What follows belongs to an exercise in optimizing a design on an open flow for small area and a short achievable clock period; a production flow would make more cautious choices.
RTL that was checked went through simulation tests only; none was proved equivalent to the original.
Not every run is shown, and edits may drop behaviour that the tests do not exercise.
Function not checked in runs 5 to 9: the RTL went through the layout flow alone.

$ cat flow/run.sh
#!/bin/bash
# synth_recipe.tcl (not shown) runs the flow's synth.tcl, then flattens the netlist and writes it again
# the make line also repeats each setting of config.mk as NAME=value (left out here)
make -C /OpenROAD-flow-scripts/flow DESIGN_CONFIG=/design/flow/config.mk WORK_HOME=/design/flow/orfs CLKGATE_MAP_FILE= SYNTH_SCRIPT=/design/flow/synth_recipe.tcl finish
$ cat flow/config.mk
export PLATFORM = sky130hd
export DESIGN_NAME = PE
export DESIGN_NICKNAME = PE
export VERILOG_FILES = /design/flow/design.v
export SDC_FILE = /design/flow/constraint.sdc
export NUM_CORES = 4
export LEC_CHECK = 0
export CAP_MARGIN = 20
export CORE_MARGIN = 2
export CORE_UTILIZATION = 40
export SLEW_MARGIN = 20
$ cat flow/constraint.sdc
create_clock -name core_clock -period 12.0 [get_ports {clk}]
set_input_delay 2.4000 -clock core_clock [delete_from_list [all_inputs] [get_ports {clk}]]
set_output_delay 2.4000 -clock core_clock [all_outputs]
set_load 0.01 [all_outputs]
$ cat flow/design.v
`timescale 1ns/1ps
module fp_mult (
    input logic clk,
    input logic rst,
    input logic en,
    input logic [31:0] a,
    input logic [31:0] b,
    output logic [31:0] result,  
    output logic ready
);
    logic [2:0] counter;
    logic sign_a_s1, sign_b_s1;
    logic [7:0] exp_a_s1, exp_b_s1;
    logic [23:0] mantissa_a_s1, mantissa_b_s1;
    logic [47:0] mantissa_r_s2;
    logic [7:0] exp_r_s2;
    logic sign_s2;
    logic [23:0] mantissa_r_s3;
    logic [7:0] exp_r_s3;
    logic sign_s3;
    always@(posedge clk or negedge rst) begin
        if (!rst) begin
            sign_a_s1 <= 0;
            sign_b_s1 <= 0;
            exp_a_s1 <= 8'b0;
            exp_b_s1 <= 8'b0;
            mantissa_a_s1 <= 24'b0;
            mantissa_b_s1 <= 24'b0;
            counter <= 0;
        end
        else begin
            if (en) begin
                sign_a_s1 <= a[31];
                sign_b_s1 <= b[31];
                exp_a_s1 <= a[30:23];
                exp_b_s1 <= b[30:23];
                mantissa_a_s1 <= {1'b1, a[22:0]};
                mantissa_b_s1 <= {1'b1, b[22:0]};
            end
            if (counter <= 3'b011) begin
                counter <= counter + 1;
            end 
            else begin
                counter <= 0;
            end
        end
    end
    always@(posedge clk or negedge rst) begin
        if (!rst) begin
            mantissa_r_s2 <= 48'b0;
            exp_r_s2 <= 8'b0;
            sign_s2 <= 0;
        end
        else begin
            if ((exp_a_s1 == 8'b0 && mantissa_a_s1[22:0] == 23'b0) || exp_b_s1 == 8'b0 && mantissa_b_s1[22:0] == 23'b0) begin
                mantissa_r_s2 <= 0;
                exp_r_s2 <= 0;
                sign_s2 <= 0; 
            end
            else begin
                mantissa_r_s2 <= mantissa_a_s1 * mantissa_b_s1;
                exp_r_s2 <= exp_a_s1 + exp_b_s1 - 127;
                sign_s2 <= sign_a_s1 ^ sign_b_s1;
            end
        end
    end
    always @(posedge clk or negedge rst) begin
        if (!rst) begin
            mantissa_r_s3 <= 0;
            exp_r_s3 <= 0;
            sign_s3 <= 0;
        end
        else begin
            if (mantissa_r_s2[47] == 1'b1) begin
                mantissa_r_s3 <= mantissa_r_s2[46:24];
                exp_r_s3 <= exp_r_s2 + 1;
                sign_s3 <= sign_s2;
            end
            else begin
                mantissa_r_s3 <= mantissa_r_s2[45:23];
                exp_r_s3 <= exp_r_s2;
                sign_s3 <= sign_s2;
            end
        end
    end
    always @(posedge clk or negedge rst) begin
        if (!rst) begin
            result <= 32'b0;
            ready <= 1;
        end
        else begin
            if (counter == 3'b011) begin
                if (exp_r_s3 >= 8'hFF) begin
                    result <= {sign_s3, 8'hFF, 23'b0};
                    ready <= 1;
                end
                else if (exp_r_s3 <= 8'h00) begin
                    result <= {sign_s3, 8'h00, 23'b0};
                    ready <= 1;
                end
                else begin
                    result <= {sign_s3, exp_r_s3[7:0], mantissa_r_s3[22:0]};
                    ready <= 1;
                end    
            end
            else begin
               ready <= 0; 
            end
        end
    end
endmodule
`timescale 1ns/1ps
module fp_add
(
    input logic clk,
    input logic rst,
    input logic en,
    input logic [31:0] a,
    input logic [31:0] b,
    output logic [31:0] sum,
    output logic ready
);
    logic [2:0] counter;
    logic sign_a_s1;
    logic [7:0] exp_a_s1;
    logic [23:0] mantissa_a_s1;
    logic sign_b_s1;
    logic [7:0] exp_b_s1;
    logic [23:0] mantissa_b_s1;
    logic larger_mantissa_s1;
    logic is_a_zero;
    logic is_b_zero;
    logic [7:0] exp_r_s2;
    logic [47:0] mantissa_r_s2;
    logic [7:0] exp_r_s3;
    logic [7:0] exp_r_s3_temp;
    logic [23:0] mantissa_r_s3;
    logic [47:0] mantissa_r_s3_temp;    
    logic [8:0] shift_amt;
    logic sign_r_s4;
    logic [7:0] exp_r_s4;
    logic [23:0] mantissa_r_s4;
    always @(posedge clk or negedge rst) begin
        if (!rst) begin
           sign_a_s1 <= 0;
           exp_a_s1 <= 0;
           mantissa_a_s1 <= 0;
           sign_b_s1 <= 0;
           exp_b_s1 <= 0;
           mantissa_b_s1 <= 0;
           larger_mantissa_s1 <= 0;
           is_a_zero <= 0;
           is_b_zero <= 0;
           counter <= 0;
        end
        else begin
            if (en) begin
                sign_a_s1 <= a[31];
                exp_a_s1 <= a[30:23];
                mantissa_a_s1 <= {1'b1, a[22:0]};
                sign_b_s1 <= b[31];
                exp_b_s1 <= b[30:23];
                mantissa_b_s1 <= {1'b1, b[22:0]};
                is_a_zero <= (a[30:23] == 8'b0 && a[22:0] == 23'b0);
                is_b_zero <= (b[30:23] == 8'b0 && b[22:0] == 23'b0);
                if (exp_a_s1 > exp_b_s1 || (exp_a_s1 == exp_b_s1 && mantissa_a_s1 > mantissa_b_s1)) begin
                    larger_mantissa_s1 <= 1;
                end 
                else begin
                    larger_mantissa_s1 <= 0;
                end
            end
            if (counter <= 3'b100) begin
                counter <= counter + 1;
            end
            else begin
                counter <= 0;
            end
        end
    end
    always @(posedge clk or negedge rst) begin
        if (!rst) begin
            mantissa_r_s2 <= 0;
            exp_r_s2 <= 0;
        end
        else begin
           if (is_a_zero && is_b_zero) begin
                mantissa_r_s2 <= 0;
                exp_r_s2 <= 0;
           end
           else if (!is_a_zero && is_b_zero) begin
                mantissa_r_s2 <= mantissa_a_s1;
                exp_r_s2 <= exp_a_s1;
           end
           else if (is_a_zero && !is_b_zero) begin
                mantissa_r_s2 <= mantissa_b_s1;
                exp_r_s2 <= exp_b_s1;
           end
           else begin
                if (exp_a_s1 == exp_b_s1) begin
                    mantissa_r_s2 <= mantissa_a_s1 + mantissa_b_s1;
                    exp_r_s2 <= exp_b_s1;
                end
                else if (exp_a_s1 < exp_b_s1) begin
                    mantissa_r_s2 <= (mantissa_a_s1 >> (exp_b_s1 - exp_a_s1)) + mantissa_b_s1;
                    exp_r_s2 <= exp_b_s1;
                end 
                else begin
                    mantissa_r_s2 <= (mantissa_b_s1 >> (exp_a_s1 - exp_b_s1)) + mantissa_a_s1;
                    exp_r_s2 <= exp_a_s1;
                end
           end
        end
    end
    always @(posedge clk or negedge rst) begin
        if (!rst) begin
            mantissa_r_s3 <= 0;
            exp_r_s3 <= 0;
        end
        else begin
            mantissa_r_s3_temp = mantissa_r_s2;
            exp_r_s3_temp = exp_r_s2;
            shift_amt = 9'd256 - {1'b0, exp_r_s3_temp};
            if (mantissa_r_s3_temp[23] == 0 && exp_r_s3_temp > 0) begin
                for (int k = 47; k >= 24; k--) begin
                    if (mantissa_r_s3_temp[k] && (k - 23) < shift_amt) begin
                        shift_amt = k - 23;
                    end
                end
                mantissa_r_s3_temp = mantissa_r_s3_temp >> shift_amt;
                exp_r_s3_temp = exp_r_s3_temp + shift_amt[7:0];
            end
            mantissa_r_s3 <= mantissa_r_s3_temp[23:0];
            exp_r_s3 <= exp_r_s3_temp;
        end
    end
    always@(posedge clk or negedge rst) begin
        if (!rst) begin
            sign_r_s4 <= 0;
            exp_r_s4 <= 0;
            mantissa_r_s4 <= 0;
        end
        else begin
            mantissa_r_s4 <= mantissa_r_s3;
            exp_r_s4 <= exp_r_s3;
            if (sign_a_s1 == sign_b_s1) begin
                sign_r_s4 <= sign_b_s1;
            end
            else begin
                if (larger_mantissa_s1) begin
                    sign_r_s4 <= sign_a_s1;
                end
                else begin
                    sign_r_s4 <= sign_b_s1;
                end
            end
        end
    end
    always @(posedge clk or negedge rst) begin
        if (!rst) begin
            sum <= 0;
            ready <= 1;
        end
        else begin
            if (counter == 3'b100) begin
                if (exp_r_s4 == 8'b0 && mantissa_r_s4 == 24'b0) begin
                    if (is_a_zero && is_b_zero) begin
                        sum <= 32'b0;
                        ready <= 1;
                    end
                    else if (is_a_zero) begin
                        sum <= {sign_b_s1, 31'b0};
                        ready <= 1;
                    end
                    else if (is_b_zero) begin
                        sum <= {sign_a_s1, 31'b0};
                        ready <= 1;
                    end 
                end
                else begin
                    if (exp_r_s4 > 8'hFF) begin
                        sum <= {sign_r_s4, 8'hFF, 23'b0};
                        ready <= 1;
                    end
                    else if (exp_r_s4 < 8'h00) begin
                        sum <= {sign_r_s4, 8'h00, 23'b0};
                        ready <= 1;
                    end
                    else begin
                        sum <= {sign_r_s4, exp_r_s4[7:0], mantissa_r_s4[22:0]};
                        ready <= 1; 
                    end
                end 
            end
            else begin
                ready <= 0;
            end
        end
    end
endmodule
`timescale 1ns/1ps
module PE (
    input clk,
    input rst,
    input logic [31:0] PE_in_a,
    input logic [31:0] PE_in_b,
    output logic [31:0] PE_out_r
);
    logic [31:0] accumulated_value;
    logic [31:0] mult_out;
    logic [31:0] add_out;
    logic en_mult;
    logic en_add;
    logic ready_mult;
    logic ready_add;
    logic [31:0] mult_latch;
    fp_mult uut_1(.clk(clk), 
                  .rst(rst), 
                  .en(en_mult), 
                  .a(PE_in_a), 
                  .b(PE_in_b), 
                  .result(mult_out),
                  .ready(ready_mult));
    always@(posedge clk or negedge rst) begin
        if (!rst) begin
            mult_latch <= 32'b0;
        end 
        else begin
            mult_latch <= mult_out;
        end   
    end
    fp_add uut_2(.clk(clk), 
                 .rst(rst), 
                 .en(en_add), 
                 .a(accumulated_value), 
                 .b(mult_latch), 
                 .sum(add_out),
                 .ready(ready_add));
    always@(posedge clk or negedge rst) begin
        if (!rst) begin
            accumulated_value <= 0;
            en_mult <= 1;
            en_add <= 1;
        end
        else begin
            if (ready_mult) begin
                en_mult <= 1;
            end
            else begin
               en_mult <= 0; 
            end
            if (ready_add) begin
                en_add <= 1;
                accumulated_value <= add_out;
            end
            else begin
                en_add <= 0;
            end
        end
    end
    assign PE_out_r = accumulated_value;
endmodule
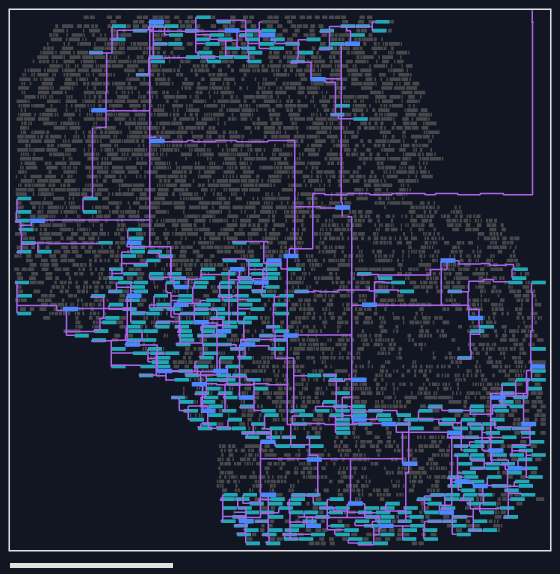
**Above:** run 1 (routed clock nets over the placement).
Bar = 100 µm.
[cyan] flip-flops | count: 435
[purple] clock wires | length: 6,740 µm
[blue] clock-net drivers | count: 51
routed clock nets	52
Worst-Skew Late Latency: 0.68 ns
Clock Skews: 0.0468 ns

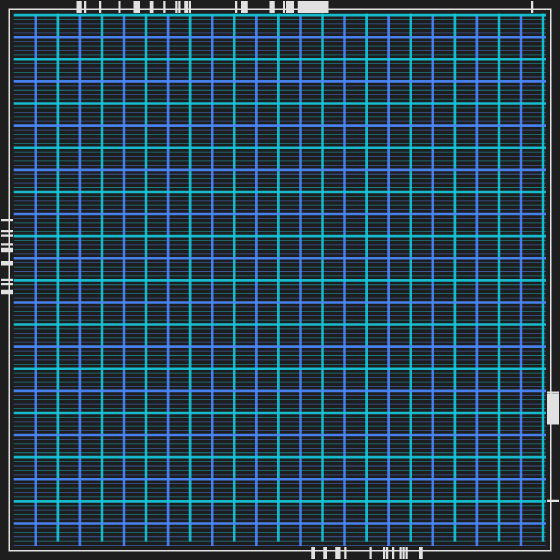
**Above:** run 1 (power grid).
Pins as bars on the die edge.
color	net
cyan	VDD
blue	VSS
signal pins	98
rows	120
met4 straps	24
met1 rails	121
CORE AREA: 0.107 mm²
Die W: 332 µm
Die H: 332 µm

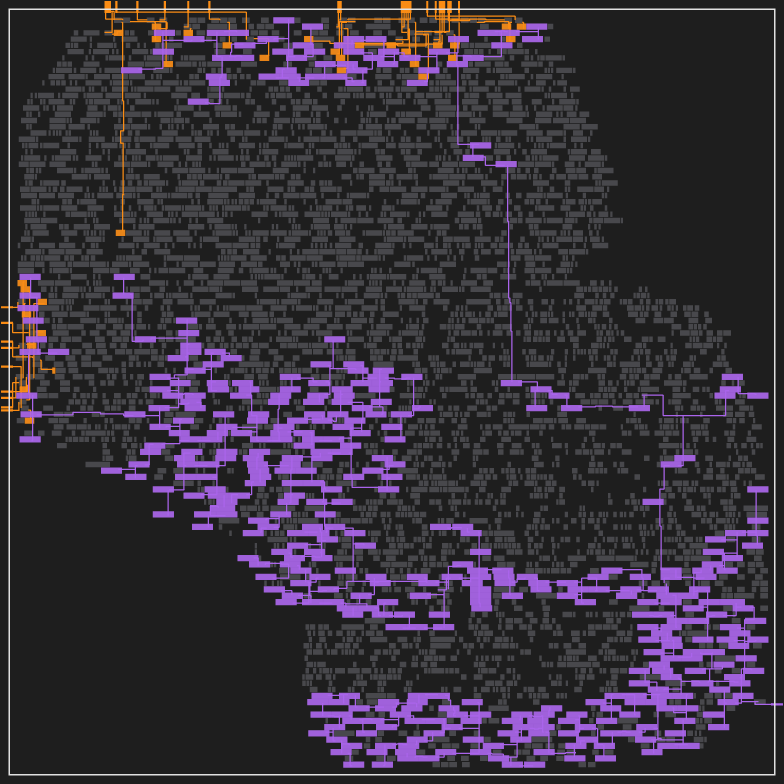
**Above:** run 1 (wires at chosen ports, followed through buffers).
color	port	bits	direction	end cells	buffers	wire
purple	`rst`	1	input	435	5	3,180 µm
orange	`PE_in_a`	32	input	32	32	1,100 µm
IO buf count: 97
Ports: 98

==> out/results.tsv, run 1 <==
metric	value	unit
Synth Area in XOR/XNOR	2.05	%
Critical Path Slowest Stage Cell	dfrtp_1	
Synth async-reset ratio	100	%
layout cells sized above 1	8.43	%
CP top delay family	adder cells	
P&R area growth vs syn	9.65	%
DRT Pass-1 Iters	6	
clk_buf instances	69	
Slew Viols, Final	0	
FMAX	127	MHz
most frequent cells in the layout	inv_1 (644), nand2_1 (627), fa_1 (487)	
vias in the first global route	33000	
Critical R2R Launch	uut_1.mantissa_b_s1[5]	
placed instance count	5924	
adder and majority gate portion of the synthesized area	31.3	%
initial antenna violation count	1	
global-route wire length before repair	200000	µm
Avg WL per Cell	21.2	µm
Remaining DRCs	0	
part of the Yosys area used for sequential elements	25.3	%
via count	32967	
Placer Congestion	0.941	
R2R setup slack	4.12	ns
status	complete, no violations	
most used cell, CP	fa_1	
Multi-input comb cells	3279	
synthesized cell area	0.0431	mm²
Tcrit/Tclk final	65.6	%
Metal-1 WL	58100	µm
met3 wire len	7390	µm
Worst-path clk slew	0.06	ns
Signal buffers	161	
Critical Path AT	8.43	ns
H-tree levels	2	
worst hold start	uut_2.mantissa_r_s3[18]	
most common cell after layout, fill and taps aside	inv_1	
Post-Synthesis Cells	4595	
post-DP HPWL	97000	µm
post-synthesis mux area share	6.53	%
top post-synthesis cells by count	inv_1 (645), nand2_1 (627), fa_1 (487)	
met3 usage	3.11	%
CTS tree	yes	
Worst-Margin Slew	1.13	ns
most common cell in the netlist	inv_1	
hold endpoint	uut_2.mantissa_r_s4[18]	
post-synthesis compound-gate area fraction	11.1	%
TAP cells	1403	
FF-to-FF path depth	23	
post-synth cell types	94	
worst path cell trace	nand2_1 > fa_1 > inv_1 > fa_1 > inv_1 > fa_1 > fa_1 > inv_1 > fa_1 > fa_1 > inv_1 > fa_1 > inv_1 > ha_1 > a21o_1 > a31o_2 > a211oi_1 > a311oi_1 > a31o_2 > a31o_2 > a2111oi_0 > nor3_1 > nor3_1	
largest class	multi-input gates	
layout net count	5428	
nonclk inv count	647	
multi-input combinational area share	61.1	%
Worst path max stage delay	1.01	ns
pre-CTS setup slack	4.21	ns
Worst Setup Path Type	reg2reg	
number of flip-flops and latches	435	
vias per cell	5.48	
max layer used	met4	
met2 WL	58000	µm
FF+latch count, synth	435	
cts bufs inserted	51	
Hold Buf Count CTS	0	
CP Depth	23	
Post-CTS Setup Bufs	0	
Min-Delay Path Class	reg2reg	
GR Util met1	33.8	%
Syn Nets	5448	
area of the multi-input gates	0.0289	mm²
worst-case clock buffer depth	3	
max_slew headroom	24.3	%
final WL	128000	µm
simple-gate share of the synthesized area	15.9	%
GRT Total Usage	23.3	%
Overflow after GRT	0	
Initial Util	40.3	%
number of flops mapped to enable cells by yosys	0	
number of fill cells	10407	
sequential cell area share	23.1	%
area leader, netlist	dfrtp_1	
Synth Flop Type	dfrtp_1	
top cell type's share of synthesized area	25.0	%
antenna-violating nets left	0	
hold depth	0	
largest cells by area after synthesis	dfrtp_1 (25%), fa_1 (23%), ha_1 (8.7%), inv_1 (5.6%), nand2_1 (5.5%)	
ant diodes	0	
worst setup margin	4.12	ns
Fin. Hold Viols	0	
main combinational cell family by area after synthesis	adder cells	
Worst setup SP type	flop	
Storage cell area	0.0109	mm²
worst-path maximum fanout	26	
Synth warnings	3	
post-route minimum period	7.88	ns
Non-Filler Instances	6018	
Finish-stage setup viols	0	
Critical path origin	uut_1.mantissa_b_s1[5]	
clock root buffer	clkbuf_16	
Cell Rows	120	
Initial DRC Count	2712	
CP Capture Type	flop	
RSZ-0062 raised after global routing	false	
R2R Path End	uut_1.mantissa_r_s2[39]	
buffering overhead	3.15	%
CTS sink count	435	
Die ar.	0.110	mm²
crit path buf inv count	5	
==> run 1: sequential cells by signal (all words and copies together) (netlist names), 23 cells and up <==
| register | count |
|---|---|
| uut_2.mantissa_r_s2 | 25 |
| accumulated_value | 32 |
| uut_1.mantissa_a_s1 | 24 |
| uut_2.mantissa_a_s1 | 23 |
| uut_1.result | 32 |
| uut_1.mantissa_b_s1 | 23 |
| uut_1.mantissa_r_s3 | 23 |
| mult_latch | 32 |
| uut_2.mantissa_r_s3 | 24 |
| uut_2.mantissa_r_s4 | 24 |
| uut_1.mantissa_r_s2 | 25 |
| uut_2.mantissa_b_s1 | 24 |
| uut_2.sum | 32 |
==> run 1: stage by stage <==
step	hold WS (ns)	utilization [%]	cell area [µm²]
floorplan	0.331	-	43100
global placement	0.332	42.5	45400
detailed placement	0.336	42.5	45400
CTS	0.342	44.2	47200
global route	0.354	44.2	47300
finish	0.339	44.2	47300
**Run 1: clock tree branches**

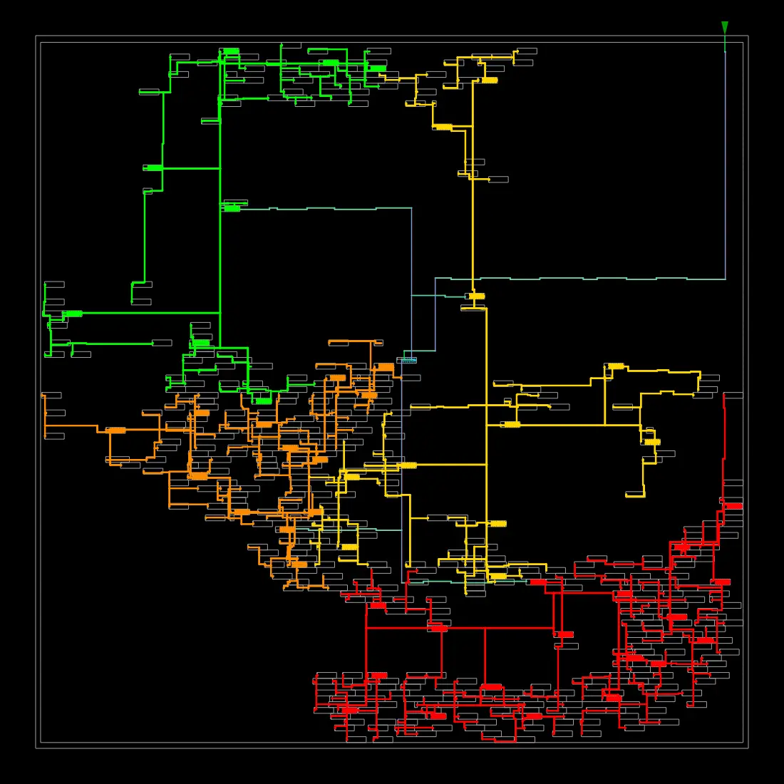

==> inputs of run 2 (changes only) <==
==> flow/design.v (replaced) <==
`timescale 1ns/1ps
module fp_mult (
    input  logic        clk,
    input  logic [2:0]  phase,
    input  logic        skip,
    input  logic [31:0] a,
    input  logic [31:0] b,
    output logic [31:0] result
);
    logic        sgn;        
    logic [7:0]  exp_a, exp_b;
    logic [22:0] man_a;
    logic [22:0] man_b;      
    logic        nz_b;       
    logic [25:0] acc;        
    logic        first, last;
    assign first = (phase == 3'd1);
    assign last  = (phase == 3'd0);
    logic [4:0] digit;
    assign digit = last ? {2'b01, man_b[2:0]} : man_b[4:0];
    logic [30:0] step;
    assign step = (first ? 26'd0 : acc) + {1'b1, man_a, 2'b00} * digit;
    always @(posedge clk) begin
        if (last) begin
            sgn   <= a[31] ^ b[31];
            exp_a <= a[30:23];
            exp_b <= b[30:23];
            man_a <= a[22:0];
            man_b <= b[22:0];
        end
        else begin
            man_b <= man_b >> 5;
        end
        nz_b <= (first ? 1'b0 : nz_b) | (|digit[4:0] & ~last) | (|man_b[2:0] & last);
        acc  <= step[30:5];
    end
    logic [7:0] e2;
    logic       s2, z2;
    always @(posedge clk) begin
        e2 <= exp_a + exp_b + 8'd129;
        s2 <= sgn;
        z2 <= (exp_a == 8'd0 && man_a == 23'd0) ||
              (exp_b == 8'd0 && !nz_b && man_b[2:0] == 3'd0);
    end
    logic [7:0]  e3;
    logic [22:0] m3;
    assign e3 = e2 + {7'd0, acc[24]};
    assign m3 = acc[24] ? acc[23:1] : acc[22:0];
    always @(posedge clk) begin
        if (first && !skip) begin
            if (z2)
                result <= 32'd0;
            else if (e3 == 8'hFF)
                result <= {s2, 8'hFF, 23'd0};
            else if (e3 == 8'h00)
                result <= {s2, 8'h00, 23'd0};
            else
                result <= {s2, e3, m3};
        end
    end
endmodule
`timescale 1ns/1ps
module fp_add (
    input  logic        clk,
    input  logic        rst,
    input  logic [2:0]  phase,
    input  logic        run,
    input  logic [31:0] b,
    output logic [31:0] sum
);
    logic [31:0] a;
    assign a = sum;
    logic za, zb;
    assign za = (a[30:0] == 31'd0);
    assign zb = (b[30:0] == 31'd0);
    logic       swap;
    logic [4:0] shamt;
    logic [7:0] diff;
    assign diff = (a[30:23] < b[30:23]) ? b[30:23] - a[30:23] : a[30:23] - b[30:23];
    always @(posedge clk) begin
        swap <= (a[30:23] < b[30:23]);
        shamt <= (diff[7:5] != 3'd0) ? 5'd31 : diff[4:0];
    end
    logic [23:0] man_a, man_b, major, minor;
    assign man_a = {~za, a[22:0]};
    assign man_b = {~zb, b[22:0]};
    assign major   = swap ? man_b : man_a;
    assign minor = swap ? man_a : man_b;
    logic        larger;     
    logic        s_sgn;
    logic [7:0]  s_exp;
    logic [24:0] s_man;
    always @(posedge clk) begin
        if (phase == 3'd3) begin
            s_sgn <= (za && zb) ? 1'b0 : (larger ? a[31] : b[31]);
            s_exp <= swap ? b[30:23] : a[30:23];
            s_man <= {1'b0, major} + {1'b0, minor >> shamt};
        end
    end
    always @(posedge clk or negedge rst) begin
        if (!rst)
            larger <= 1'b0;
        else if (phase == 3'd3 && run)
            larger <= (a[30:0] > b[30:0]);
    end
    logic norm;
    assign norm = s_man[24] && !s_man[23] && (s_exp != 8'd0);
    always @(posedge clk or negedge rst) begin
        if (!rst)
            sum <= 32'd0;
        else if (phase == 3'd5 && run)
            sum <= {s_sgn, s_exp + {7'd0, norm}, norm ? s_man[23:1] : s_man[22:0]};
    end
endmodule
`timescale 1ns/1ps
module PE (
    input clk,
    input rst,
    input logic [31:0] PE_in_a,
    input logic [31:0] PE_in_b,
    output logic [31:0] PE_out_r
);
    logic [2:0] cm;      
    logic [2:0] ca;      
    logic       run;     
    always @(posedge clk or negedge rst) begin
        if (!rst) begin
            cm  <= 3'd0;
            ca  <= 3'd0;
            run <= 1'b0;
        end
        else begin
            cm <= (cm == 3'd4) ? 3'd0 : cm + 3'd1;
            ca <= (ca == 3'd5) ? 3'd0 : ca + 3'd1;
            if (ca == 3'd5)
                run <= 1'b1;
        end
    end
    logic [31:0] prod;
    fp_mult uut_1 (.clk(clk),
                   .phase(cm),
                   .skip(ca == 3'd2),
                   .a(PE_in_a),
                   .b(PE_in_b),
                   .result(prod));
    fp_add uut_2 (.clk(clk),
                  .rst(rst),
                  .phase(ca),
                  .run(run),
                  .b(prod),
                  .sum(PE_out_r));
endmodule
--- a/flow/config.mk
+++ b/flow/config.mk
@@ -6,6 +6,8 @@
 export NUM_CORES = 4
 export LEC_CHECK = 0
+export ABC_CLOCK_PERIOD_IN_PS = 3500
 export CAP_MARGIN = 20
 export CORE_MARGIN = 2
 export CORE_UTILIZATION = 40
+export SETUP_SLACK_MARGIN = 5
 export SLEW_MARGIN = 20
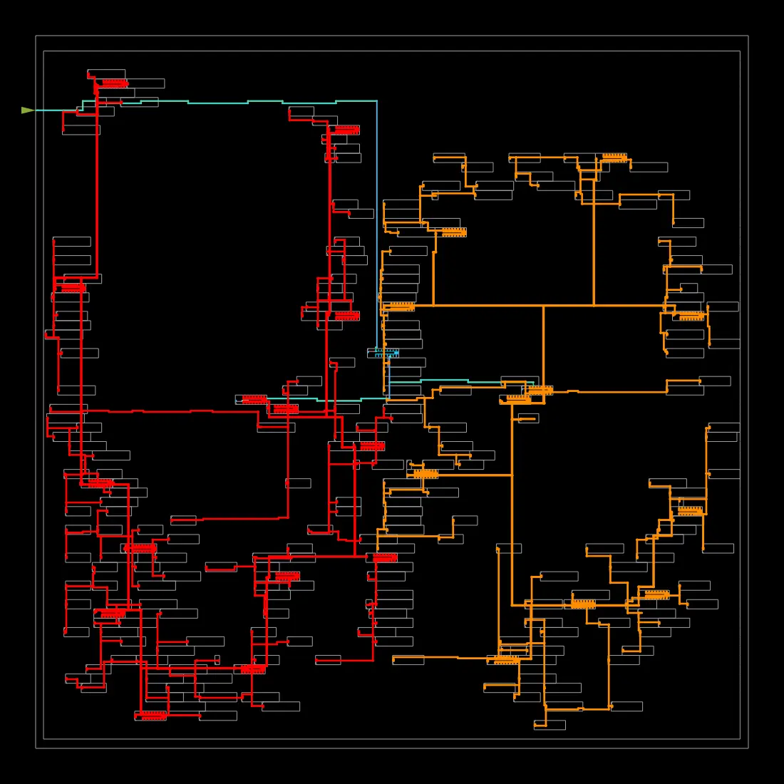
**Above:** run 2 (clock tree branches).
clock root buffer: clkbuf_16
CTS sink count: 212
cts bufs inserted: 26
number of flip-flops and latches: 212
H-tree levels: 1

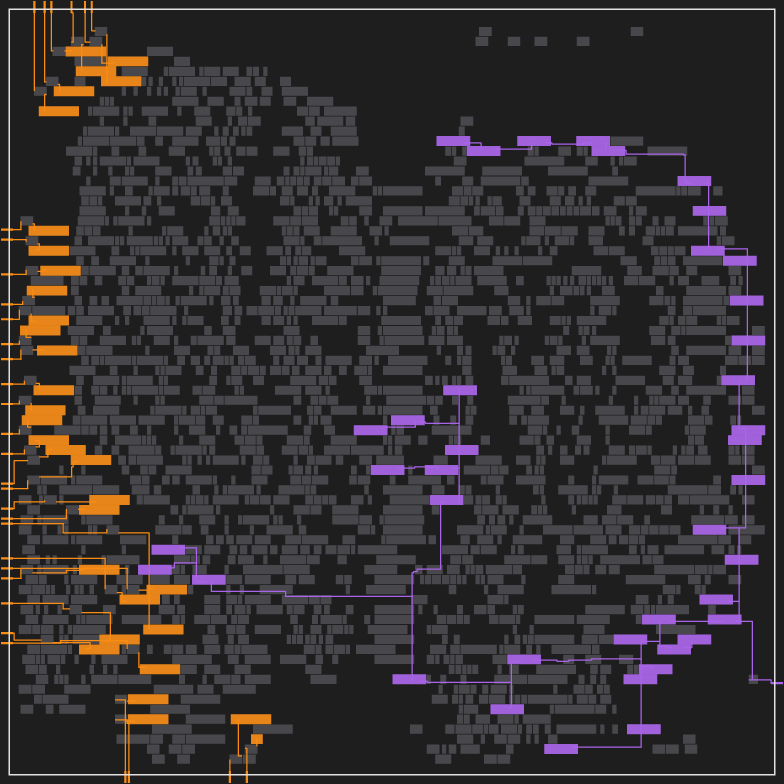
**Above:** run 2 (wires at chosen ports, followed through buffers).

==> out/results.tsv, run 2 <==
metric	value	unit	change
status	complete, no violations		unchanged
Clock Skews	0.0253	ns	was 0.0468 ns
Hold Buf Count CTS	0		unchanged
Placer Congestion	0.876		was 0.941
placed instance count	2330		was 5,924
CP Capture Type	flop		unchanged
Worst Setup Path Type	reg2reg		unchanged
largest class	multi-input gates		unchanged
Multi-input comb cells	1324		was 3,279
Post-CTS Setup Bufs	0		unchanged
adder and majority gate portion of the synthesized area	19.2	%	was 31.3%
global-route wire length before repair	65500	µm	was 200,000 µm
most common cell after layout, fill and taps aside	nand2_1		was inv_1
Cell Rows	74		was 120
most common cell in the netlist	nand2_1		was inv_1
part of the Yosys area used for sequential elements	32.9	%	was 25.3%
GR Util met1	23.1	%	was 33.8%
Worst path max stage delay	0.56	ns	was 1.01 ns
sequential cell area share	28.7	%	was 23.1%
Worst-path clk slew	0.06	ns	about the same
Finish-stage setup viols	0		unchanged
antenna-violating nets left	0		unchanged
CP Depth	26		was 23
Fin. Hold Viols	0		unchanged
worst-case clock buffer depth	3		unchanged
Die ar.	0.0435	mm²	was 0.110 mm²
GRT Total Usage	18.4	%	was 23.3%
CTS tree	yes		unchanged
Synth Area in XOR/XNOR	4.35	%	was 2.05%
nonclk inv count	158		was 647
main combinational cell family by area after synthesis	adder cells		unchanged
layout net count	2109		was 5,428
worst-path maximum fanout	39		was 26
largest cells by area after synthesis	edfxtp_1 (19%), ha_1 (11%), fa_1 (8.4%), dfxtp_1 (7.9%), dfrtp_1 (6.0%)		was dfrtp_1 (25%), fa_1 (23%), ha_1 (8.7%), inv_1 (5.6%), nand2_1 (5.5%)
met3 wire len	1550	µm	was 7390 µm
Synth Flop Type	edfxtp_1		was dfrtp_1
vias in the first global route	12836		was 33,000
FF+latch count, synth	212		was 435
post-synth cell types	75		was 94
Synth async-reset ratio	18.9	%	was 100%
initial antenna violation count	0		was 1
Non-Filler Instances	2380		was 6,018
CP top delay family	adder cells		unchanged
placed cell areas	0.0182	mm²	was 0.0454 mm²
Storage cell area	0.00551	mm²	was 0.0109 mm²
Tcrit/Tclk final	54.1	%	was 65.6%
max layer used	met4		unchanged
IO buf count	97		unchanged
Avg WL per Cell	16.5	µm	was 21.2 µm
Min-Delay Path Class	reg2reg		unchanged
final WL	39300	µm	was 128,000 µm
Remaining DRCs	0		unchanged
Worst-Skew Late Latency	0.56	ns	was 0.68 ns
synthesized cell area	0.0167	mm²	was 0.0431 mm²
area of the multi-input gates	0.0104	mm²	was 0.0289 mm²
area leader, netlist	edfxtp_1		was dfrtp_1
clk_buf instances	34		was 69
crit path buf inv count	4		was 5
Metal-1 WL	17500	µm	was 58,100 µm
number of flops mapped to enable cells by yosys	106		was 0
layout cells sized above 1	7.90	%	was 8.43%
buffering overhead	5.53	%	was 3.15%
most frequent cells in the layout	nand2_1 (223), inv_1 (156), ha_1 (145)		was inv_1 (644), nand2_1 (627), fa_1 (487)
RSZ-0062 raised after global routing	false		unchanged
P&R area growth vs syn	14.9	%	was 9.65%
number of fill cells	3877		was 10,407
Worst setup SP type	flop		unchanged
pre-CTS setup slack	4.76	ns	was 4.21 ns
top post-synthesis cells by count	nand2_1 (223), inv_1 (157), ha_1 (145)		was inv_1 (645), nand2_1 (627), fa_1 (487)
Ports	98		unchanged
CORE AREA	0.0410	mm²	was 0.107 mm²
post-synthesis compound-gate area fraction	11.2	%	was 11.1%
Worst-Margin Slew	1.01	ns	was 1.13 ns
Initial Util	40.8	%	was 40.3%
max_slew headroom	31.5	%	was 24.3%
Post-Synthesis Cells	1757		was 4,595
Synth warnings	3		unchanged
-- run 2: cell count changes after synthesis, moves of 106 or more --
| cell | before | now |
|---|---|---|
| ha_1 | 300 | 145 |
| dfrtp_1 | 431 | 40 |
| nand2_1 | 627 | 223 |
| inv_1 | 645 | 157 |
| o21ai_0 | 193 | 76 |
| mux2_2 | 156 | 43 |
| edfxtp_1 | 0 | 106 |
| fa_1 | 487 | 70 |
| clkbuf_1 | 201 | 53 |
| and2_1 | 285 | 92 |
-- run 2: cells by family (layout without fill, tap and decap cells) --
logic type,Yosys count,count (layout)
xor gates and xnor gates,83,83
and+or+nand+nor,604,605
DFF,212,212
buffers and inverters,222,312
muxes,130,130
adders and majority gates,215,215
AOI/OAI and AO/OA,291,291
-- run 2: path summary, 6_finish.rpt --
path | start | end | slack (ns)
worst max-delay path | cm[0] | uut_1.acc[20] | 5.51
worst min-delay path | uut_1.sgn | uut_1.s2 | 0.38
worst max register to register | cm[0] | uut_1.acc[20] | 5.51
worst min register to register | uut_1.sgn | uut_1.s2 | 0.38
max in group asynchronous | rst | uut_2.sum[31] | 9.71
min in group asynchronous | rst | uut_2.sum[28] | 1.87
**Run 2: routed clock nets over the placement**

Bar = 50 µm.
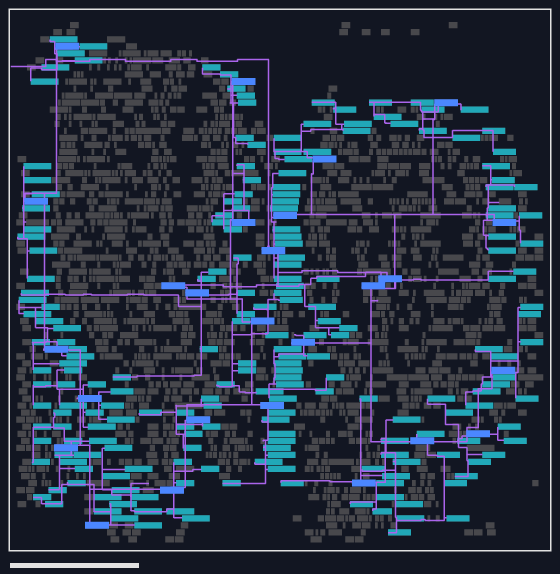

==> inputs of run 3 (changes only) <==
--- a/flow/config.mk
+++ b/flow/config.mk
@@ -10,4 +10,3 @@
 export CORE_MARGIN = 2
 export CORE_UTILIZATION = 40
-export SETUP_SLACK_MARGIN = 5
 export SLEW_MARGIN = 20
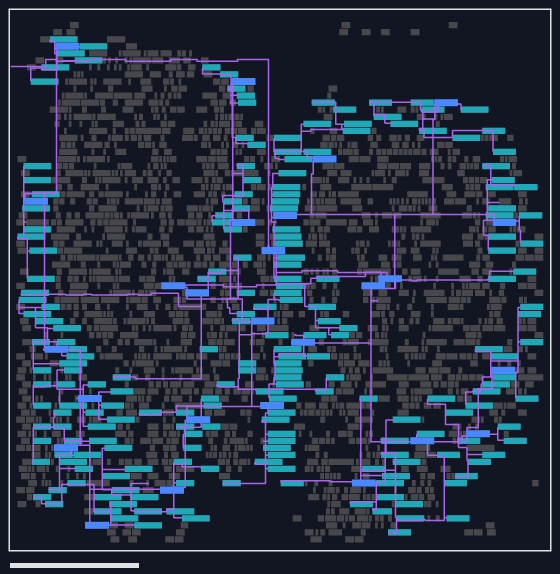
**Above:** run 3 (routed clock nets over the placement).
Bar = 50 µm.
[purple] clock wires | length: 3,210 µm
[cyan] flip-flops | count: 212
[blue] clock-net drivers | count: 26
flops lie	all over the die
routed clock nets	27

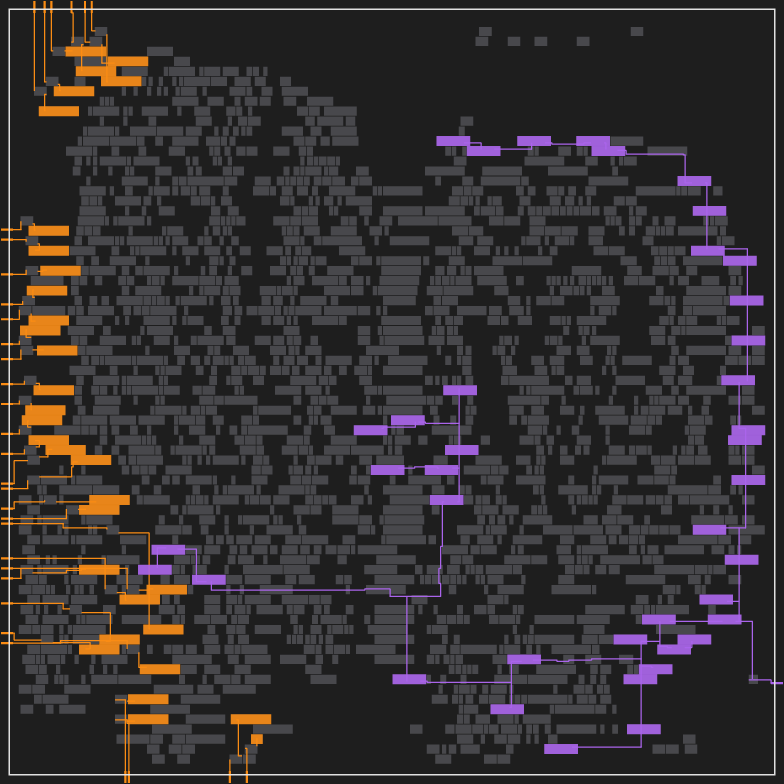
**Above:** run 3 (wires at chosen ports, followed through buffers).
color	port	bits	direction	end cells	buffers	wire
purple	`rst`	1	input	40	1	596 µm
orange	`PE_in_a`	32	input	32	32	603 µm

==> out/results.tsv, run 3 <==
metric	value	unit	change
Final Cell Area	0.0192	mm²	about the same
worst-path maximum fanout	38		was 39
top post-synthesis cells by count	nand2_1 (223), inv_1 (157), ha_1 (145)		unchanged
hold endpoint	uut_1.s2		unchanged
Placer Congestion	0.876		unchanged
CP top delay family	adder cells		unchanged
placed instance count	2330		unchanged
post-synth cell types	75		unchanged
Worst path max stage delay	0.56	ns	about the same
crit path buf inv count	4		unchanged
Clock Skews	0.0256	ns	was 0.0253 ns
DRT Pass-1 Iters	5		unchanged
vias per cell	5.26		was 5.27
placed cell areas	0.0182	mm²	unchanged
status	complete, no violations		unchanged
Remaining DRCs	0		unchanged
Synth Flop Type	edfxtp_1		unchanged
Final Hold Slack	0.376	ns	about the same
synthesized cell area	0.0167	mm²	unchanged
GRT Total Usage	18.4	%	about the same
Worst-Skew Late Latency	0.56	ns	about the same
part of the Yosys area used for sequential elements	32.9	%	unchanged
cts bufs inserted	26		unchanged
CTS sink count	212		unchanged
post-route minimum period	7.26	ns	was 6.49 ns
Tcrit/Tclk final	60.5	%	was 54.1%
Fin. Hold Viols	0		unchanged
Slew Viols, Final	0		unchanged
area leader, netlist	edfxtp_1		unchanged
Ports	98		unchanged
Post-CTS Setup Bufs	0		unchanged
Critical Path Slowest Stage Cell	fa_1		unchanged
Worst setup SP type	flop		unchanged
R2R Path End	uut_1.acc[20]		unchanged
most common cell after layout, fill and taps aside	nand2_1		unchanged
largest cells by area after synthesis	edfxtp_1 (19%), ha_1 (11%), fa_1 (8.4%), dfxtp_1 (7.9%), dfrtp_1 (6.0%)		unchanged
RSZ-0062 raised after global routing	false		unchanged
Syn Nets	2038		unchanged
number of fill cells	3882		was 3,877
most frequent cells in the layout	nand2_1 (223), inv_1 (156), ha_1 (145)		unchanged
Post-Synthesis Cells	1757		unchanged
Worst-Margin Slew	1.01	ns	about the same
simple-gate share of the synthesized area	17.6	%	unchanged
post-synthesis compound-gate area fraction	11.2	%	unchanged
adder and majority gate portion of the synthesized area	19.2	%	unchanged
Critical R2R Launch	cm[0]		unchanged
Storage cell area	0.00551	mm²	unchanged
post-synthesis mux area share	9.75	%	unchanged
most common cell in the netlist	nand2_1		unchanged
Critical Path AT	7.69	ns	was 6.92 ns
Worst Setup EP	uut_1.acc[20]		unchanged
final WL	39100	µm	was 39,300 µm
Finish-stage setup viols	0		unchanged
Cell Rows	74		unchanged
FF+latch count, synth	212		unchanged
CP Depth	26		unchanged
worst-case clock buffer depth	3		unchanged
Synth async-reset ratio	18.9	%	unchanged
layout cells sized above 1	7.69	%	was 7.90%
post-DP HPWL	30300	µm	unchanged
FMAX	138	MHz	was 154 MHz
CP Capture Type	flop		unchanged
Initial Util	40.8	%	unchanged
Worst Setup Path Type	reg2reg		unchanged
Min-Delay Path Class	reg2reg		unchanged
Synth warnings	3		unchanged
initial antenna violation count	0		unchanged
P&R area growth vs syn	14.7	%	was 14.9%
Die W	209	µm	unchanged
clock root buffer	clkbuf_16		unchanged
main combinational cell family by area after synthesis	adder cells		unchanged
R2R setup slack	4.74	ns	was 5.51 ns
Initial DRC Count	557		was 561
Largest regs	uut_1.result (32), uut_2.sum (32), uut_1.acc (26)		unchanged
via count	12510		was 12,543
Synth Area in XOR/XNOR	4.35	%	unchanged
Non-Filler Instances	2379		was 2,380
H-tree levels	1		unchanged
Worst-path clk slew	0.06	ns	about the same
hold depth	0		unchanged
CTS tree	yes		unchanged
run 3: area by class of cell:
type                            count  share of cell area, %
Multi-Input combinational cell   1323                   54.3
Sequential cell                   212                   28.7
Timing Repair Buffer              106                   5.50
Clock buffer                       34                   3.82
Tap cell                          532                   3.47
Inverter                          158                   3.10
Clock inverter                     14                   1.11
run 3: kinds of logic (layout without fill, tap and decap cells):
family	count (synthesis)	after routing
and+or+nand+nor	604	604
AOI/OAI and AO/OA	291	291
buffers and inverters	222	312
adders and majority gates	215	215
DFF	212	212
muxes	130	130
xor gates and xnor gates	83	83
run 3: metal layers:
layer,vias to the layer above,track usage [%],part of all wire [%]
met5,-,0,0
met4,0,6.52,3.8
met3,73,2.82,4.0
met2,243,32.0,47
met1,5949,23.1,45
li1,6245,-,-
run 3: per-stage QoR:
step | util [%] | setup slack, ns
global route | 46.8 | 4.10
detailed placement | 44.4 | 4.76
CTS | 46.7 | 4.73
finish | 46.8 | 4.74
floorplan | - | 5.71
global placement | 44.4 | 4.86
==> inputs of run 4 (changes only) <==
--- a/flow/config.mk
+++ b/flow/config.mk
@@ -6,5 +6,4 @@
 export NUM_CORES = 4
 export LEC_CHECK = 0
-export ABC_CLOCK_PERIOD_IN_PS = 3500
 export CAP_MARGIN = 20
 export CORE_MARGIN = 2
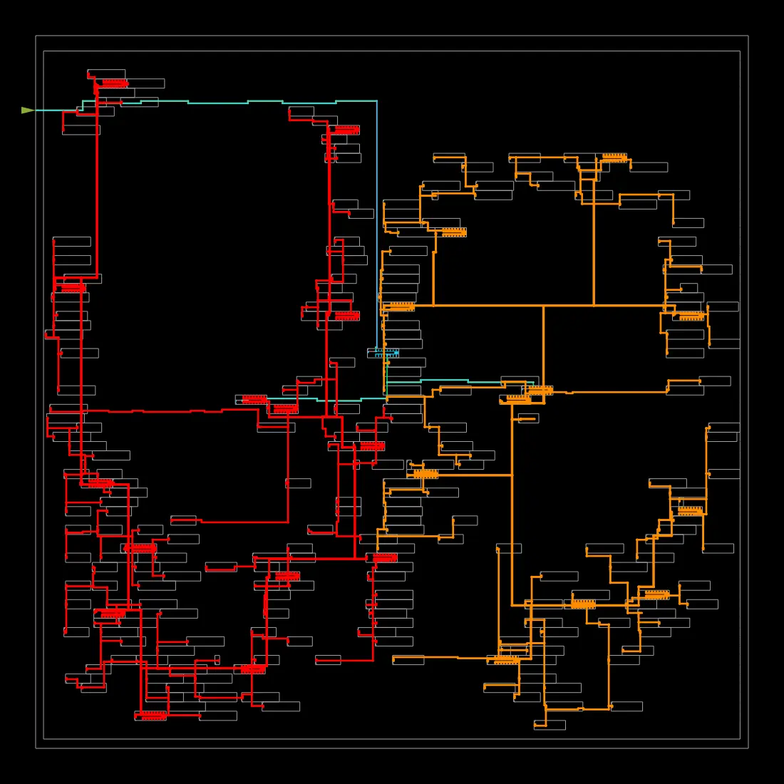
**Above:** run 4 (clock tree branches).

==> out/results.tsv, run 4 <==
metric	value	unit	change
status	complete, no violations		unchanged
Initial DRC Count	557		unchanged
Worst setup SP type	flop		unchanged
post-synth cell types	75		unchanged
Post-Synthesis Cells	1757		unchanged
Synth async-reset ratio	18.9	%	unchanged
FMAX	138	MHz	unchanged
hold depth	0		unchanged
Final Hold Slack	0.376	ns	unchanged
via count	12510		unchanged
GRT Total Usage	18.4	%	unchanged
area of the multi-input gates	0.0104	mm²	unchanged
met3 usage	2.82	%	unchanged
Critical R2R Launch	cm[0]		unchanged
Clock Skews	0.0256	ns	unchanged
Synth Flop Type	edfxtp_1		unchanged
IO buf count	97		unchanged
RSZ-0062 raised after global routing	false		unchanged
vias in the first global route	12835		unchanged
FF-to-FF path depth	26		unchanged
Finished Core Util	46.8	%	unchanged
Tcrit/Tclk final	60.5	%	unchanged
Fin. Hold Viols	0		unchanged
Storage cell area	0.00551	mm²	unchanged
vias per cell	5.26		unchanged
main combinational cell family by area after synthesis	adder cells		unchanged
Metal-1 WL	17600	µm	unchanged
met3 wire len	1560	µm	unchanged
Initial Util	40.8	%	unchanged
Critical Path AT	7.69	ns	about the same
Slew Viols, Final	0		unchanged
Worst path max stage delay	0.56	ns	about the same
Worst-Skew Late Latency	0.56	ns	about the same
Hold Buf Count CTS	0		unchanged
placed cell areas	0.0182	mm²	unchanged
post-DP HPWL	30300	µm	unchanged
global-route wire length before repair	65500	µm	unchanged
FF+latch count, synth	212		unchanged
R2R Path End	uut_1.acc[20]		unchanged
post-synthesis mux area share	9.75	%	unchanged
area leader, netlist	edfxtp_1		unchanged
CTS tree	yes		unchanged
post-route minimum period	7.26	ns	unchanged
worst-path maximum fanout	38		unchanged
number of fill cells	3882		unchanged
Die ar.	0.0435	mm²	unchanged
met2 Usage GRT	32.0	%	unchanged
Avg WL per Cell	16.4	µm	unchanged
Worst Setup EP	uut_1.acc[20]		unchanged
most frequent cells in the layout	nand2_1 (223), inv_1 (156), ha_1 (145)		unchanged
Synth Area in XOR/XNOR	4.35	%	unchanged
worst setup margin	4.74	ns	unchanged
simple-gate share of the synthesized area	17.6	%	unchanged
met2 WL	18500	µm	unchanged
clock root buffer	clkbuf_16		unchanged
P&R area growth vs syn	14.7	%	unchanged
ant diodes	0		unchanged
Largest regs	uut_1.result (32), uut_2.sum (32), uut_1.acc (26)		unchanged
top post-synthesis cells by count	nand2_1 (223), inv_1 (157), ha_1 (145)		unchanged
layout cells sized above 1	7.69	%	unchanged
max layer used	met4		unchanged
Post-CTS Setup Bufs	0		unchanged
most common cell in the netlist	nand2_1		unchanged
Finish-stage setup viols	0		unchanged
Min-Delay Path Class	reg2reg		unchanged
Syn Nets	2038		unchanged
antenna-violating nets left	0		unchanged
pre-CTS setup slack	4.76	ns	unchanged
synthesized cell area	0.0167	mm²	unchanged
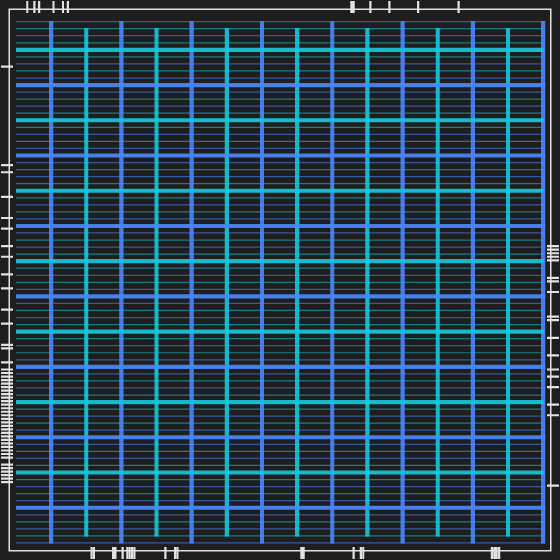
**Above:** run 4 (power grid).
Pins as bars on the die edge.
Die H: 209 µm
CORE AREA: 0.0410 mm²
Die W: 209 µm

-- run 4: layout make-up --
class	instances	area share, %
multi-input combinational	1323	54.3
clock buffer	34	3.82
tap	532	3.47
timing repair buffer	106	5.50
inverter	158	3.10
clock inverter	14	1.11
sequential	212	28.7
-- run 4: kinds of logic (layout without fill, tap and decap cells) --
logic type,after synthesis,after routing
xor+xnor,83,83
simple gates,604,604
buf+inv,222,312
flops,212,212
mux,130,130
fa+ha+maj,215,215
compound gates,291,291
-- run 4: critical path, delay by kind of cell (launching register included) --
family | cells | cell delay, ns
adders and majority gates | 6 | 2.37
xor gates and xnor gates | 1 | 0.08
DFF | 1 | 0.39
and+or+nand+nor | 7 | 2.14
muxes | 1 | 0.22
AOI/OAI and AO/OA | 7 | 1.42
buffers and inverters | 4 | 0.50
-- run 4: worst min-delay path by stage --
stage                     startpoint  slack, ns       end
after floorplan            uut_1.sgn       0.32  uut_1.s2
after global placement     uut_1.sgn       0.34  uut_1.s2
after detailed placement   uut_1.sgn       0.36  uut_1.s2
after CTS                  uut_1.sgn       0.38  uut_1.s2
after global routing       uut_1.sgn       0.39  uut_1.s2
final                      uut_1.sgn       0.38  uut_1.s2
**Run 4: clock nets**

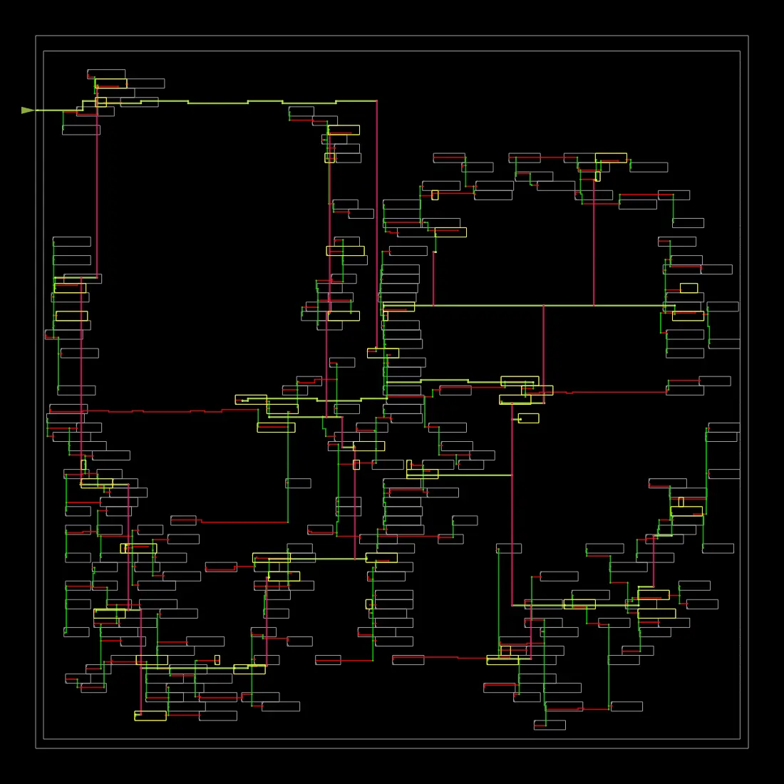

--- run 5 (changed files replaced; the others as in run 4) ---
==> flow/design.v <==
`timescale 1ns/1ps
module fp_mult (
    input  logic        clk,
    input  logic        load,
    input  logic        first,
    input  logic        store,
    input  logic [31:0] a,
    input  logic [31:0] b,
    output logic [31:0] result
);
    logic        sgn;        
    logic [7:0]  exp_a, exp_b;
    logic [22:0] man_a;
    logic [23:0] man_b;      
    logic        nz_b;       
    always @(posedge clk) begin
        if (load) begin
            sgn   <= a[31] ^ b[31];
            exp_a <= a[30:23];
            exp_b <= b[30:23];
            man_a <= a[22:0];
            man_b <= {1'b1, b[22:0]};
        end
        else begin
            man_b <= man_b >> 5;
        end
    end
    logic [4:0] digit;
    assign digit = man_b[4:0];
    always @(posedge clk)
        nz_b <= (first ? 1'b0 : nz_b) | (load ? |digit[2:0] : |digit);
    logic [25:0] acc_s, acc_c;
    logic        acc_e;
    logic [25:0] x;
    assign x = {1'b1, man_a, 2'b00};
    logic [30:0] r0, r1, r2, r3, r4, r5, r6;
    assign r0 = {5'd0, x & {26{digit[0]}}};
    assign r1 = {4'd0, x & {26{digit[1]}}, acc_e & ~first};
    assign r2 = {3'd0, x & {26{digit[2]}}, 2'd0};
    assign r3 = {2'd0, x & {26{digit[3]}}, 3'd0};
    assign r4 = {1'd0, x & {26{digit[4]}}, 4'd0};
    assign r5 = first ? 31'd0 : {5'd0, acc_s};
    assign r6 = first ? 31'd0 : {5'd0, acc_c};
    logic [30:0] s1a, c1a, s1b, c1b, s2a, c2a, s2b, c2b, s3, c3, ts, tc;
    assign s1a = r0 ^ r1 ^ r2;
    assign c1a = ((r0 & r1) | (r0 & r2) | (r1 & r2)) << 1;
    assign s1b = r3 ^ r4 ^ r5;
    assign c1b = ((r3 & r4) | (r3 & r5) | (r4 & r5)) << 1;
    assign s2a = s1a ^ c1a ^ s1b;
    assign c2a = ((s1a & c1a) | (s1a & s1b) | (c1a & s1b)) << 1;
    assign s2b = c1b ^ r6;
    assign c2b = (c1b & r6) << 1;
    assign s3  = s2a ^ c2a ^ s2b;
    assign c3  = ((s2a & c2a) | (s2a & s2b) | (c2a & s2b)) << 1;
    assign ts  = s3 ^ c3 ^ c2b;
    assign tc  = ((s3 & c3) | (s3 & c2b) | (c3 & c2b)) << 1;
    logic [5:0] low;
    assign low = {1'b0, ts[4:0]} + {1'b0, tc[4:0]};
    always @(posedge clk) begin
        acc_s <= ts[30:5];
        acc_c <= tc[30:5];
        acc_e <= low[5];
    end
    logic [7:0] e2;
    logic       s2, z2, e2_ff, e2_fe, e2_00;
    logic [7:0] e2n;
    assign e2n = exp_a + exp_b + 8'd129;
    always @(posedge clk) begin
        e2    <= e2n;
        e2_ff <= (e2n == 8'hFF);
        e2_fe <= (e2n == 8'hFE);
        e2_00 <= (e2n == 8'h00);
        s2    <= sgn;
        z2    <= (exp_a == 8'd0 && man_a == 23'd0) ||
                 (exp_b == 8'd0 && !nz_b && digit[2:0] == 3'd0);
    end
    logic [25:0] p;
    assign p = acc_s + acc_c + {25'd0, acc_e};
    logic [7:0]  e3;
    logic [22:0] m3;
    logic        ovf, unf;
    assign e3  = p[24] ? e2 + 8'd1 : e2;
    assign m3  = p[24] ? p[23:1] : p[22:0];
    assign ovf = p[24] ? e2_fe : e2_ff;
    assign unf = p[24] ? e2_ff : e2_00;
    always @(posedge clk) begin
        if (store) begin
            if (z2)
                result <= 32'd0;
            else if (ovf)
                result <= {s2, 8'hFF, 23'd0};
            else if (unf)
                result <= {s2, 8'h00, 23'd0};
            else
                result <= {s2, e3, m3};
        end
    end
endmodule
`timescale 1ns/1ps
module fp_add (
    input  logic        clk,
    input  logic        rst,
    input  logic        add,
    input  logic        update,
    input  logic        run,
    input  logic [31:0] b,
    output logic [31:0] sum
);
    logic [31:0] a;
    assign a = sum;
    logic za, zb;
    assign za = (a[30:0] == 31'd0);
    assign zb = (b[30:23] == 8'd0);
    logic       swap;
    logic [4:0] shamt;
    logic [8:0] diff;
    logic [7:0] mag;
    assign diff = {1'b0, a[30:23]} - {1'b0, b[30:23]};
    assign mag  = diff[8] ? -diff[7:0] : diff[7:0];
    always @(posedge clk) begin
        swap  <= diff[8];
        shamt <= (mag[7:5] != 3'd0) ? 5'd31 : mag[4:0];
    end
    logic [23:0] man_a, man_b, major, minor;
    assign man_a = {~za, a[22:0]};
    assign man_b = {~zb, b[22:0]};
    assign major = swap ? man_b : man_a;
    assign minor = swap ? man_a : man_b;
    logic        larger;     
    logic        s_sgn;
    logic [7:0]  s_exp;
    logic [24:0] s_man;
    always @(posedge clk) begin
        if (add) begin
            s_sgn <= (za && zb) ? 1'b0 : (larger ? a[31] : b[31]);
            s_exp <= swap ? b[30:23] : a[30:23];
            s_man <= {1'b0, major} + {1'b0, minor >> shamt};
        end
    end
    always @(posedge clk or negedge rst) begin
        if (!rst)
            larger <= 1'b0;
        else if (add && run)
            larger <= (a[30:0] > b[30:0]);
    end
    logic norm;
    assign norm = s_man[24] && !s_man[23] && (s_exp != 8'd0);
    always @(posedge clk or negedge rst) begin
        if (!rst)
            sum <= 32'd0;
        else if (update)
            sum <= {s_sgn, s_exp + {7'd0, norm}, norm ? s_man[23:1] : s_man[22:0]};
    end
endmodule
`timescale 1ns/1ps
module PE (
    input clk,
    input rst,
    input logic [31:0] PE_in_a,
    input logic [31:0] PE_in_b,
    output logic [31:0] PE_out_r
);
    logic [4:0] pm;      
    logic [5:0] pa;      
    logic       run;     
    always @(posedge clk or negedge rst) begin
        if (!rst) begin
            pm  <= 5'b00001;
            pa  <= 6'b000001;
            run <= 1'b0;
        end
        else begin
            pm <= {pm[3:0], pm[4]};
            pa <= {pa[4:0], pa[5]};
            if (pa[5])
                run <= 1'b1;
        end
    end
    logic [31:0] prod;
    fp_mult uut_1 (.clk(clk),
                   .load(pm[0]),
                   .first(pm[1]),
                   .store(pm[1] & ~pa[2]),
                   .a(PE_in_a),
                   .b(PE_in_b),
                   .result(prod));
    fp_add uut_2 (.clk(clk),
                  .rst(rst),
                  .add(pa[3]),
                  .update(pa[5] & run),
                  .run(run),
                  .b(prod),
                  .sum(PE_out_r));
endmodule
==> flow/config.mk <==
export PLATFORM = sky130hd
export DESIGN_NAME = PE
export DESIGN_NICKNAME = PE
export VERILOG_FILES = /design/flow/design.v
export SDC_FILE = /design/flow/constraint.sdc
export NUM_CORES = 4
export LEC_CHECK = 0
export ABC_AREA = 1
export CAP_MARGIN = 20
export CORE_MARGIN = 2
export CORE_UTILIZATION = 40
export SETUP_SLACK_MARGIN = 5
export SLEW_MARGIN = 20
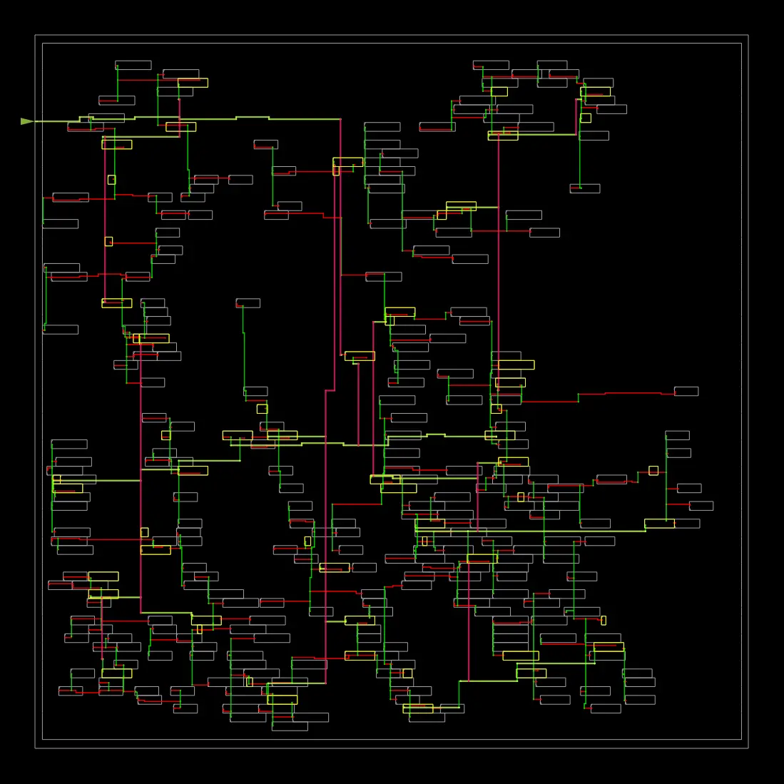
**Above:** run 5 (clock nets).
cts bufs inserted: 31
CTS sink count: 248

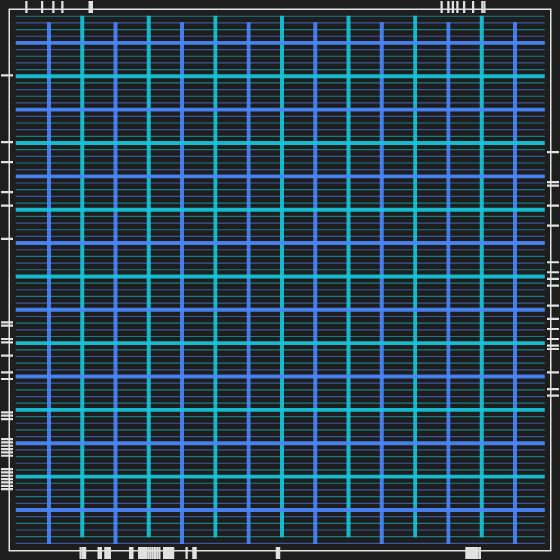
**Above:** run 5 (power grid).
Pins as bars on the die edge.
color	net
blue	VSS
cyan	VDD
met4 straps	15
signal pins	98
met5 straps	15
met1 rails	80
rows	79

==> out/results.tsv, run 5 <==
metric	value	unit	change
status	complete, no violations		unchanged
Clock Skews	0.0196	ns	was 0.0256 ns
worst-path maximum fanout	103		was 38
buffering overhead	4.90	%	was 5.50%
IO buf count	97		unchanged
Post-Synthesis Cells	2388		was 1,757
post-route minimum period	4.95	ns	was 7.26 ns
post-synth cell types	46		was 75
Die W	220	µm	was 209 µm
worst path cell trace	buf_4 > inv_1 > nand2_1 > nand3_1 > o21a_1 > nand2_1 > o21ai_0 > or2_2 > nand3_1 > nand2_1 > nor2_1 > a21oi_1 > ha_1 > nand3_1 > and2_1 > o21ai_0 > a21oi_1 > o21ai_0 > xor2_1		
Worst Setup Path Type	reg2reg		unchanged
Worst Setup EP	uut_2.s_man[16]		was uut_1.acc[20]
CP top delay family	compound AO/OA/AOI/OAI gates		was adder cells
Die H	220	µm	was 209 µm
P&R area growth vs syn	13.9	%	was 14.7%
FMAX	202	MHz	was 138 MHz
CTS tree	yes		unchanged
number of flops mapped to enable cells by yosys	106		unchanged
Post-CTS Setup Bufs	0		unchanged
part of the Yosys area used for sequential elements	33.5	%	was 32.9%
final WL	49100	µm	was 39,100 µm
vias per cell	4.93		was 5.26
via count	15236		was 12,510
met2 WL	24600	µm	was 18,500 µm
crit path buf inv count	2		was 4
number of flip-flops and latches	248		was 212
Placer Congestion	0.936		was 0.876
Initial Util	40.3	%	was 40.8%
vias in the first global route	15389		was 12,835
Largest regs	uut_1.result (32), uut_2.sum (32)		was uut_1.result (32), uut_2.sum (32), uut_1.acc (26)
most frequent cells in the layout	nand2_1 (616), inv_1 (435), nor2_1 (185)		was nand2_1 (223), inv_1 (156), ha_1 (145)
Die ar.	0.0485	mm²	was 0.0435 mm²
DRT Pass-1 Iters	6		was 5
top cell type's share of synthesized area	17.0	%	was 19.0%
most common cell in the netlist	nand2_1		unchanged
Finish-stage setup viols	0		unchanged
largest class	multi-input gates		unchanged
post-DP HPWL	39100	µm	was 30,300 µm
number of fill cells	4579		was 3,882
FF+latch count, synth	248		was 212
Multi-input comb cells	1630		was 1,323
Critical Path Slowest Stage Cell	buf_4		was fa_1
synthesized cell area	0.0187	mm²	was 0.0167 mm²
Signal buffers	107		was 106
area leader, netlist	edfxtp_1		unchanged
Initial DRC Count	953		was 557
Synth Flop Type	edfxtp_1		unchanged
Synth async-reset ratio	18.1	%	was 18.9%
Clock buf/inv share	5.07	%	was 4.93%
Avg WL per Cell	15.9	µm	was 16.4 µm
sequential cell area share	29.4	%	was 28.7%
met3 wire len	1940	µm	was 1560 µm
Worst-Margin Slew	1.03	ns	was 1.01 ns
ant diodes	0		unchanged
area of the multi-input gates	0.0105	mm²	was 0.0104 mm²
R2R setup slack	7.05	ns	was 4.74 ns
Final Hold Slack	0.341	ns	was 0.376 ns
Remaining DRCs	0		unchanged
antenna-violating nets left	0		unchanged
Ports	98		unchanged
GRT Total Usage	20.7	%	was 18.4%
Worst-Skew Late Latency	0.59	ns	was 0.56 ns
CP Depth	19		was 26
Hold Buf Count CTS	0		unchanged
global-route wire length before repair	79600	µm	was 65,500 µm
H-tree levels	1		unchanged
Critical path origin	uut_2.swap		was cm[0]
Cell Rows	79		was 74
Synth warnings	3		unchanged
layout net count	2778		was 2,108
GR Util met1	25.7	%	was 23.1%
Fin. Hold Viols	0		unchanged
max layer used	met4		unchanged
Syn Nets	2709		was 2,038
Worst-path clk slew	0.06	ns	about the same
hold endpoint	uut_1.s2		unchanged
CP Capture Type	flop		unchanged
Tcrit/Tclk final	41.3	%	was 60.5%
layout cells sized above 1	4.47	%	was 7.69%
R2R Path End	uut_2.s_man[16]		was uut_1.acc[20]
Min-Delay Path Class	reg2reg		unchanged
Storage cell area	0.00626	mm²	was 0.00551 mm²
run 5: cell families (layout without fill, tap and decap cells):
logic type,count (synthesis),after routing,share of synthesized area [%]
AND/OR/NAND/NOR,999,999,22.1
adder cells (fa/ha/maj),255,255,21.8
multiplexers,8,8,0.429
XOR/XNOR,62,62,2.91
flip-flops,248,248,33.5
buffers and inverters,510,604,10.4
AO/OA/AOI/OAI,306,306,8.85
run 5: metrics by stage:
step | std cells | util, % | cell area (µm²) | worst slack, ns
floorplan | 2388 | - | 18700 | 8.74
global placement | 3031 | 43.6 | 20200 | 7.28
detailed placement | 3031 | 43.6 | 20200 | 7.26
CTS | 3089 | 45.9 | 21300 | 7.20
global route | 3089 | 45.9 | 21300 | 6.71
finish | 3089 | 45.9 | 21300 | 7.05
**Run 5: sequential cells grouped by signal name**

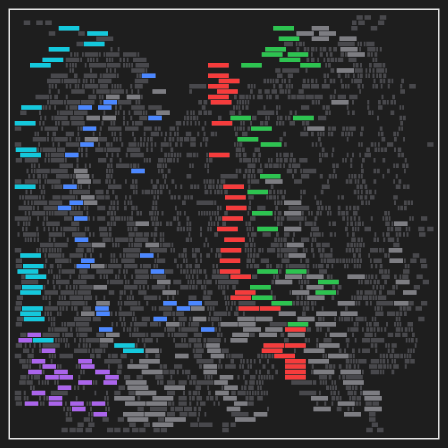

==> inputs of run 6 (changes only) <==
--- a/flow/config.mk
+++ b/flow/config.mk
@@ -6,5 +6,4 @@
 export NUM_CORES = 4
 export LEC_CHECK = 0
-export ABC_AREA = 1
 export CAP_MARGIN = 20
 export CORE_MARGIN = 2
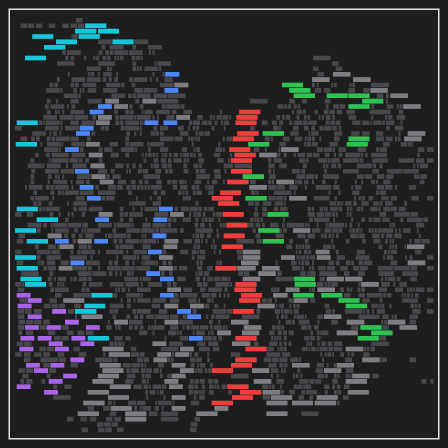
**Above:** run 6 (sequential cells grouped by signal name).
color	name in the netlist	sequential cells
blue	`uut_1.acc_c`	26
green	`uut_2.s_man`	25
cyan	`uut_1.man_a`	23
red	`uut_1.result`	32
purple	`uut_1.man_b`	24
not colored	118

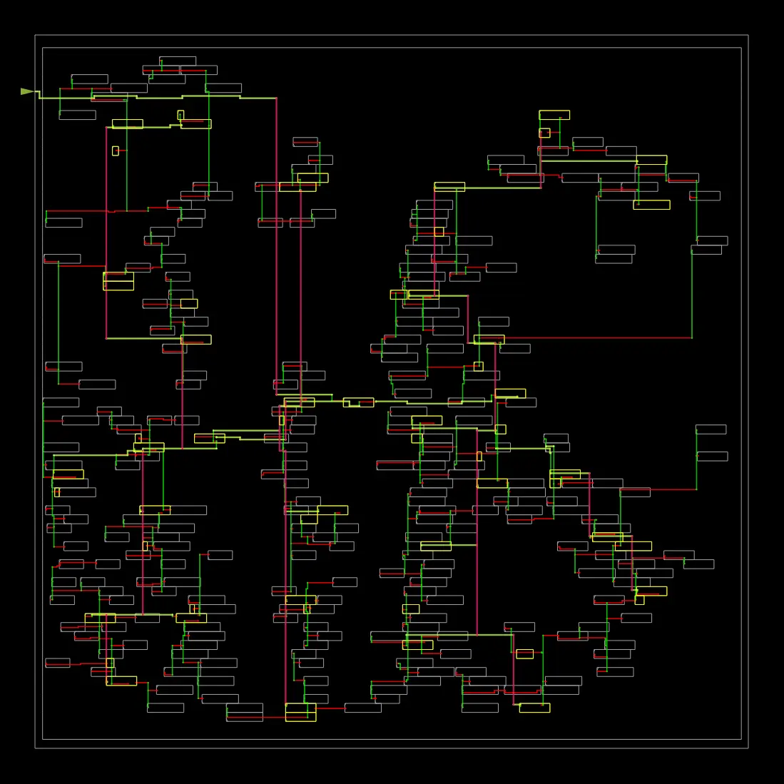
**Above:** run 6 (clock nets).
number of flip-flops and latches: 248
clk_buf instances: 42
Clock Skews: 0.0136 ns

==> out/results.tsv, run 6 <==
metric	value	unit	change
final WL	42700	µm	was 49,100 µm
Post-CTS Setup Bufs	0		unchanged
post-route minimum period	5.21	ns	was 4.95 ns
worst path cell trace	nor4_1 > nand4_1 > nor2_1 > mux4_2 > o21ai_0 > mux2i_1 > o22ai_1 > ha_1 > fa_1 > a21o_1 > a21oi_1 > o21ai_0 > a31oi_1 > o2111a_1 > o31a_1 > o21bai_1 > a21oi_1 > xnor2_1		was buf_4 > inv_1 > nand2_1 > nand3_1 > o21a_1 > nand2_1 > o21ai_0 > or2_2 > nand3_1 > nand2_1 > nor2_1 > a21oi_1 > ha_1 > nand3_1 > and2_1 > o21ai_0 > a21oi_1 > o21ai_0 > xor2_1
hold depth	0		unchanged
Min-Delay Path Class	reg2reg		unchanged
Die ar.	0.0467	mm²	was 0.0485 mm²
Final Cell Area	0.0206	mm²	was 0.0213 mm²
most common cell in the netlist	inv_1		was nand2_1
R2R Path End	uut_2.s_man[22]		was uut_2.s_man[16]
largest class	multi-input gates		unchanged
Cell Rows	77		was 79
Storage cell area	0.00625	mm²	was 0.00626 mm²
global-route wire length before repair	70200	µm	was 79,600 µm
Critical path origin	uut_2.sum[26]		was uut_2.swap
max_slew headroom	29.9	%	was 30.9%
Worst setup SP type	flop		unchanged
Worst path max stage delay	0.62	ns	was 0.66 ns
Tcrit/Tclk final	43.5	%	was 41.3%
multi-input combinational area share	52.4	%	was 49.3%
status	complete, no violations		unchanged
FF+latch count, synth	248		unchanged
layout net count	2098		was 2,778
placed cell areas	0.0195	mm²	was 0.0202 mm²
Critical R2R Launch	uut_2.sum[26]		was uut_2.swap
number of gates resized after CTS	0		unchanged
Worst-path clk slew	0.07	ns	was 0.06 ns
vias per cell	5.20		was 4.93
vias in the first global route	13165		was 15,389
layer with the highest usage	met2		unchanged
Overflow after GRT	0		unchanged
P&R area growth vs syn	14.5	%	was 13.9%
part of the Yosys area used for sequential elements	34.8	%	was 33.5%
worst hold start	uut_1.sgn		unchanged
initial antenna violation count	0		unchanged
Clock buf/inv share	5.28	%	was 5.07%
Worst Setup Path Type	reg2reg		unchanged
worst-path maximum fanout	5		was 103
top post-synthesis cells by count	inv_1 (179), ha_1 (137), and2_1 (119)		was nand2_1 (616), inv_1 (435), nor2_1 (186)
FF-to-FF path depth	18		was 19
Largest regs	uut_1.result (32), uut_2.sum (32)		unchanged
IO buf count	97		unchanged
pre-CTS setup slack	6.88	ns	was 7.26 ns
post-DP HPWL	33000	µm	was 39,100 µm
Ports	98		unchanged
area leader, netlist	edfxtp_1		unchanged
Avg WL per Cell	17.8	µm	was 15.9 µm
Die W	216	µm	was 220 µm
antenna-violating nets left	0		unchanged
TAP cells	592		was 607
Hold Buf Count CTS	0		unchanged
Remaining DRCs	0		unchanged
met2 WL	20200	µm	was 24,600 µm
crit path buf inv count	0		was 2
Fin. Hold Viols	0		unchanged
H-tree levels	1		unchanged
met3 wire len	2040	µm	was 1940 µm
Final Hold Slack	0.336	ns	was 0.341 ns
R2R setup slack	6.79	ns	was 7.05 ns
post-synth cell types	69		was 46
Critical Path AT	5.55	ns	was 5.28 ns
Slew Viols, Final	0		unchanged
via count	12440		was 15,236
Initial Util	40.6	%	was 40.3%
Metal-1 WL	19000	µm	was 20,800 µm
CTS tree	yes		unchanged
area of the multi-input gates	0.0108	mm²	was 0.0105 mm²
Finish-stage setup viols	0		unchanged
buffering overhead	5.06	%	was 4.90%
CP Depth	18		was 19
layout cells sized above 1	10.9	%	was 4.47%
largest cells by area after synthesis	edfxtp_1 (18%), fa_1 (13%), dfxtp_1 (11%), ha_1 (9.5%), dfrtp_1 (6.0%)		was edfxtp_1 (17%), fa_1 (13%), nand2_1 (12%), dfxtp_1 (10%), ha_1 (9.2%)
Synth Flop Type	edfxtp_1		unchanged
Synth async-reset ratio	18.1	%	unchanged
Non-Filler Instances	2394		was 3,089
synthesized cell area	0.0180	mm²	was 0.0187 mm²
CP top delay family	compound AO/OA/AOI/OAI gates		unchanged
Finished Core Util	46.5	%	was 45.9%
Multi-input comb cells	1209		was 1,630
sequential cell area share	30.4	%	was 29.4%
met2 Usage GRT	31.7	%	was 37.9%
cts bufs inserted	31		unchanged
Signal buffers	107		unchanged
CORE AREA	0.0443	mm²	was 0.0464 mm²
most frequent cells in the layout	inv_1 (179), ha_1 (137), and2_1 (118), fa_1 (118), edfxtp_1 (106)		was nand2_1 (616), inv_1 (435), nor2_1 (185)
CP Capture Type	flop		unchanged
Post-Synthesis Cells	1698		was 2,388
max layer used	met4		unchanged
Worst-Skew Late Latency	0.58	ns	was 0.59 ns
number of fill cells	4176		was 4,579
top cell type's share of synthesized area	17.7	%	was 17.0%
RSZ-0062 raised after global routing	false		unchanged
Worst-Margin Slew	1.05	ns	was 1.03 ns
Die H	216	µm	was 220 µm
hold endpoint	uut_1.s2		unchanged
CTS sink count	248		unchanged
met3 usage	2.97	%	was 1.88%
Initial DRC Count	821		was 953
number of flops mapped to enable cells by yosys	106		unchanged
ant diodes	0		unchanged
GRT Total Usage	18.7	%	was 20.7%
nonclk inv count	180		was 439
DRT Pass-1 Iters	5		was 6
placed instance count	2336		was 3,031
most common cell after layout, fill and taps aside	inv_1		was nand2_1
Placer Congestion	0.910		was 0.936
Worst Setup EP	uut_2.s_man[22]		was uut_2.s_man[16]
worst setup margin	6.79	ns	was 7.05 ns
## run 6: changes by cell type in the layout (fill, tap and decap cells not counted), moves of 39 or more
cell	previous run	this run
nand2_1	616	70
inv_1	435	179
and2_1	3	118
o21ai_0	156	46
nand3_1	97	15
nor2_1	185	105
mux2_2	0	75
nor2b_1	0	55
mux2i_1	8	47
## run 6: worst reg2reg max path: stages (launching register included)
cell,delay [ns]
dfrtp_1,0.42
nor4_1,0.62
nand4_1,0.30
nor2_1,0.21
mux4_2,0.28
o21ai_0,0.12
mux2i_1,0.28
o22ai_1,0.14
ha_1,0.25
fa_1,0.46
a21o_1,0.18
a21oi_1,0.28
o21ai_0,0.17
a31oi_1,0.38
o2111a_1,0.29
o31a_1,0.24
o21bai_1,0.10
a21oi_1,0.18
xnor2_1,0.08
## run 6: cells by family (layout without fill, tap and decap cells)
group / Yosys count / in the layout / synth area share, %
AND/OR/NAND/NOR: 471 / 471 / 14.0
AO/OA/AOI/OAI: 273 / 273 / 9.85
adder cells (fa/ha/maj): 255 / 255 / 22.7
flip-flops: 248 / 248 / 34.8
buffers and inverters: 241 / 345 / 5.31
multiplexers: 145 / 145 / 10.2
XOR/XNOR: 65 / 65 / 3.17
**Run 6: wires at chosen ports, followed through buffers**

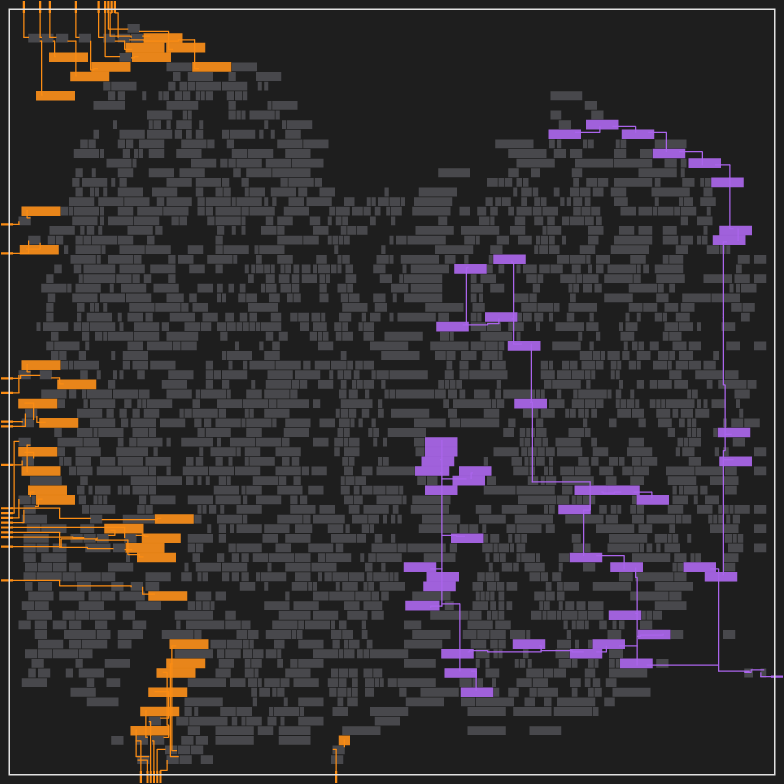

==> inputs of run 7 (changes only) <==
--- a/flow/design.v
+++ b/flow/design.v
@@ -110,6 +110,8 @@
     assign a = sum;
     logic za, zb;
-    assign za = (a[30:0] == 31'd0);
-    assign zb = (b[30:23] == 8'd0);
+    always @(posedge clk) begin
+        za <= (a[30:0] == 31'd0);
+        zb <= (b[30:23] == 8'd0);
+    end
     logic       swap;
     logic [4:0] shamt;
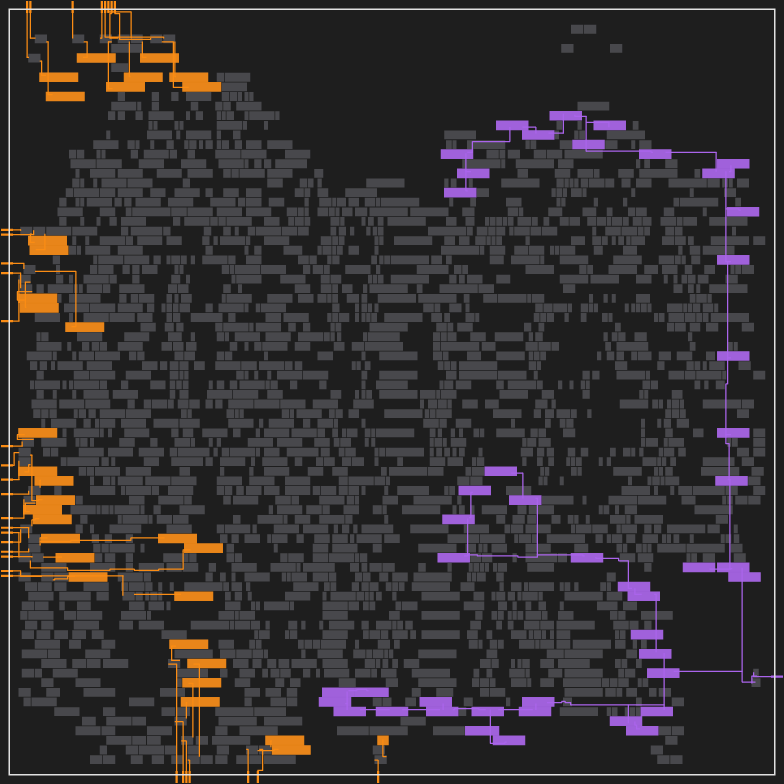
**Above:** run 7 (wires at chosen ports, followed through buffers).

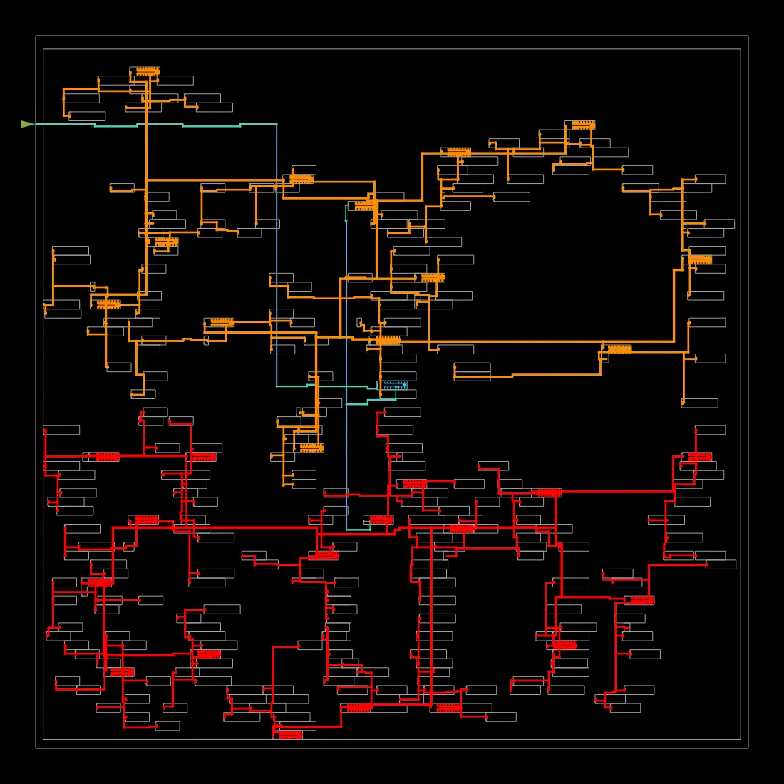
**Above:** run 7 (clock tree branches).
CTS sink count: 250
number of flip-flops and latches: 250

==> out/results.tsv, run 7 <==
metric	value	unit	change
status	complete, no violations		unchanged
top cell type's share of synthesized area	17.7	%	about the same
Min-Delay Path Class	reg2reg		unchanged
Worst path max stage delay	0.57	ns	was 0.62 ns
worst-case clock buffer depth	3		unchanged
R2R Path End	uut_2.s_man[22]		unchanged
post-synth cell types	73		was 69
number of flops mapped to enable cells by yosys	106		unchanged
hold endpoint	uut_1.s2		unchanged
Critical R2R Launch	uut_2.swap		was uut_2.sum[26]
Worst-Skew Late Latency	0.60	ns	was 0.58 ns
layout net count	2146		was 2,098
CP Depth	18		unchanged
max_slew headroom	26.5	%	was 29.9%
Post-Synthesis Cells	1748		was 1,698
GRT Total Usage	19.1	%	was 18.7%
most common cell after layout, fill and taps aside	inv_1		unchanged
layout cells sized above 1	9.25	%	was 10.9%
Worst-Margin Slew	1.09	ns	was 1.05 ns
CTS tree	yes		unchanged
Initial DRC Count	571		was 821
via count	12855		was 12,440
Metal-1 WL	18800	µm	was 19,000 µm
final WL	44100	µm	was 42,700 µm
FMAX	194	MHz	was 192 MHz
pre-CTS setup slack	6.93	ns	was 6.88 ns
global-route wire length before repair	71200	µm	was 70,200 µm
post-route minimum period	5.15	ns	was 5.21 ns
hold depth	0		unchanged
Die H	216	µm	about the same
max layer used	met4		unchanged
Ports	98		unchanged
CP top delay family	compound AO/OA/AOI/OAI gates		unchanged
DRT Pass-1 Iters	5		unchanged
Placer Congestion	0.875		was 0.910
vias in the first global route	13333		was 13,165
Critical path origin	uut_2.swap		was uut_2.sum[26]
Avg WL per Cell	18.1	µm	was 17.8 µm
placed cell areas	0.0195	mm²	about the same
Finished Core Util	46.5	%	about the same
Finish-stage setup viols	0		unchanged
Clock Skews	0.0172	ns	was 0.0136 ns
Hold Buf Count CTS	0		unchanged
area leader, netlist	edfxtp_1		unchanged
Remaining DRCs	0		unchanged
Initial Util	40.7	%	was 40.6%
Cell Rows	77		unchanged
met2 Usage GRT	34.2	%	was 31.7%
Overflow after GRT	0		unchanged
Die W	216	µm	about the same
R2R setup slack	6.85	ns	was 6.79 ns
GR Util met1	23.7	%	was 24.4%
CP Capture Type	flop		unchanged
clock root buffer	clkbuf_16		unchanged
Non-Filler Instances	2441		was 2,394
Final Cell Area	0.0206	mm²	about the same
RSZ-0062 raised after global routing	false		unchanged
Worst-path clk slew	0.06	ns	was 0.07 ns
vias per cell	5.27		was 5.20
Syn Nets	2069		was 2,019
largest cells by area after synthesis	edfxtp_1 (18%), fa_1 (13%), dfxtp_1 (11%), ha_1 (9.5%), dfrtp_1 (6.0%)		unchanged
Largest regs	uut_1.result (32), uut_2.sum (32)		unchanged
## run 7: final cells by class
| cell class | instances | area [µm²] | area share, % |
|---|---|---|---|
| clock buffers | 47 | 961 | 4.66 |
| clock inverters | 10 | 95.1 | 0.462 |
| inverters | 187 | 702 | 3.41 |
| multi-input cells | 1246 | 10800 | 52.2 |
| flip-flops and latches | 250 | 6290 | 30.6 |
| well taps | 592 | 741 | 3.60 |
| repair buffers | 109 | 1060 | 5.13 |
## run 7: cell families after synthesis
family / count (synthesis) / synth area share, %
and+or+nand+nor: 523 / 15.1
AOI/OAI and AO/OA: 290 / 10.5
adders and majority gates: 255 / 22.6
buffers and inverters: 252 / 5.49
DFF: 250 / 34.9
muxes: 111 / 8.12
xor gates and xnor gates: 67 / 3.26
**Run 7: clock nets**

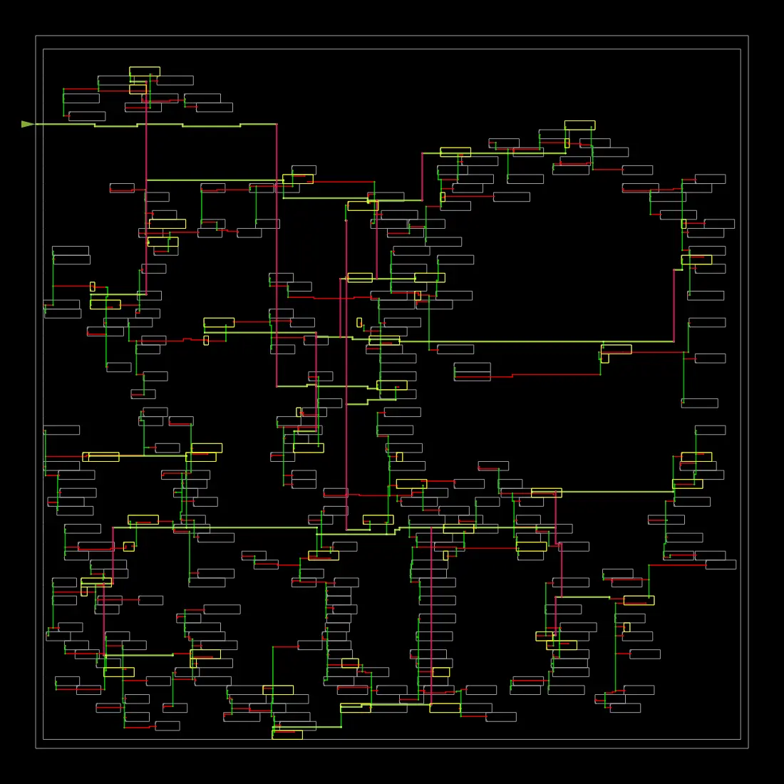

==> inputs of run 8 (changes only) <==
==> flow/flow/run.sh (new file) <==
#!/bin/bash
set -euo pipefail
bash standard.sh finish SETUP_SLACK_MARGIN=8 > flow.log 2>&1
==> flow/standard.sh (new file) <==
#!/bin/bash
# synth_recipe.tcl (not shown) runs the flow's synth.tcl, then flattens the netlist and writes it again
# the make line also repeats each setting of config.mk as NAME=value (left out here)
make -C /OpenROAD-flow-scripts/flow DESIGN_CONFIG=/design/flow/config.mk WORK_HOME=/design/flow/orfs CLKGATE_MAP_FILE= SYNTH_SCRIPT=/design/flow/synth_recipe.tcl "${@:-finish}"
--- a/flow/config.mk
+++ b/flow/config.mk
@@ -9,4 +9,3 @@
 export CORE_MARGIN = 2
 export CORE_UTILIZATION = 40
-export SETUP_SLACK_MARGIN = 5
 export SLEW_MARGIN = 20
removed: flow/run.sh
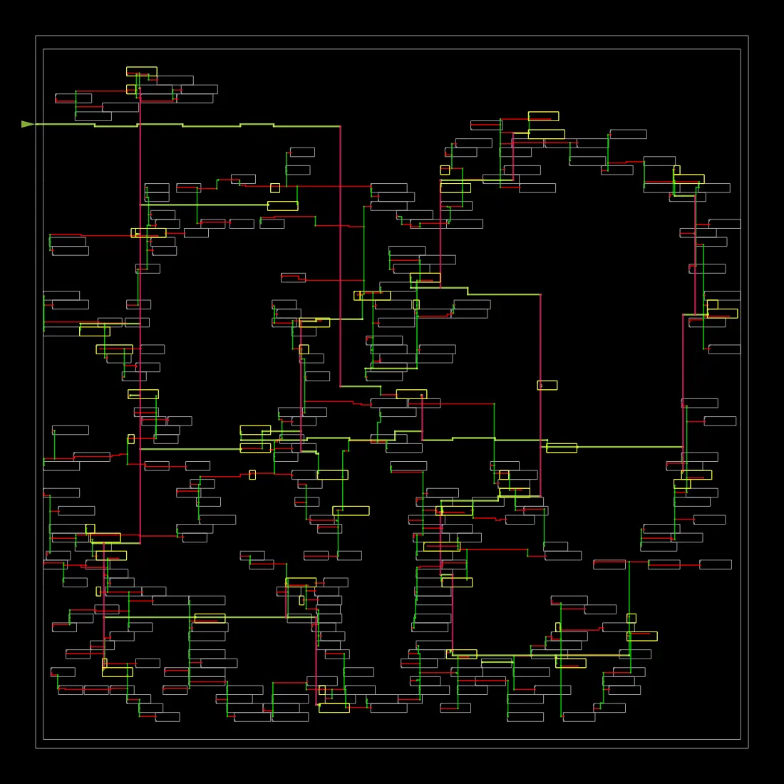
**Above:** run 8 (clock nets).
clk_buf instances: 34
cts bufs inserted: 30
Clock Skews: 0.0144 ns
Worst-Skew Late Latency: 0.59 ns

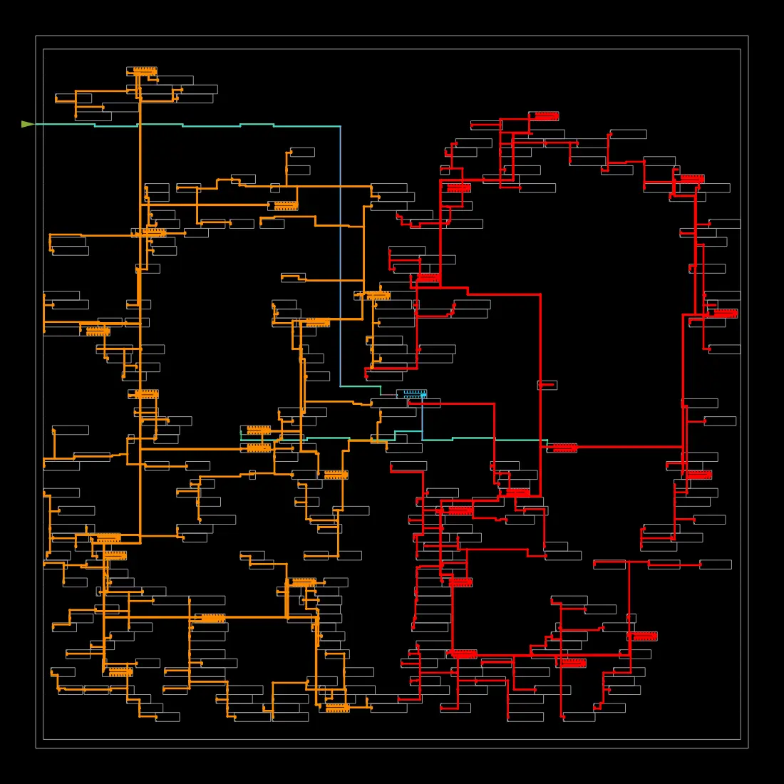
**Above:** run 8 (clock tree branches).

==> out/results.tsv, run 8 <==
metric	value	unit	change
vias per cell	5.28		was 5.27
Worst-Margin Slew	1.14	ns	was 1.09 ns
post-synth cell types	73		unchanged
worst hold start	uut_1.sgn		unchanged
initial antenna violation count	1		was 0
CP Depth	21		was 18
Syn Nets	2069		unchanged
area of the multi-input gates	0.0110	mm²	was 0.0108 mm²
placed cell areas	0.0195	mm²	about the same
Worst path max stage delay	0.38	ns	was 0.57 ns
Min-Delay Path Class	reg2reg		unchanged
Slew Viols, Final	0		unchanged
Post-CTS Setup Bufs	57		was 0
Critical Path Slowest Stage Cell	mux4_2		was buf_4
adder and majority gate portion of the synthesized area	22.6	%	unchanged
max_slew headroom	23.3	%	was 26.5%
Worst Setup EP	uut_2.s_man[22]		unchanged
Setup TNS Final	0	ns	unchanged
Worst EP required	12.33	ns	was 12.34 ns
Worst-path clk slew	0.06	ns	about the same
Finish-stage setup viols	0		unchanged
RSZ-0062 raised after global routing	true		was false
Fin. Hold Viols	0		unchanged
Final Hold Slack	0.341	ns	was 0.337 ns
final WL	46600	µm	was 44,100 µm
Avg WL per Cell	18.6	µm	was 18.1 µm
post-route minimum period	4.17	ns	was 5.15 ns
placed instance count	2384		unchanged
top post-synthesis cells by count	inv_1 (187), ha_1 (137), and2_1 (128)		unchanged
DRT Pass-1 Iters	5		unchanged
top cell type's share of synthesized area	17.7	%	unchanged
CP top delay family	compound AO/OA/AOI/OAI gates		unchanged
global-route wire length before repair	74700	µm	was 71,200 µm
Worst setup SP type	flop		unchanged
number of flops mapped to enable cells by yosys	106		unchanged
ant diodes	0		unchanged
Synth warnings	3		unchanged
FF-to-FF path depth	21		was 18
worst setup margin	7.83	ns	was 6.85 ns
Placer Congestion	0.874		was 0.875
Hold Buf Count CTS	0		unchanged
worst path cell trace	buf_12 > buf_16 > mux4_2 > mux2i_4 > buf_4 > a21oi_4 > mux2i_1 > o22ai_1 > ha_2 > inv_2 > fa_2 > nor2b_2 > o21ai_2 > a21oi_2 > o211ai_1 > buf_4 > o31ai_4 > a31o_2 > o31a_1 > a211oi_2 > xnor2_1		was buf_4 > nor2_1 > a211oi_1 > mux2i_1 > or2_2 > nand2_1 > o21ai_0 > o22ai_1 > ha_1 > nand2_1 > nand2b_1 > or3_1 > o211ai_1 > o31ai_1 > a31o_2 > o31a_1 > a211oi_1 > xnor2_1
Initial Util	40.7	%	unchanged
R2R Path End	uut_2.s_man[22]		unchanged
number of fill cells	4105		was 4,256
status	complete, no violations		unchanged
layout net count	2214		was 2,146
FMAX	240	MHz	was 194 MHz
H-tree levels	1		unchanged
Finished Core Util	48.6	%	was 46.5%
most frequent cells in the layout	inv_1 (184), ha_1 (133), and2_1 (124)		was inv_1 (187), ha_1 (137), and2_1 (127)
hold depth	0		unchanged
Ports	98		unchanged
Critical Path AT	4.51	ns	was 5.49 ns
number of gates resized after CTS	104		was 0
Storage cell area	0.00635	mm²	was 0.00629 mm²
CP Capture Type	flop		unchanged
Synth async-reset ratio	18.0	%	unchanged
Non-Filler Instances	2509		was 2,441
Critical R2R Launch	uut_2.shamt[0]		was uut_2.swap
Tcrit/Tclk final	34.8	%	was 42.9%
Die H	216	µm	unchanged
Die W	216	µm	unchanged
clock root buffer	clkbuf_16		unchanged
GRT Total Usage	20.1	%	was 19.1%
R2R setup slack	7.83	ns	was 6.85 ns
simple-gate share of the synthesized area	15.1	%	unchanged
CORE AREA	0.0443	mm²	unchanged
Final Cell Area	0.0215	mm²	was 0.0206 mm²
most common cell after layout, fill and taps aside	inv_1		unchanged
vias in the first global route	13774		was 13,333
Synth Area in XOR/XNOR	3.26	%	unchanged
Critical path origin	uut_2.shamt[0]		was uut_2.swap
largest net degree at the start of global routing	67		unchanged
most common cell in the netlist	inv_1		unchanged
IO buf count	97		unchanged
antenna-violating nets left	0		unchanged
Die ar.	0.0468	mm²	unchanged
most used cell, CP	buf_4		
worst-path maximum fanout	6		was 51
layout cells sized above 1	17.0	%	was 9.25%
Synth Flop Type	edfxtp_1		unchanged
pre-CTS setup slack	6.97	ns	was 6.93 ns
max-capacitance violation count	0		unchanged
area leader, netlist	edfxtp_1		unchanged
Cell Rows	77		unchanged
part of the Yosys area used for sequential elements	34.9	%	unchanged
largest cells by area after synthesis	edfxtp_1 (18%), fa_1 (13%), dfxtp_1 (11%), ha_1 (9.5%), dfrtp_1 (6.0%)		unchanged
Largest regs	uut_1.result (32), uut_2.sum (32)		unchanged
Remaining DRCs	0		unchanged
post-DP HPWL	33900	µm	was 34,000 µm
Post-Synthesis Cells	1748		unchanged
crit path buf inv count	5		was 1
post-synthesis mux area share	8.12	%	unchanged
synthesized cell area	0.0180	mm²	unchanged
Initial DRC Count	732		was 571
main combinational cell family by area after synthesis	adder cells		unchanged
CTS tree	yes		unchanged
Overflow after GRT	0		unchanged
post-synthesis compound-gate area fraction	10.5	%	unchanged
P&R area growth vs syn	19.5	%	was 14.3%
FF+latch count, synth	250		unchanged
via count	13249		was 12,855
worst-case clock buffer depth	3		unchanged
Worst Setup Path Type	reg2reg		unchanged
mean post-synth cell area	10.3	µm²	unchanged
CTS sink count	250		unchanged
hold endpoint	uut_1.s2		unchanged
-- run 8: cell families (layout without fill, tap and decap cells) --
| logic type | Yosys count | in the layout |
|---|---|---|
| adder cells (fa/ha/maj) | 255 | 255 |
| AO/OA/AOI/OAI | 290 | 290 |
| XOR/XNOR | 67 | 67 |
| buffers and inverters | 252 | 421 |
| AND/OR/NAND/NOR | 523 | 523 |
| flip-flops | 250 | 250 |
| multiplexers | 111 | 111 |
-- run 8: cell type report --
class / instances / share of cell area, %
Multi-Input combinational cell: 1246 / 51.1
Sequential cell: 250 / 29.5
Timing Repair Buffer: 176 / 7.88
Clock buffer: 34 / 3.60
Tap cell: 592 / 3.44
Inverter: 187 / 3.30
Clock inverter: 22 / 1.12
Timing Repair inverter: 2 / 0.0465
-- run 8: routing by layer --
layer | wire length (µm) | global-route usage (%)
met1 | 19600 | 24.9
met3 | 2070 | 2.89
met5 | 0 | 0
met2 | 23000 | 35.7
met4 | 1910 | 7.47
**Run 8: routed clock nets over the placement**

Bar = 50 µm.
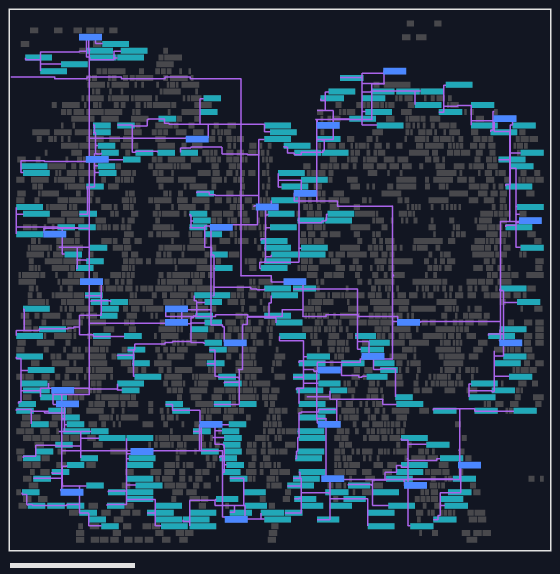

==> run 9: too many edits to list; what changed since run 8 <==
flow/design.v: 196 -> 765 lines; modules unchanged: 2
  fp_mult: edited, 97 -> 84 lines
  fp_mult_step: new, 582 lines
==> module fp_mult as of run 9 <==
module fp_mult (
    input  logic        clk,
    input  logic        load,
    input  logic        first,
    input  logic        store,
    input  logic [31:0] a,
    input  logic [31:0] b,
    output logic [31:0] result
);
    logic        sgn;        
    logic [7:0]  exp_a, exp_b;
    logic [22:0] man_a;
    logic [23:0] man_b;      
    logic        nz_b;       
    always @(posedge clk) begin
        if (load) begin
            sgn   <= a[31] ^ b[31];
            exp_a <= a[30:23];
            exp_b <= b[30:23];
            man_a <= a[22:0];
            man_b <= {1'b1, b[22:0]};
        end
        else begin
            man_b <= man_b >> 5;
        end
    end
    logic [4:0] digit;
    assign digit = man_b[4:0];
    always @(posedge clk)
        nz_b <= (first ? 1'b0 : nz_b) | (load ? |digit[2:0] : |digit);
    logic [25:0] acc_s, acc_c;
    logic        acc_e;
    logic [25:0] x;
    assign x = {1'b1, man_a, 2'b00};
    logic [25:0] ns, nc;
    logic        ne;
    fp_mult_step step (.x(x),
                       .d(digit),
                       .s(first ? 26'd0 : acc_s),
                       .c(first ? 26'd0 : acc_c),
                       .e(acc_e & ~first),
                       .ns(ns),
                       .nc(nc),
                       .ne(ne));
    always @(posedge clk) begin
        acc_s <= ns;
        acc_c <= nc;
        acc_e <= ne;
    end
    logic [7:0] e2;
    logic       s2, z2, e2_ff, e2_fe, e2_00;
    logic [7:0] e2n;
    assign e2n = exp_a + exp_b + 8'd129;
    always @(posedge clk) begin
        e2    <= e2n;
        e2_ff <= (e2n == 8'hFF);
        e2_fe <= (e2n == 8'hFE);
        e2_00 <= (e2n == 8'h00);
        s2    <= sgn;
        z2    <= (exp_a == 8'd0 && man_a == 23'd0) ||
                 (exp_b == 8'd0 && !nz_b && digit[2:0] == 3'd0);
    end
    logic [25:0] p;
    assign p = acc_s + acc_c + {25'd0, acc_e};
    logic [7:0]  e3;
    logic [22:0] m3;
    logic        ovf, unf;
    assign e3  = p[24] ? e2 + 8'd1 : e2;
    assign m3  = p[24] ? p[23:1] : p[22:0];
    assign ovf = p[24] ? e2_fe : e2_ff;
    assign unf = p[24] ? e2_ff : e2_00;
    always @(posedge clk) begin
        if (store) begin
            if (z2)
                result <= 32'd0;
            else if (ovf)
                result <= {s2, 8'hFF, 23'd0};
            else if (unf)
                result <= {s2, 8'h00, 23'd0};
            else
                result <= {s2, e3, m3};
        end
    end
endmodule
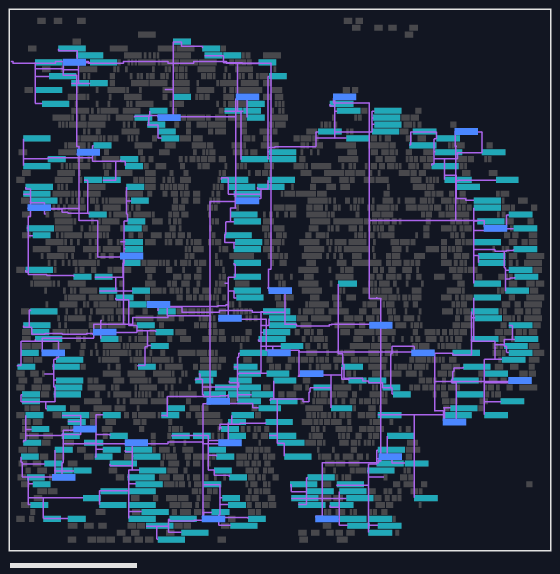
**Above:** run 9 (routed clock nets over the placement).
Bar = 50 µm.
[purple] clock wires | length: 3,650 µm
[cyan] flip-flops | count: 249
[blue] clock-net drivers | count: 29
flops lie	all over the die
routed clock nets	30
Worst-Skew Late Latency: 0.58 ns

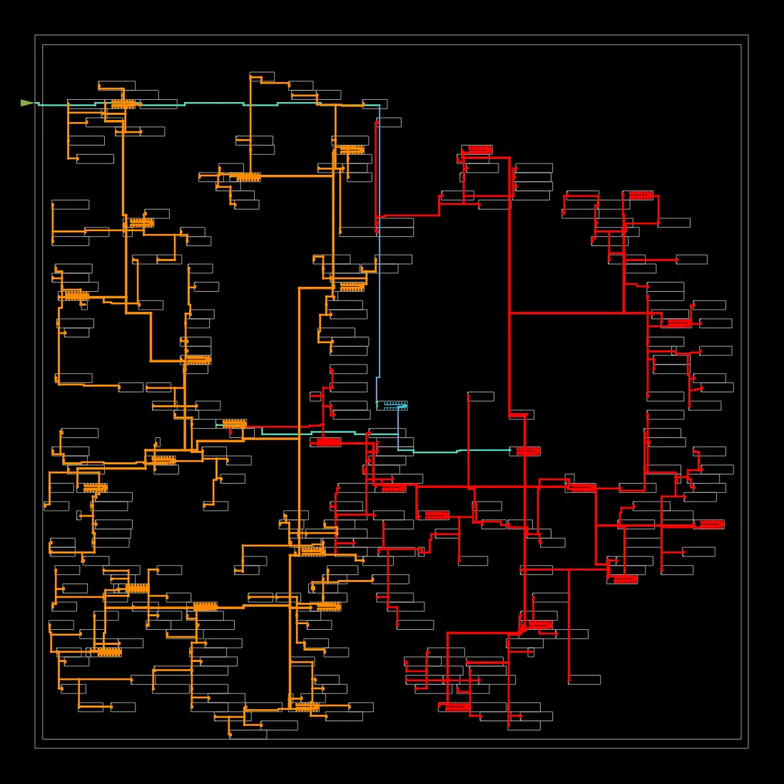
**Above:** run 9 (clock tree branches).
CTS sink count: 249
number of flip-flops and latches: 249
cts bufs inserted: 29

==> out/results.tsv, run 9 <==
metric	value	unit	change
Clock Skews	0.00994	ns	was 0.0144 ns
P&R area growth vs syn	20.2	%	was 19.5%
Finish-stage setup viols	0		unchanged
initial antenna violation count	1		unchanged
status	complete, no violations		unchanged
main combinational cell family by area after synthesis	adder cells		unchanged
adder and majority gate portion of the synthesized area	21.3	%	was 22.6%
Clock buf/inv share	4.46	%	was 4.72%
Worst-Margin Slew	1.37	ns	was 1.14 ns
number of flops mapped to enable cells by yosys	106		unchanged
DRT Pass-1 Iters	5		unchanged
max_slew headroom	8.04	%	was 23.3%
met2 WL	20500	µm	was 23,000 µm
Metal-1 WL	19100	µm	was 19,600 µm
Multi-input comb cells	1213		was 1,246
placed cell areas	0.0189	mm²	was 0.0195 mm²
Avg WL per Cell	17.2	µm	was 18.6 µm
hold endpoint	uut_1.s2		unchanged
CP Capture Type	flop		unchanged
max-capacitance violation count	0		unchanged
Synth Flop Type	edfxtp_1		unchanged
vias per cell	5.16		was 5.28
post-synth cell types	67		was 73
Overflow after GRT	0		unchanged
RSZ-0062 raised after global routing	true		unchanged
worst-path maximum fanout	6		unchanged
pre-CTS setup slack	6.79	ns	was 6.97 ns
clock root buffer	clkbuf_16		unchanged
Final Cell Area	0.0209	mm²	was 0.0215 mm²
largest cells by area after synthesis	edfxtp_1 (18%), fa_1 (13%), dfxtp_1 (11%), ha_1 (7.7%), dfrtp_1 (6.2%)		was edfxtp_1 (18%), fa_1 (13%), dfxtp_1 (11%), ha_1 (9.5%), dfrtp_1 (6.0%)
simple-gate share of the synthesized area	14.6	%	was 15.1%
Remaining DRCs	0		unchanged
Worst setup SP type	flop		unchanged
Largest regs	uut_1.result (32), uut_2.sum (32), uut_1.acc_s (26)		was uut_1.result (32), uut_2.sum (32)
layout cells sized above 1	16.1	%	was 17.0%
top cell type's share of synthesized area	18.3	%	was 17.7%
IO buf count	97		unchanged
CTS tree	yes		unchanged
antenna-violating nets left	0		unchanged
most common cell after layout, fill and taps aside	inv_1		unchanged
layout net count	2150		was 2,214
most frequent cells in the layout	inv_1 (190), nand2_1 (188), fa_1 (115)		was inv_1 (184), ha_1 (133), and2_1 (124)
part of the Yosys area used for sequential elements	36.1	%	was 34.9%
Post-CTS Setup Bufs	52		was 57
R2R setup slack	7.94	ns	was 7.83 ns
Critical R2R Launch	uut_2.shamt[0]		unchanged
number of fill cells	4030		was 4,105
worst path cell trace	buf_12 > buf_12 > mux4_2 > nand2_1 > nand2_1 > mux2i_1 > mux2_4 > o22ai_1 > ha_1 > nor2b_2 > o31a_1 > nor4_2 > nor2_2 > a41oi_2 > a21oi_2 > a31oi_2 > nor2b_4 > xnor2_1		was buf_12 > buf_16 > mux4_2 > mux2i_4 > buf_4 > a21oi_4 > mux2i_1 > o22ai_1 > ha_2 > inv_2 > fa_2 > nor2b_2 > o21ai_2 > a21oi_2 > o211ai_1 > buf_4 > o31ai_4 > a31o_2 > o31a_1 > a211oi_2 > xnor2_1
met3 wire len	1900	µm	was 2070 µm
worst setup margin	7.94	ns	was 7.83 ns
Die ar.	0.0451	mm²	was 0.0468 mm²
Tcrit/Tclk final	33.9	%	was 34.8%
FF-to-FF path depth	18		was 21
vias in the first global route	12814		was 13,774
sequential cell area share	30.3	%	was 29.5%
CP top delay family	compound AO/OA/AOI/OAI gates		unchanged
number of gates resized after CTS	69		was 104
Non-Filler Instances	2469		was 2,509
Initial Util	40.4	%	was 40.7%
worst hold start	uut_1.sgn		unchanged
Initial DRC Count	753		was 732
Finished Core Util	48.5	%	was 48.6%
Setup TNS Final	0	ns	unchanged
Storage cell area	0.00632	mm²	was 0.00635 mm²
GR Util met1	25.9	%	was 24.9%
buffering overhead	8.60	%	was 7.88%
global-route wire length before repair	68300	µm	was 74,700 µm
Die W	212	µm	was 216 µm
final WL	42600	µm	was 46,600 µm
Cell Rows	76		was 77
Critical Path AT	4.39	ns	was 4.51 ns
Synth async-reset ratio	18.1	%	was 18.0%
Final Hold Slack	0.342	ns	was 0.341 ns
FF+latch count, synth	249		was 250
Fin. Hold Viols	0		unchanged
TAP cells	585		was 592
==> run 9: cell count changes in the layout (fill, tap and decap cells not counted), sizes merged, moves of 8 or more <==
cell and delta:
mux2 +10, ha -30, nand2 +80, nor2b +12, clkinvlp -8, and2 -86
o21ai -12
==> run 9: worst max path at each step <==
stage | start | depth (start not counted) | slack, ns | to
final | uut_2.shamt[0] | 18 | 7.94 | uut_2.s_man[20]
after global routing | uut_2.shamt[0] | 18 | 7.78 | uut_2.s_man[24]
after CTS | uut_2.shamt[0] | 19 | 7.96 | uut_2.s_man[23]
after detailed placement | uut_2.shamt[1] | 17 | 6.79 | uut_2.s_man[23]
after global placement | uut_2.shamt[1] | 17 | 6.90 | uut_2.s_man[23]
after floorplan | uut_2.shamt[0] | 18 | 7.98 | uut_2.s_man[24]
**Run 9: power grid**

Pins as bars on the die edge.
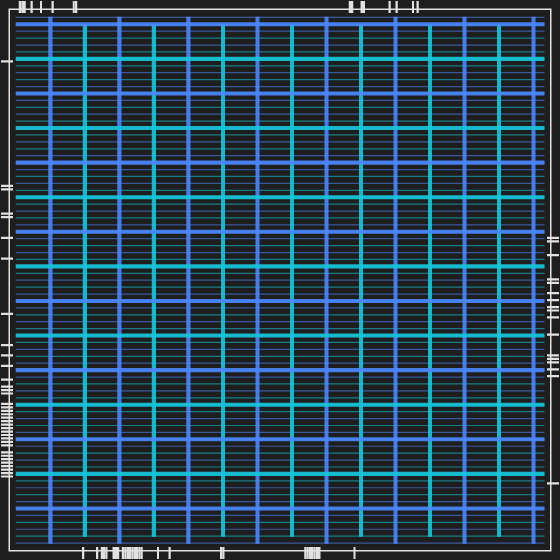

==> inputs of run 10 (changes only) <==
--- a/flow/design.v
+++ b/flow/design.v
@@ -696,6 +696,4 @@
     assign man_a = {~za, a[22:0]};
     assign man_b = {~zb, b[22:0]};
-    assign major = swap ? man_b : man_a;
-    assign minor = swap ? man_a : man_b;
     logic        larger;     
     logic        s_sgn;
@@ -703,10 +701,13 @@
     logic [24:0] s_man;
     always @(posedge clk) begin
+        major <= swap ? man_b : man_a;
+        minor <= (swap ? man_a : man_b) >> shamt;
         if (add) begin
             s_sgn <= (za && zb) ? 1'b0 : (larger ? a[31] : b[31]);
             s_exp <= swap ? b[30:23] : a[30:23];
-            s_man <= {1'b0, major} + {1'b0, minor >> shamt};
         end
     end
+    always @(posedge clk)
+        s_man <= {1'b0, major} + {1'b0, minor};
     always @(posedge clk or negedge rst) begin
         if (!rst)
==> flow/flow/run.sh (replaced) <==
#!/bin/bash
set -euo pipefail
bash standard.sh finish SETUP_SLACK_MARGIN=8.5 > flow.log 2>&1
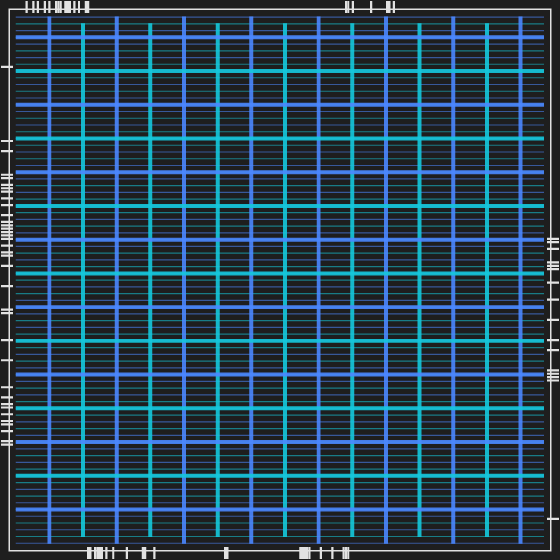
**Above:** run 10 (power grid).
Pins as bars on the die edge.
color	net
cyan	VDD
blue	VSS
rows	78
met4 straps	15
signal pins	98
met5 straps	15
Die H: 218 µm
Die W: 218 µm

==> out/results.tsv, run 10 <==
metric	value	unit	change
FMAX	282	MHz	was 246 MHz
antenna-violating nets left	0		unchanged
global-route wire length before repair	68400	µm	was 68,300 µm
DRT Pass-1 Iters	5		unchanged
Finish-stage setup viols	0		unchanged
clk_buf instances	52		was 37
initial antenna violation count	0		was 1
met3 wire len	1590	µm	was 1900 µm
Overflow after GRT	0		unchanged
largest cells by area after synthesis	dfxtp_1 (19%), edfxtp_1 (13%), fa_1 (13%), ha_1 (7.3%), dfrtp_1 (5.9%)		was edfxtp_1 (18%), fa_1 (13%), dfxtp_1 (11%), ha_1 (7.7%), dfrtp_1 (6.2%)
FF-to-FF path depth	13		was 18
IO buf count	97		unchanged
Worst-Skew Late Latency	0.54	ns	was 0.58 ns
TAP cells	600		was 585
post-DP HPWL	31400	µm	was 30,500 µm
most common cell after layout, fill and taps aside	inv_1		unchanged
R2R setup slack	8.71	ns	was 7.94 ns
P&R area growth vs syn	16.8	%	was 20.2%
Largest regs	uut_1.result (32), uut_2.sum (32), uut_1.acc_s (26)		unchanged
met2 Usage GRT	30.2	%	was 32.7%
Multi-input comb cells	1207		was 1,213
met2 WL	19900	µm	was 20,500 µm
met3 usage	2.78	%	was 2.41%
Cell Rows	78		was 76
Metal-1 WL	18500	µm	was 19,100 µm
Clock buf/inv share	5.41	%	was 4.46%
Critical Path AT	1.14	ns	was 4.39 ns
number of flops mapped to enable cells by yosys	81		was 106
Synth async-reset ratio	15.2	%	was 18.1%
worst-case clock buffer depth	3		unchanged
multi-input combinational area share	48.5	%	was 49.7%
R2R Path End	uut_1.result[19]		was uut_2.s_man[20]
Worst Setup EP	PE_out_r[7]		was uut_2.s_man[20]
Signal buffers	140		was 176
CTS tree	yes		unchanged
most common cell in the netlist	inv_1		was nand2_1
layout net count	2171		was 2,150
Hold Buf Count CTS	0		unchanged
Synth warnings	3		unchanged
top post-synthesis cells by count	inv_1 (200), dfxtp_1 (171), fa_1 (116), nor2_1 (116), nand2_1 (113)		was nand2_1 (193), inv_1 (191), fa_1 (116)
area of the multi-input gates	0.0104	mm²	about the same
vias per cell	5.10		was 5.16
Worst-path clk slew	0.06	ns	about the same
Fin. Hold Viols	0		unchanged
Die ar.	0.0474	mm²	was 0.0451 mm²
Post-CTS Setup Bufs	31		was 52
RSZ-0062 raised after global routing	true		unchanged
hold endpoint	uut_1.s2		unchanged
max-capacitance violation count	0		unchanged
max layer used	met4		unchanged
Critical R2R Launch	uut_1.acc_e		was uut_2.shamt[0]
top cell type's share of synthesized area	18.7	%	was 18.3%
Critical Path Slowest Stage Cell	dfrtp_2		was mux4_2
Slew Viols, Final	0		unchanged
Avg WL per Cell	16.7	µm	was 17.2 µm
part of the Yosys area used for sequential elements	38.2	%	was 36.1%
Critical path origin	uut_2.sum[7]		was uut_2.shamt[0]
status	complete, no violations		unchanged
Initial DRC Count	768		was 753
Post-Synthesis Cells	1763		was 1,717
number of gates resized after CTS	180		was 69
Worst setup SP type	flop		unchanged
via count	12795		was 12,746
Placer Congestion	0.878		was 0.914
max_slew headroom	26.5	%	was 8.04%
Ports	98		unchanged
vias in the first global route	13310		was 12,814
crit path buf inv count	1		was 2
ant diodes	0		unchanged
Worst Setup Path Type	reg2out		was reg2reg
mean post-synth cell area	10.4	µm²	was 10.1 µm²
hold depth	0		unchanged
post-route minimum period	3.54	ns	was 4.06 ns
Worst-Margin Slew	1.10	ns	was 1.37 ns
number of fill cells	4221		was 4,030
GR Util met1	23.0	%	was 25.9%
GRT Total Usage	18.2	%	was 19.2%
layout cells sized above 1	14.5	%	was 16.1%
worst-path maximum fanout	2		was 6
most frequent cells in the layout	inv_1 (200), dfxtp_1 (168), nor2_1 (116), fa_1 (116), nand2_1 (113)		was inv_1 (190), nand2_1 (188), fa_1 (115)
CP top delay family	flip-flops		was compound AO/OA/AOI/OAI gates
Worst EP required	9.60	ns	was 12.33 ns
Worst path max stage delay	0.46	ns	was 0.54 ns
largest class	multi-input gates		unchanged
Remaining DRCs	0		unchanged
Setup TNS Final	0	ns	unchanged
worst hold start	uut_1.sgn		unchanged
CP Capture Type	primary output		was flop
Storage cell area	0.00702	mm²	was 0.00632 mm²
FF+latch count, synth	297		was 249
Tcrit/Tclk final	29.5	%	was 33.9%
nonclk inv count	200		was 192
final WL	42000	µm	was 42,600 µm
Syn Nets	2052		was 2,006
worst path cell trace	buf_6		was buf_12 > buf_12 > mux4_2 > nand2_1 > nand2_1 > mux2i_1 > mux2_4 > o22ai_1 > ha_1 > nor2b_2 > o31a_1 > nor4_2 > nor2_2 > a41oi_2 > a21oi_2 > a31oi_2 > nor2b_4 > xnor2_1
clock root buffer	clkbuf_16		unchanged
largest net degree at the start of global routing	67		unchanged
buffering overhead	6.10	%	was 8.60%
CP Depth	1		was 18
sequential cell area share	32.9	%	was 30.3%
Initial Util	40.4	%	about the same
layer with the highest usage	met2		unchanged
Clock Skews	0.0183	ns	was 0.00994 ns
post-synth cell types	72		was 67
synthesized cell area	0.0183	mm²	was 0.0174 mm²
CORE AREA	0.0452	mm²	was 0.0430 mm²
area leader, netlist	dfxtp_1		was edfxtp_1
Synth Flop Type	dfxtp_1		was edfxtp_1
Min-Delay Path Class	reg2reg		unchanged
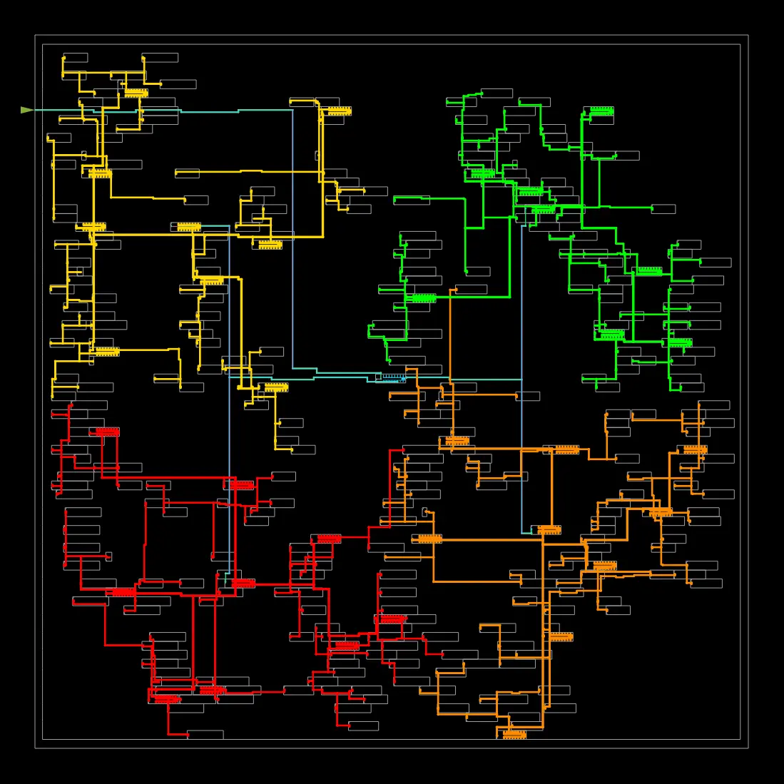
**Above:** run 10 (clock tree branches).
H-tree levels: 2
cts bufs inserted: 36
CTS sink count: 297
number of flip-flops and latches: 297

-- run 10: cells by family after synthesis --
group	share of synthesized area, %
buffers and inverters	5.49
adder cells (fa/ha/maj)	20.3
multiplexers	9.26
AO/OA/AOI/OAI	9.46
XOR/XNOR	3.06
flip-flops	38.2
AND/OR/NAND/NOR	14.3
-- run 10: stage by stage --
step | area, µm² | instances | util (%) | setup slack [ns] | hold WS (ns)
detailed placement | 19800 | 2408 | 43.9 | 8.11 | 0.328
CTS | 21200 | 2502 | 47.0 | 8.31 | 0.342
floorplan | 18300 | 1763 | - | 8.81 | 0.323
finish | 21300 | 2507 | 47.2 | 8.46 | 0.339
global placement | 19800 | 2408 | 43.9 | 8.26 | 0.329
global route | 21300 | 2507 | 47.2 | 8.43 | 0.359
-- run 10: worst reg2reg max path, delay by kind of cell, from the launching register on --
kind                       cells  cell delay (ns)
DFF                            1             0.32
adders and majority gates      2             0.69
AOI/OAI and AO/OA              4             0.96
and+or+nand+nor                4             0.86
buffers and inverters          3             0.31

==> notes/layouts.md <==
Pictures saved along the way, in no particular order.

Sequential cells grouped by signal name.
Plate I
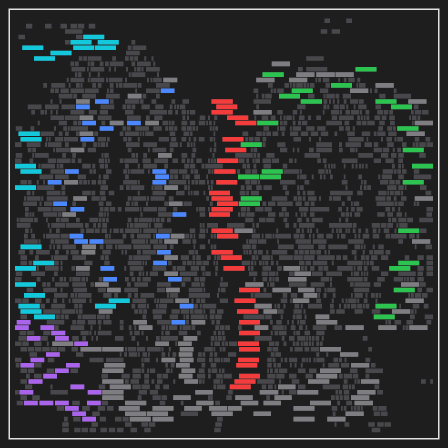
Plate II
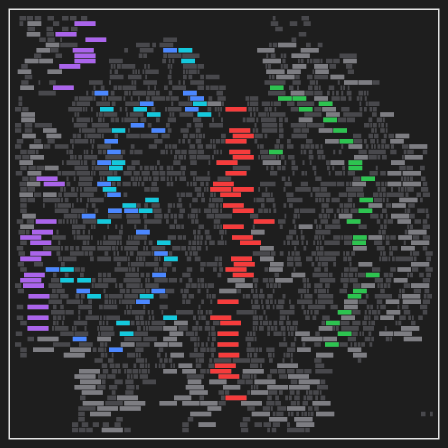
Plate III
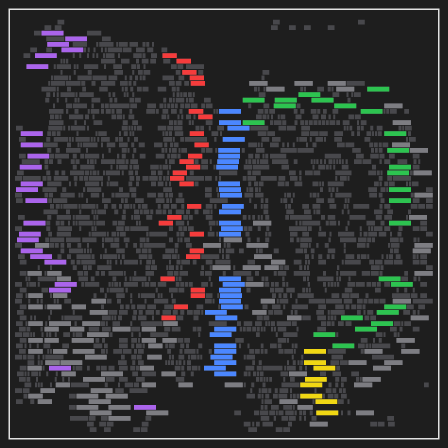
Plate IV
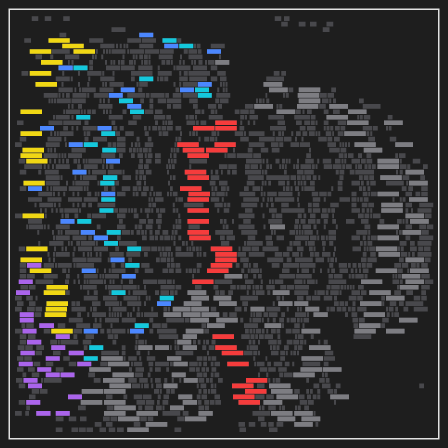
Plate V
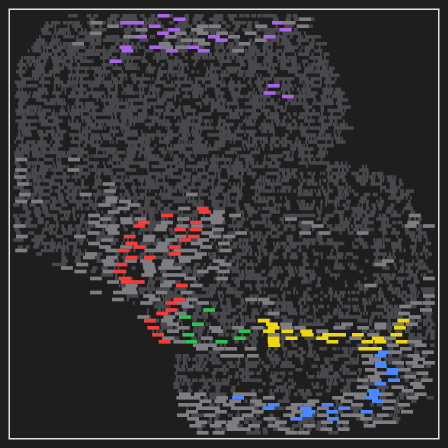
Plate IV is run 9.
Plate III is run 2.
Plate I is run 8.
Plate II is run 10.
Plate V is run 1.

Key to Plate II:
color	name in the netlist	sequential cells
purple	`uut_1.man_a`	23
blue	`uut_1.acc_c`	25
cyan	`uut_1.acc_s`	26
green	`uut_2.major`	24
red	`uut_1.result`	32


==> notes/layouts.md <==
Pictures saved along the way, in no particular order.

Wires at chosen ports, followed through buffers.
picture 1
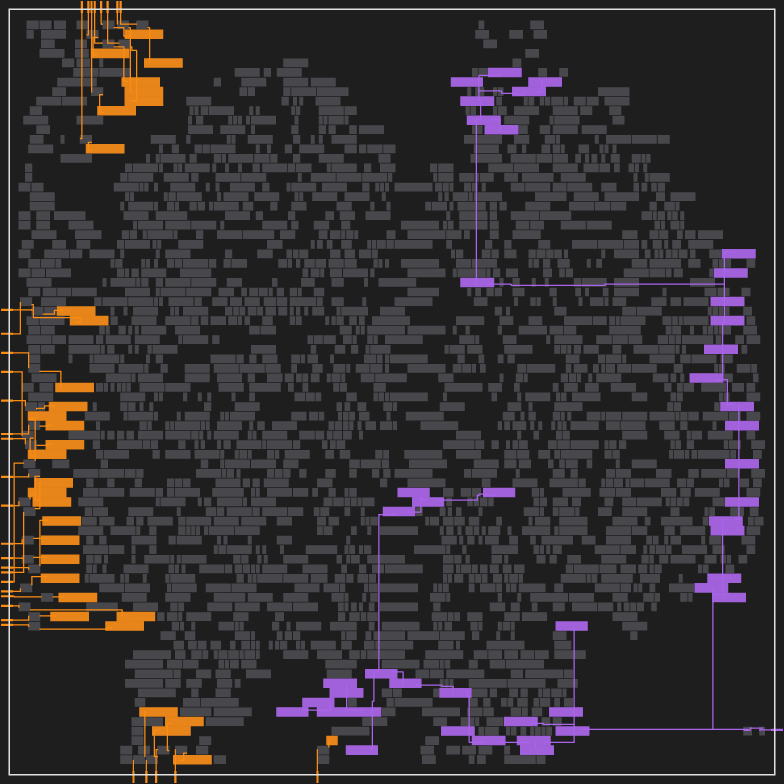
picture 2
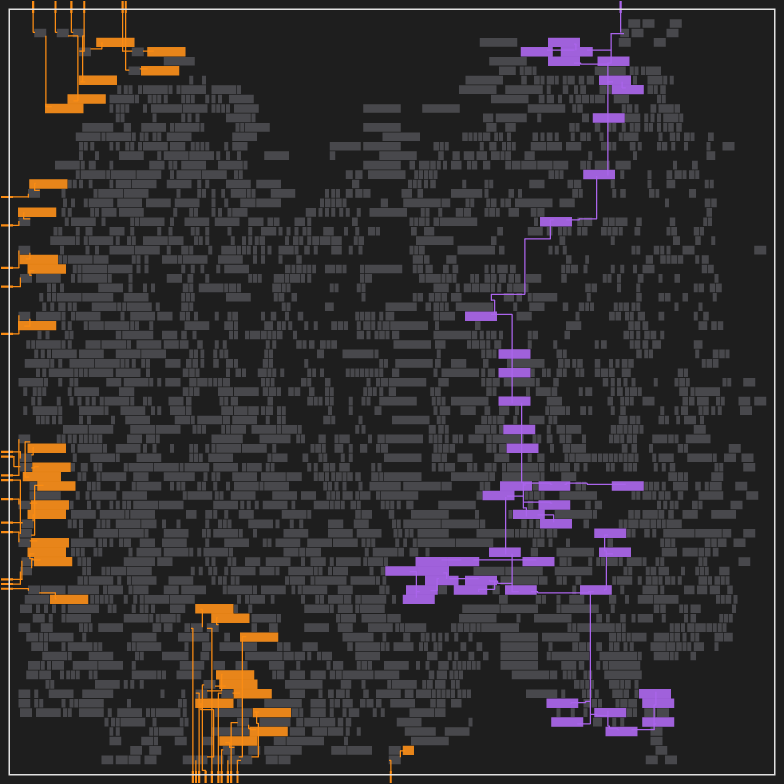
picture 3
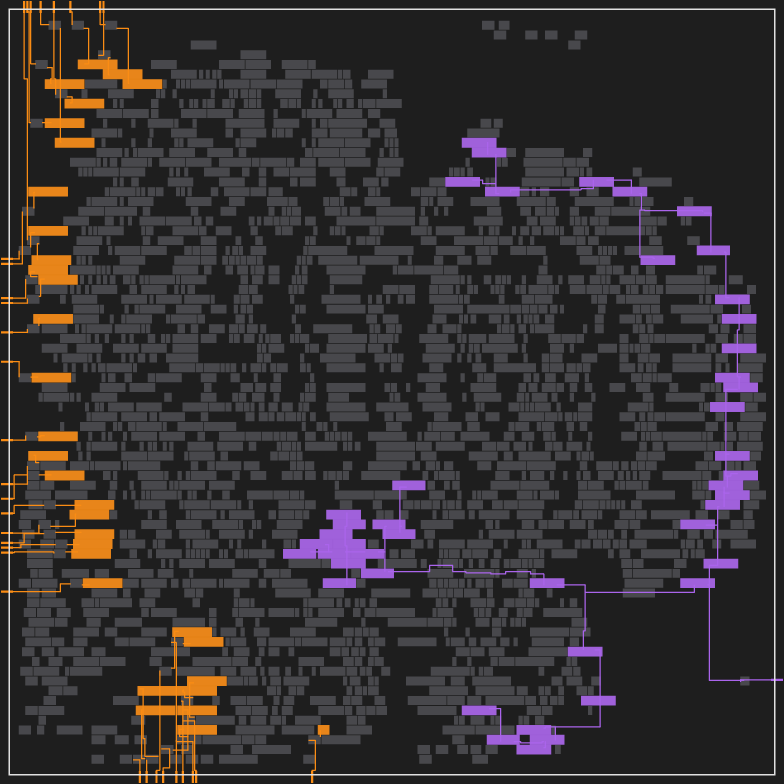
- picture 3 = run 9
- picture 2 = run 5
- picture 1 = run 10
Of these, most cells: picture 2

-- static timing again, ports no longer ideal --
The results above use ideal ports. As a check the final layouts listed here were re-extracted and re-timed, cells and wires unchanged.
Step 1 sets driving cells, clkbuf_16 on the clock port and buf_2 on the other inputs (assumed; they add their load-dependent delay and slew).
Step 2 moves the port delays by t, midway between the first and last clock arrival at a register: inputs arrive t later, outputs are due t later. That takes back most of the time a late clock gives input paths.
Slacks: no drivers / after step 1 / after step 2; pairs: no drivers / after step 1.
run	t (ns)	setup slack, ns	hold WS [ns]	worst setup path after step 2	slew at the worst register clock pin (ns)
run 1	0.713	4.123 / 4.123 / 4.123	0.339 / 0.339 / 0.339	register to register	0.07 / 0.07
run 2	0.605	5.511 / 5.511 / 5.511	0.376 / 0.376 / 0.376	register to register	0.07 / 0.07
run 3	0.603	4.745 / 4.745 / 4.745	0.376 / 0.376 / 0.376	register to register	0.07 / 0.07
run 4	0.603	4.745 / 4.745 / 4.745	0.376 / 0.376 / 0.376	register to register	0.07 / 0.07
run 5	0.633	7.047 / 7.047 / 7.047	0.341 / 0.341 / 0.341	register to register	0.07 / 0.07
run 6	0.626	6.785 / 6.785 / 6.785	0.336 / 0.336 / 0.336	register to register	0.07 / 0.07
run 7	0.645	6.846 / 6.846 / 6.846	0.337 / 0.337 / 0.337	register to register	0.06 / 0.06
run 8	0.635	7.826 / 7.826 / 7.826	0.341 / 0.341 / 0.341	register to register	0.07 / 0.07
run 9	0.635	7.936 / 7.936 / 7.936	0.342 / 0.342 / 0.342	register to register	0.06 / 0.06
run 10	0.587	8.456 / 8.402 / 8.713	0.339 / 0.339 / 0.339	register to register	0.06 / 0.06
After both steps every run listed still meets setup and hold.
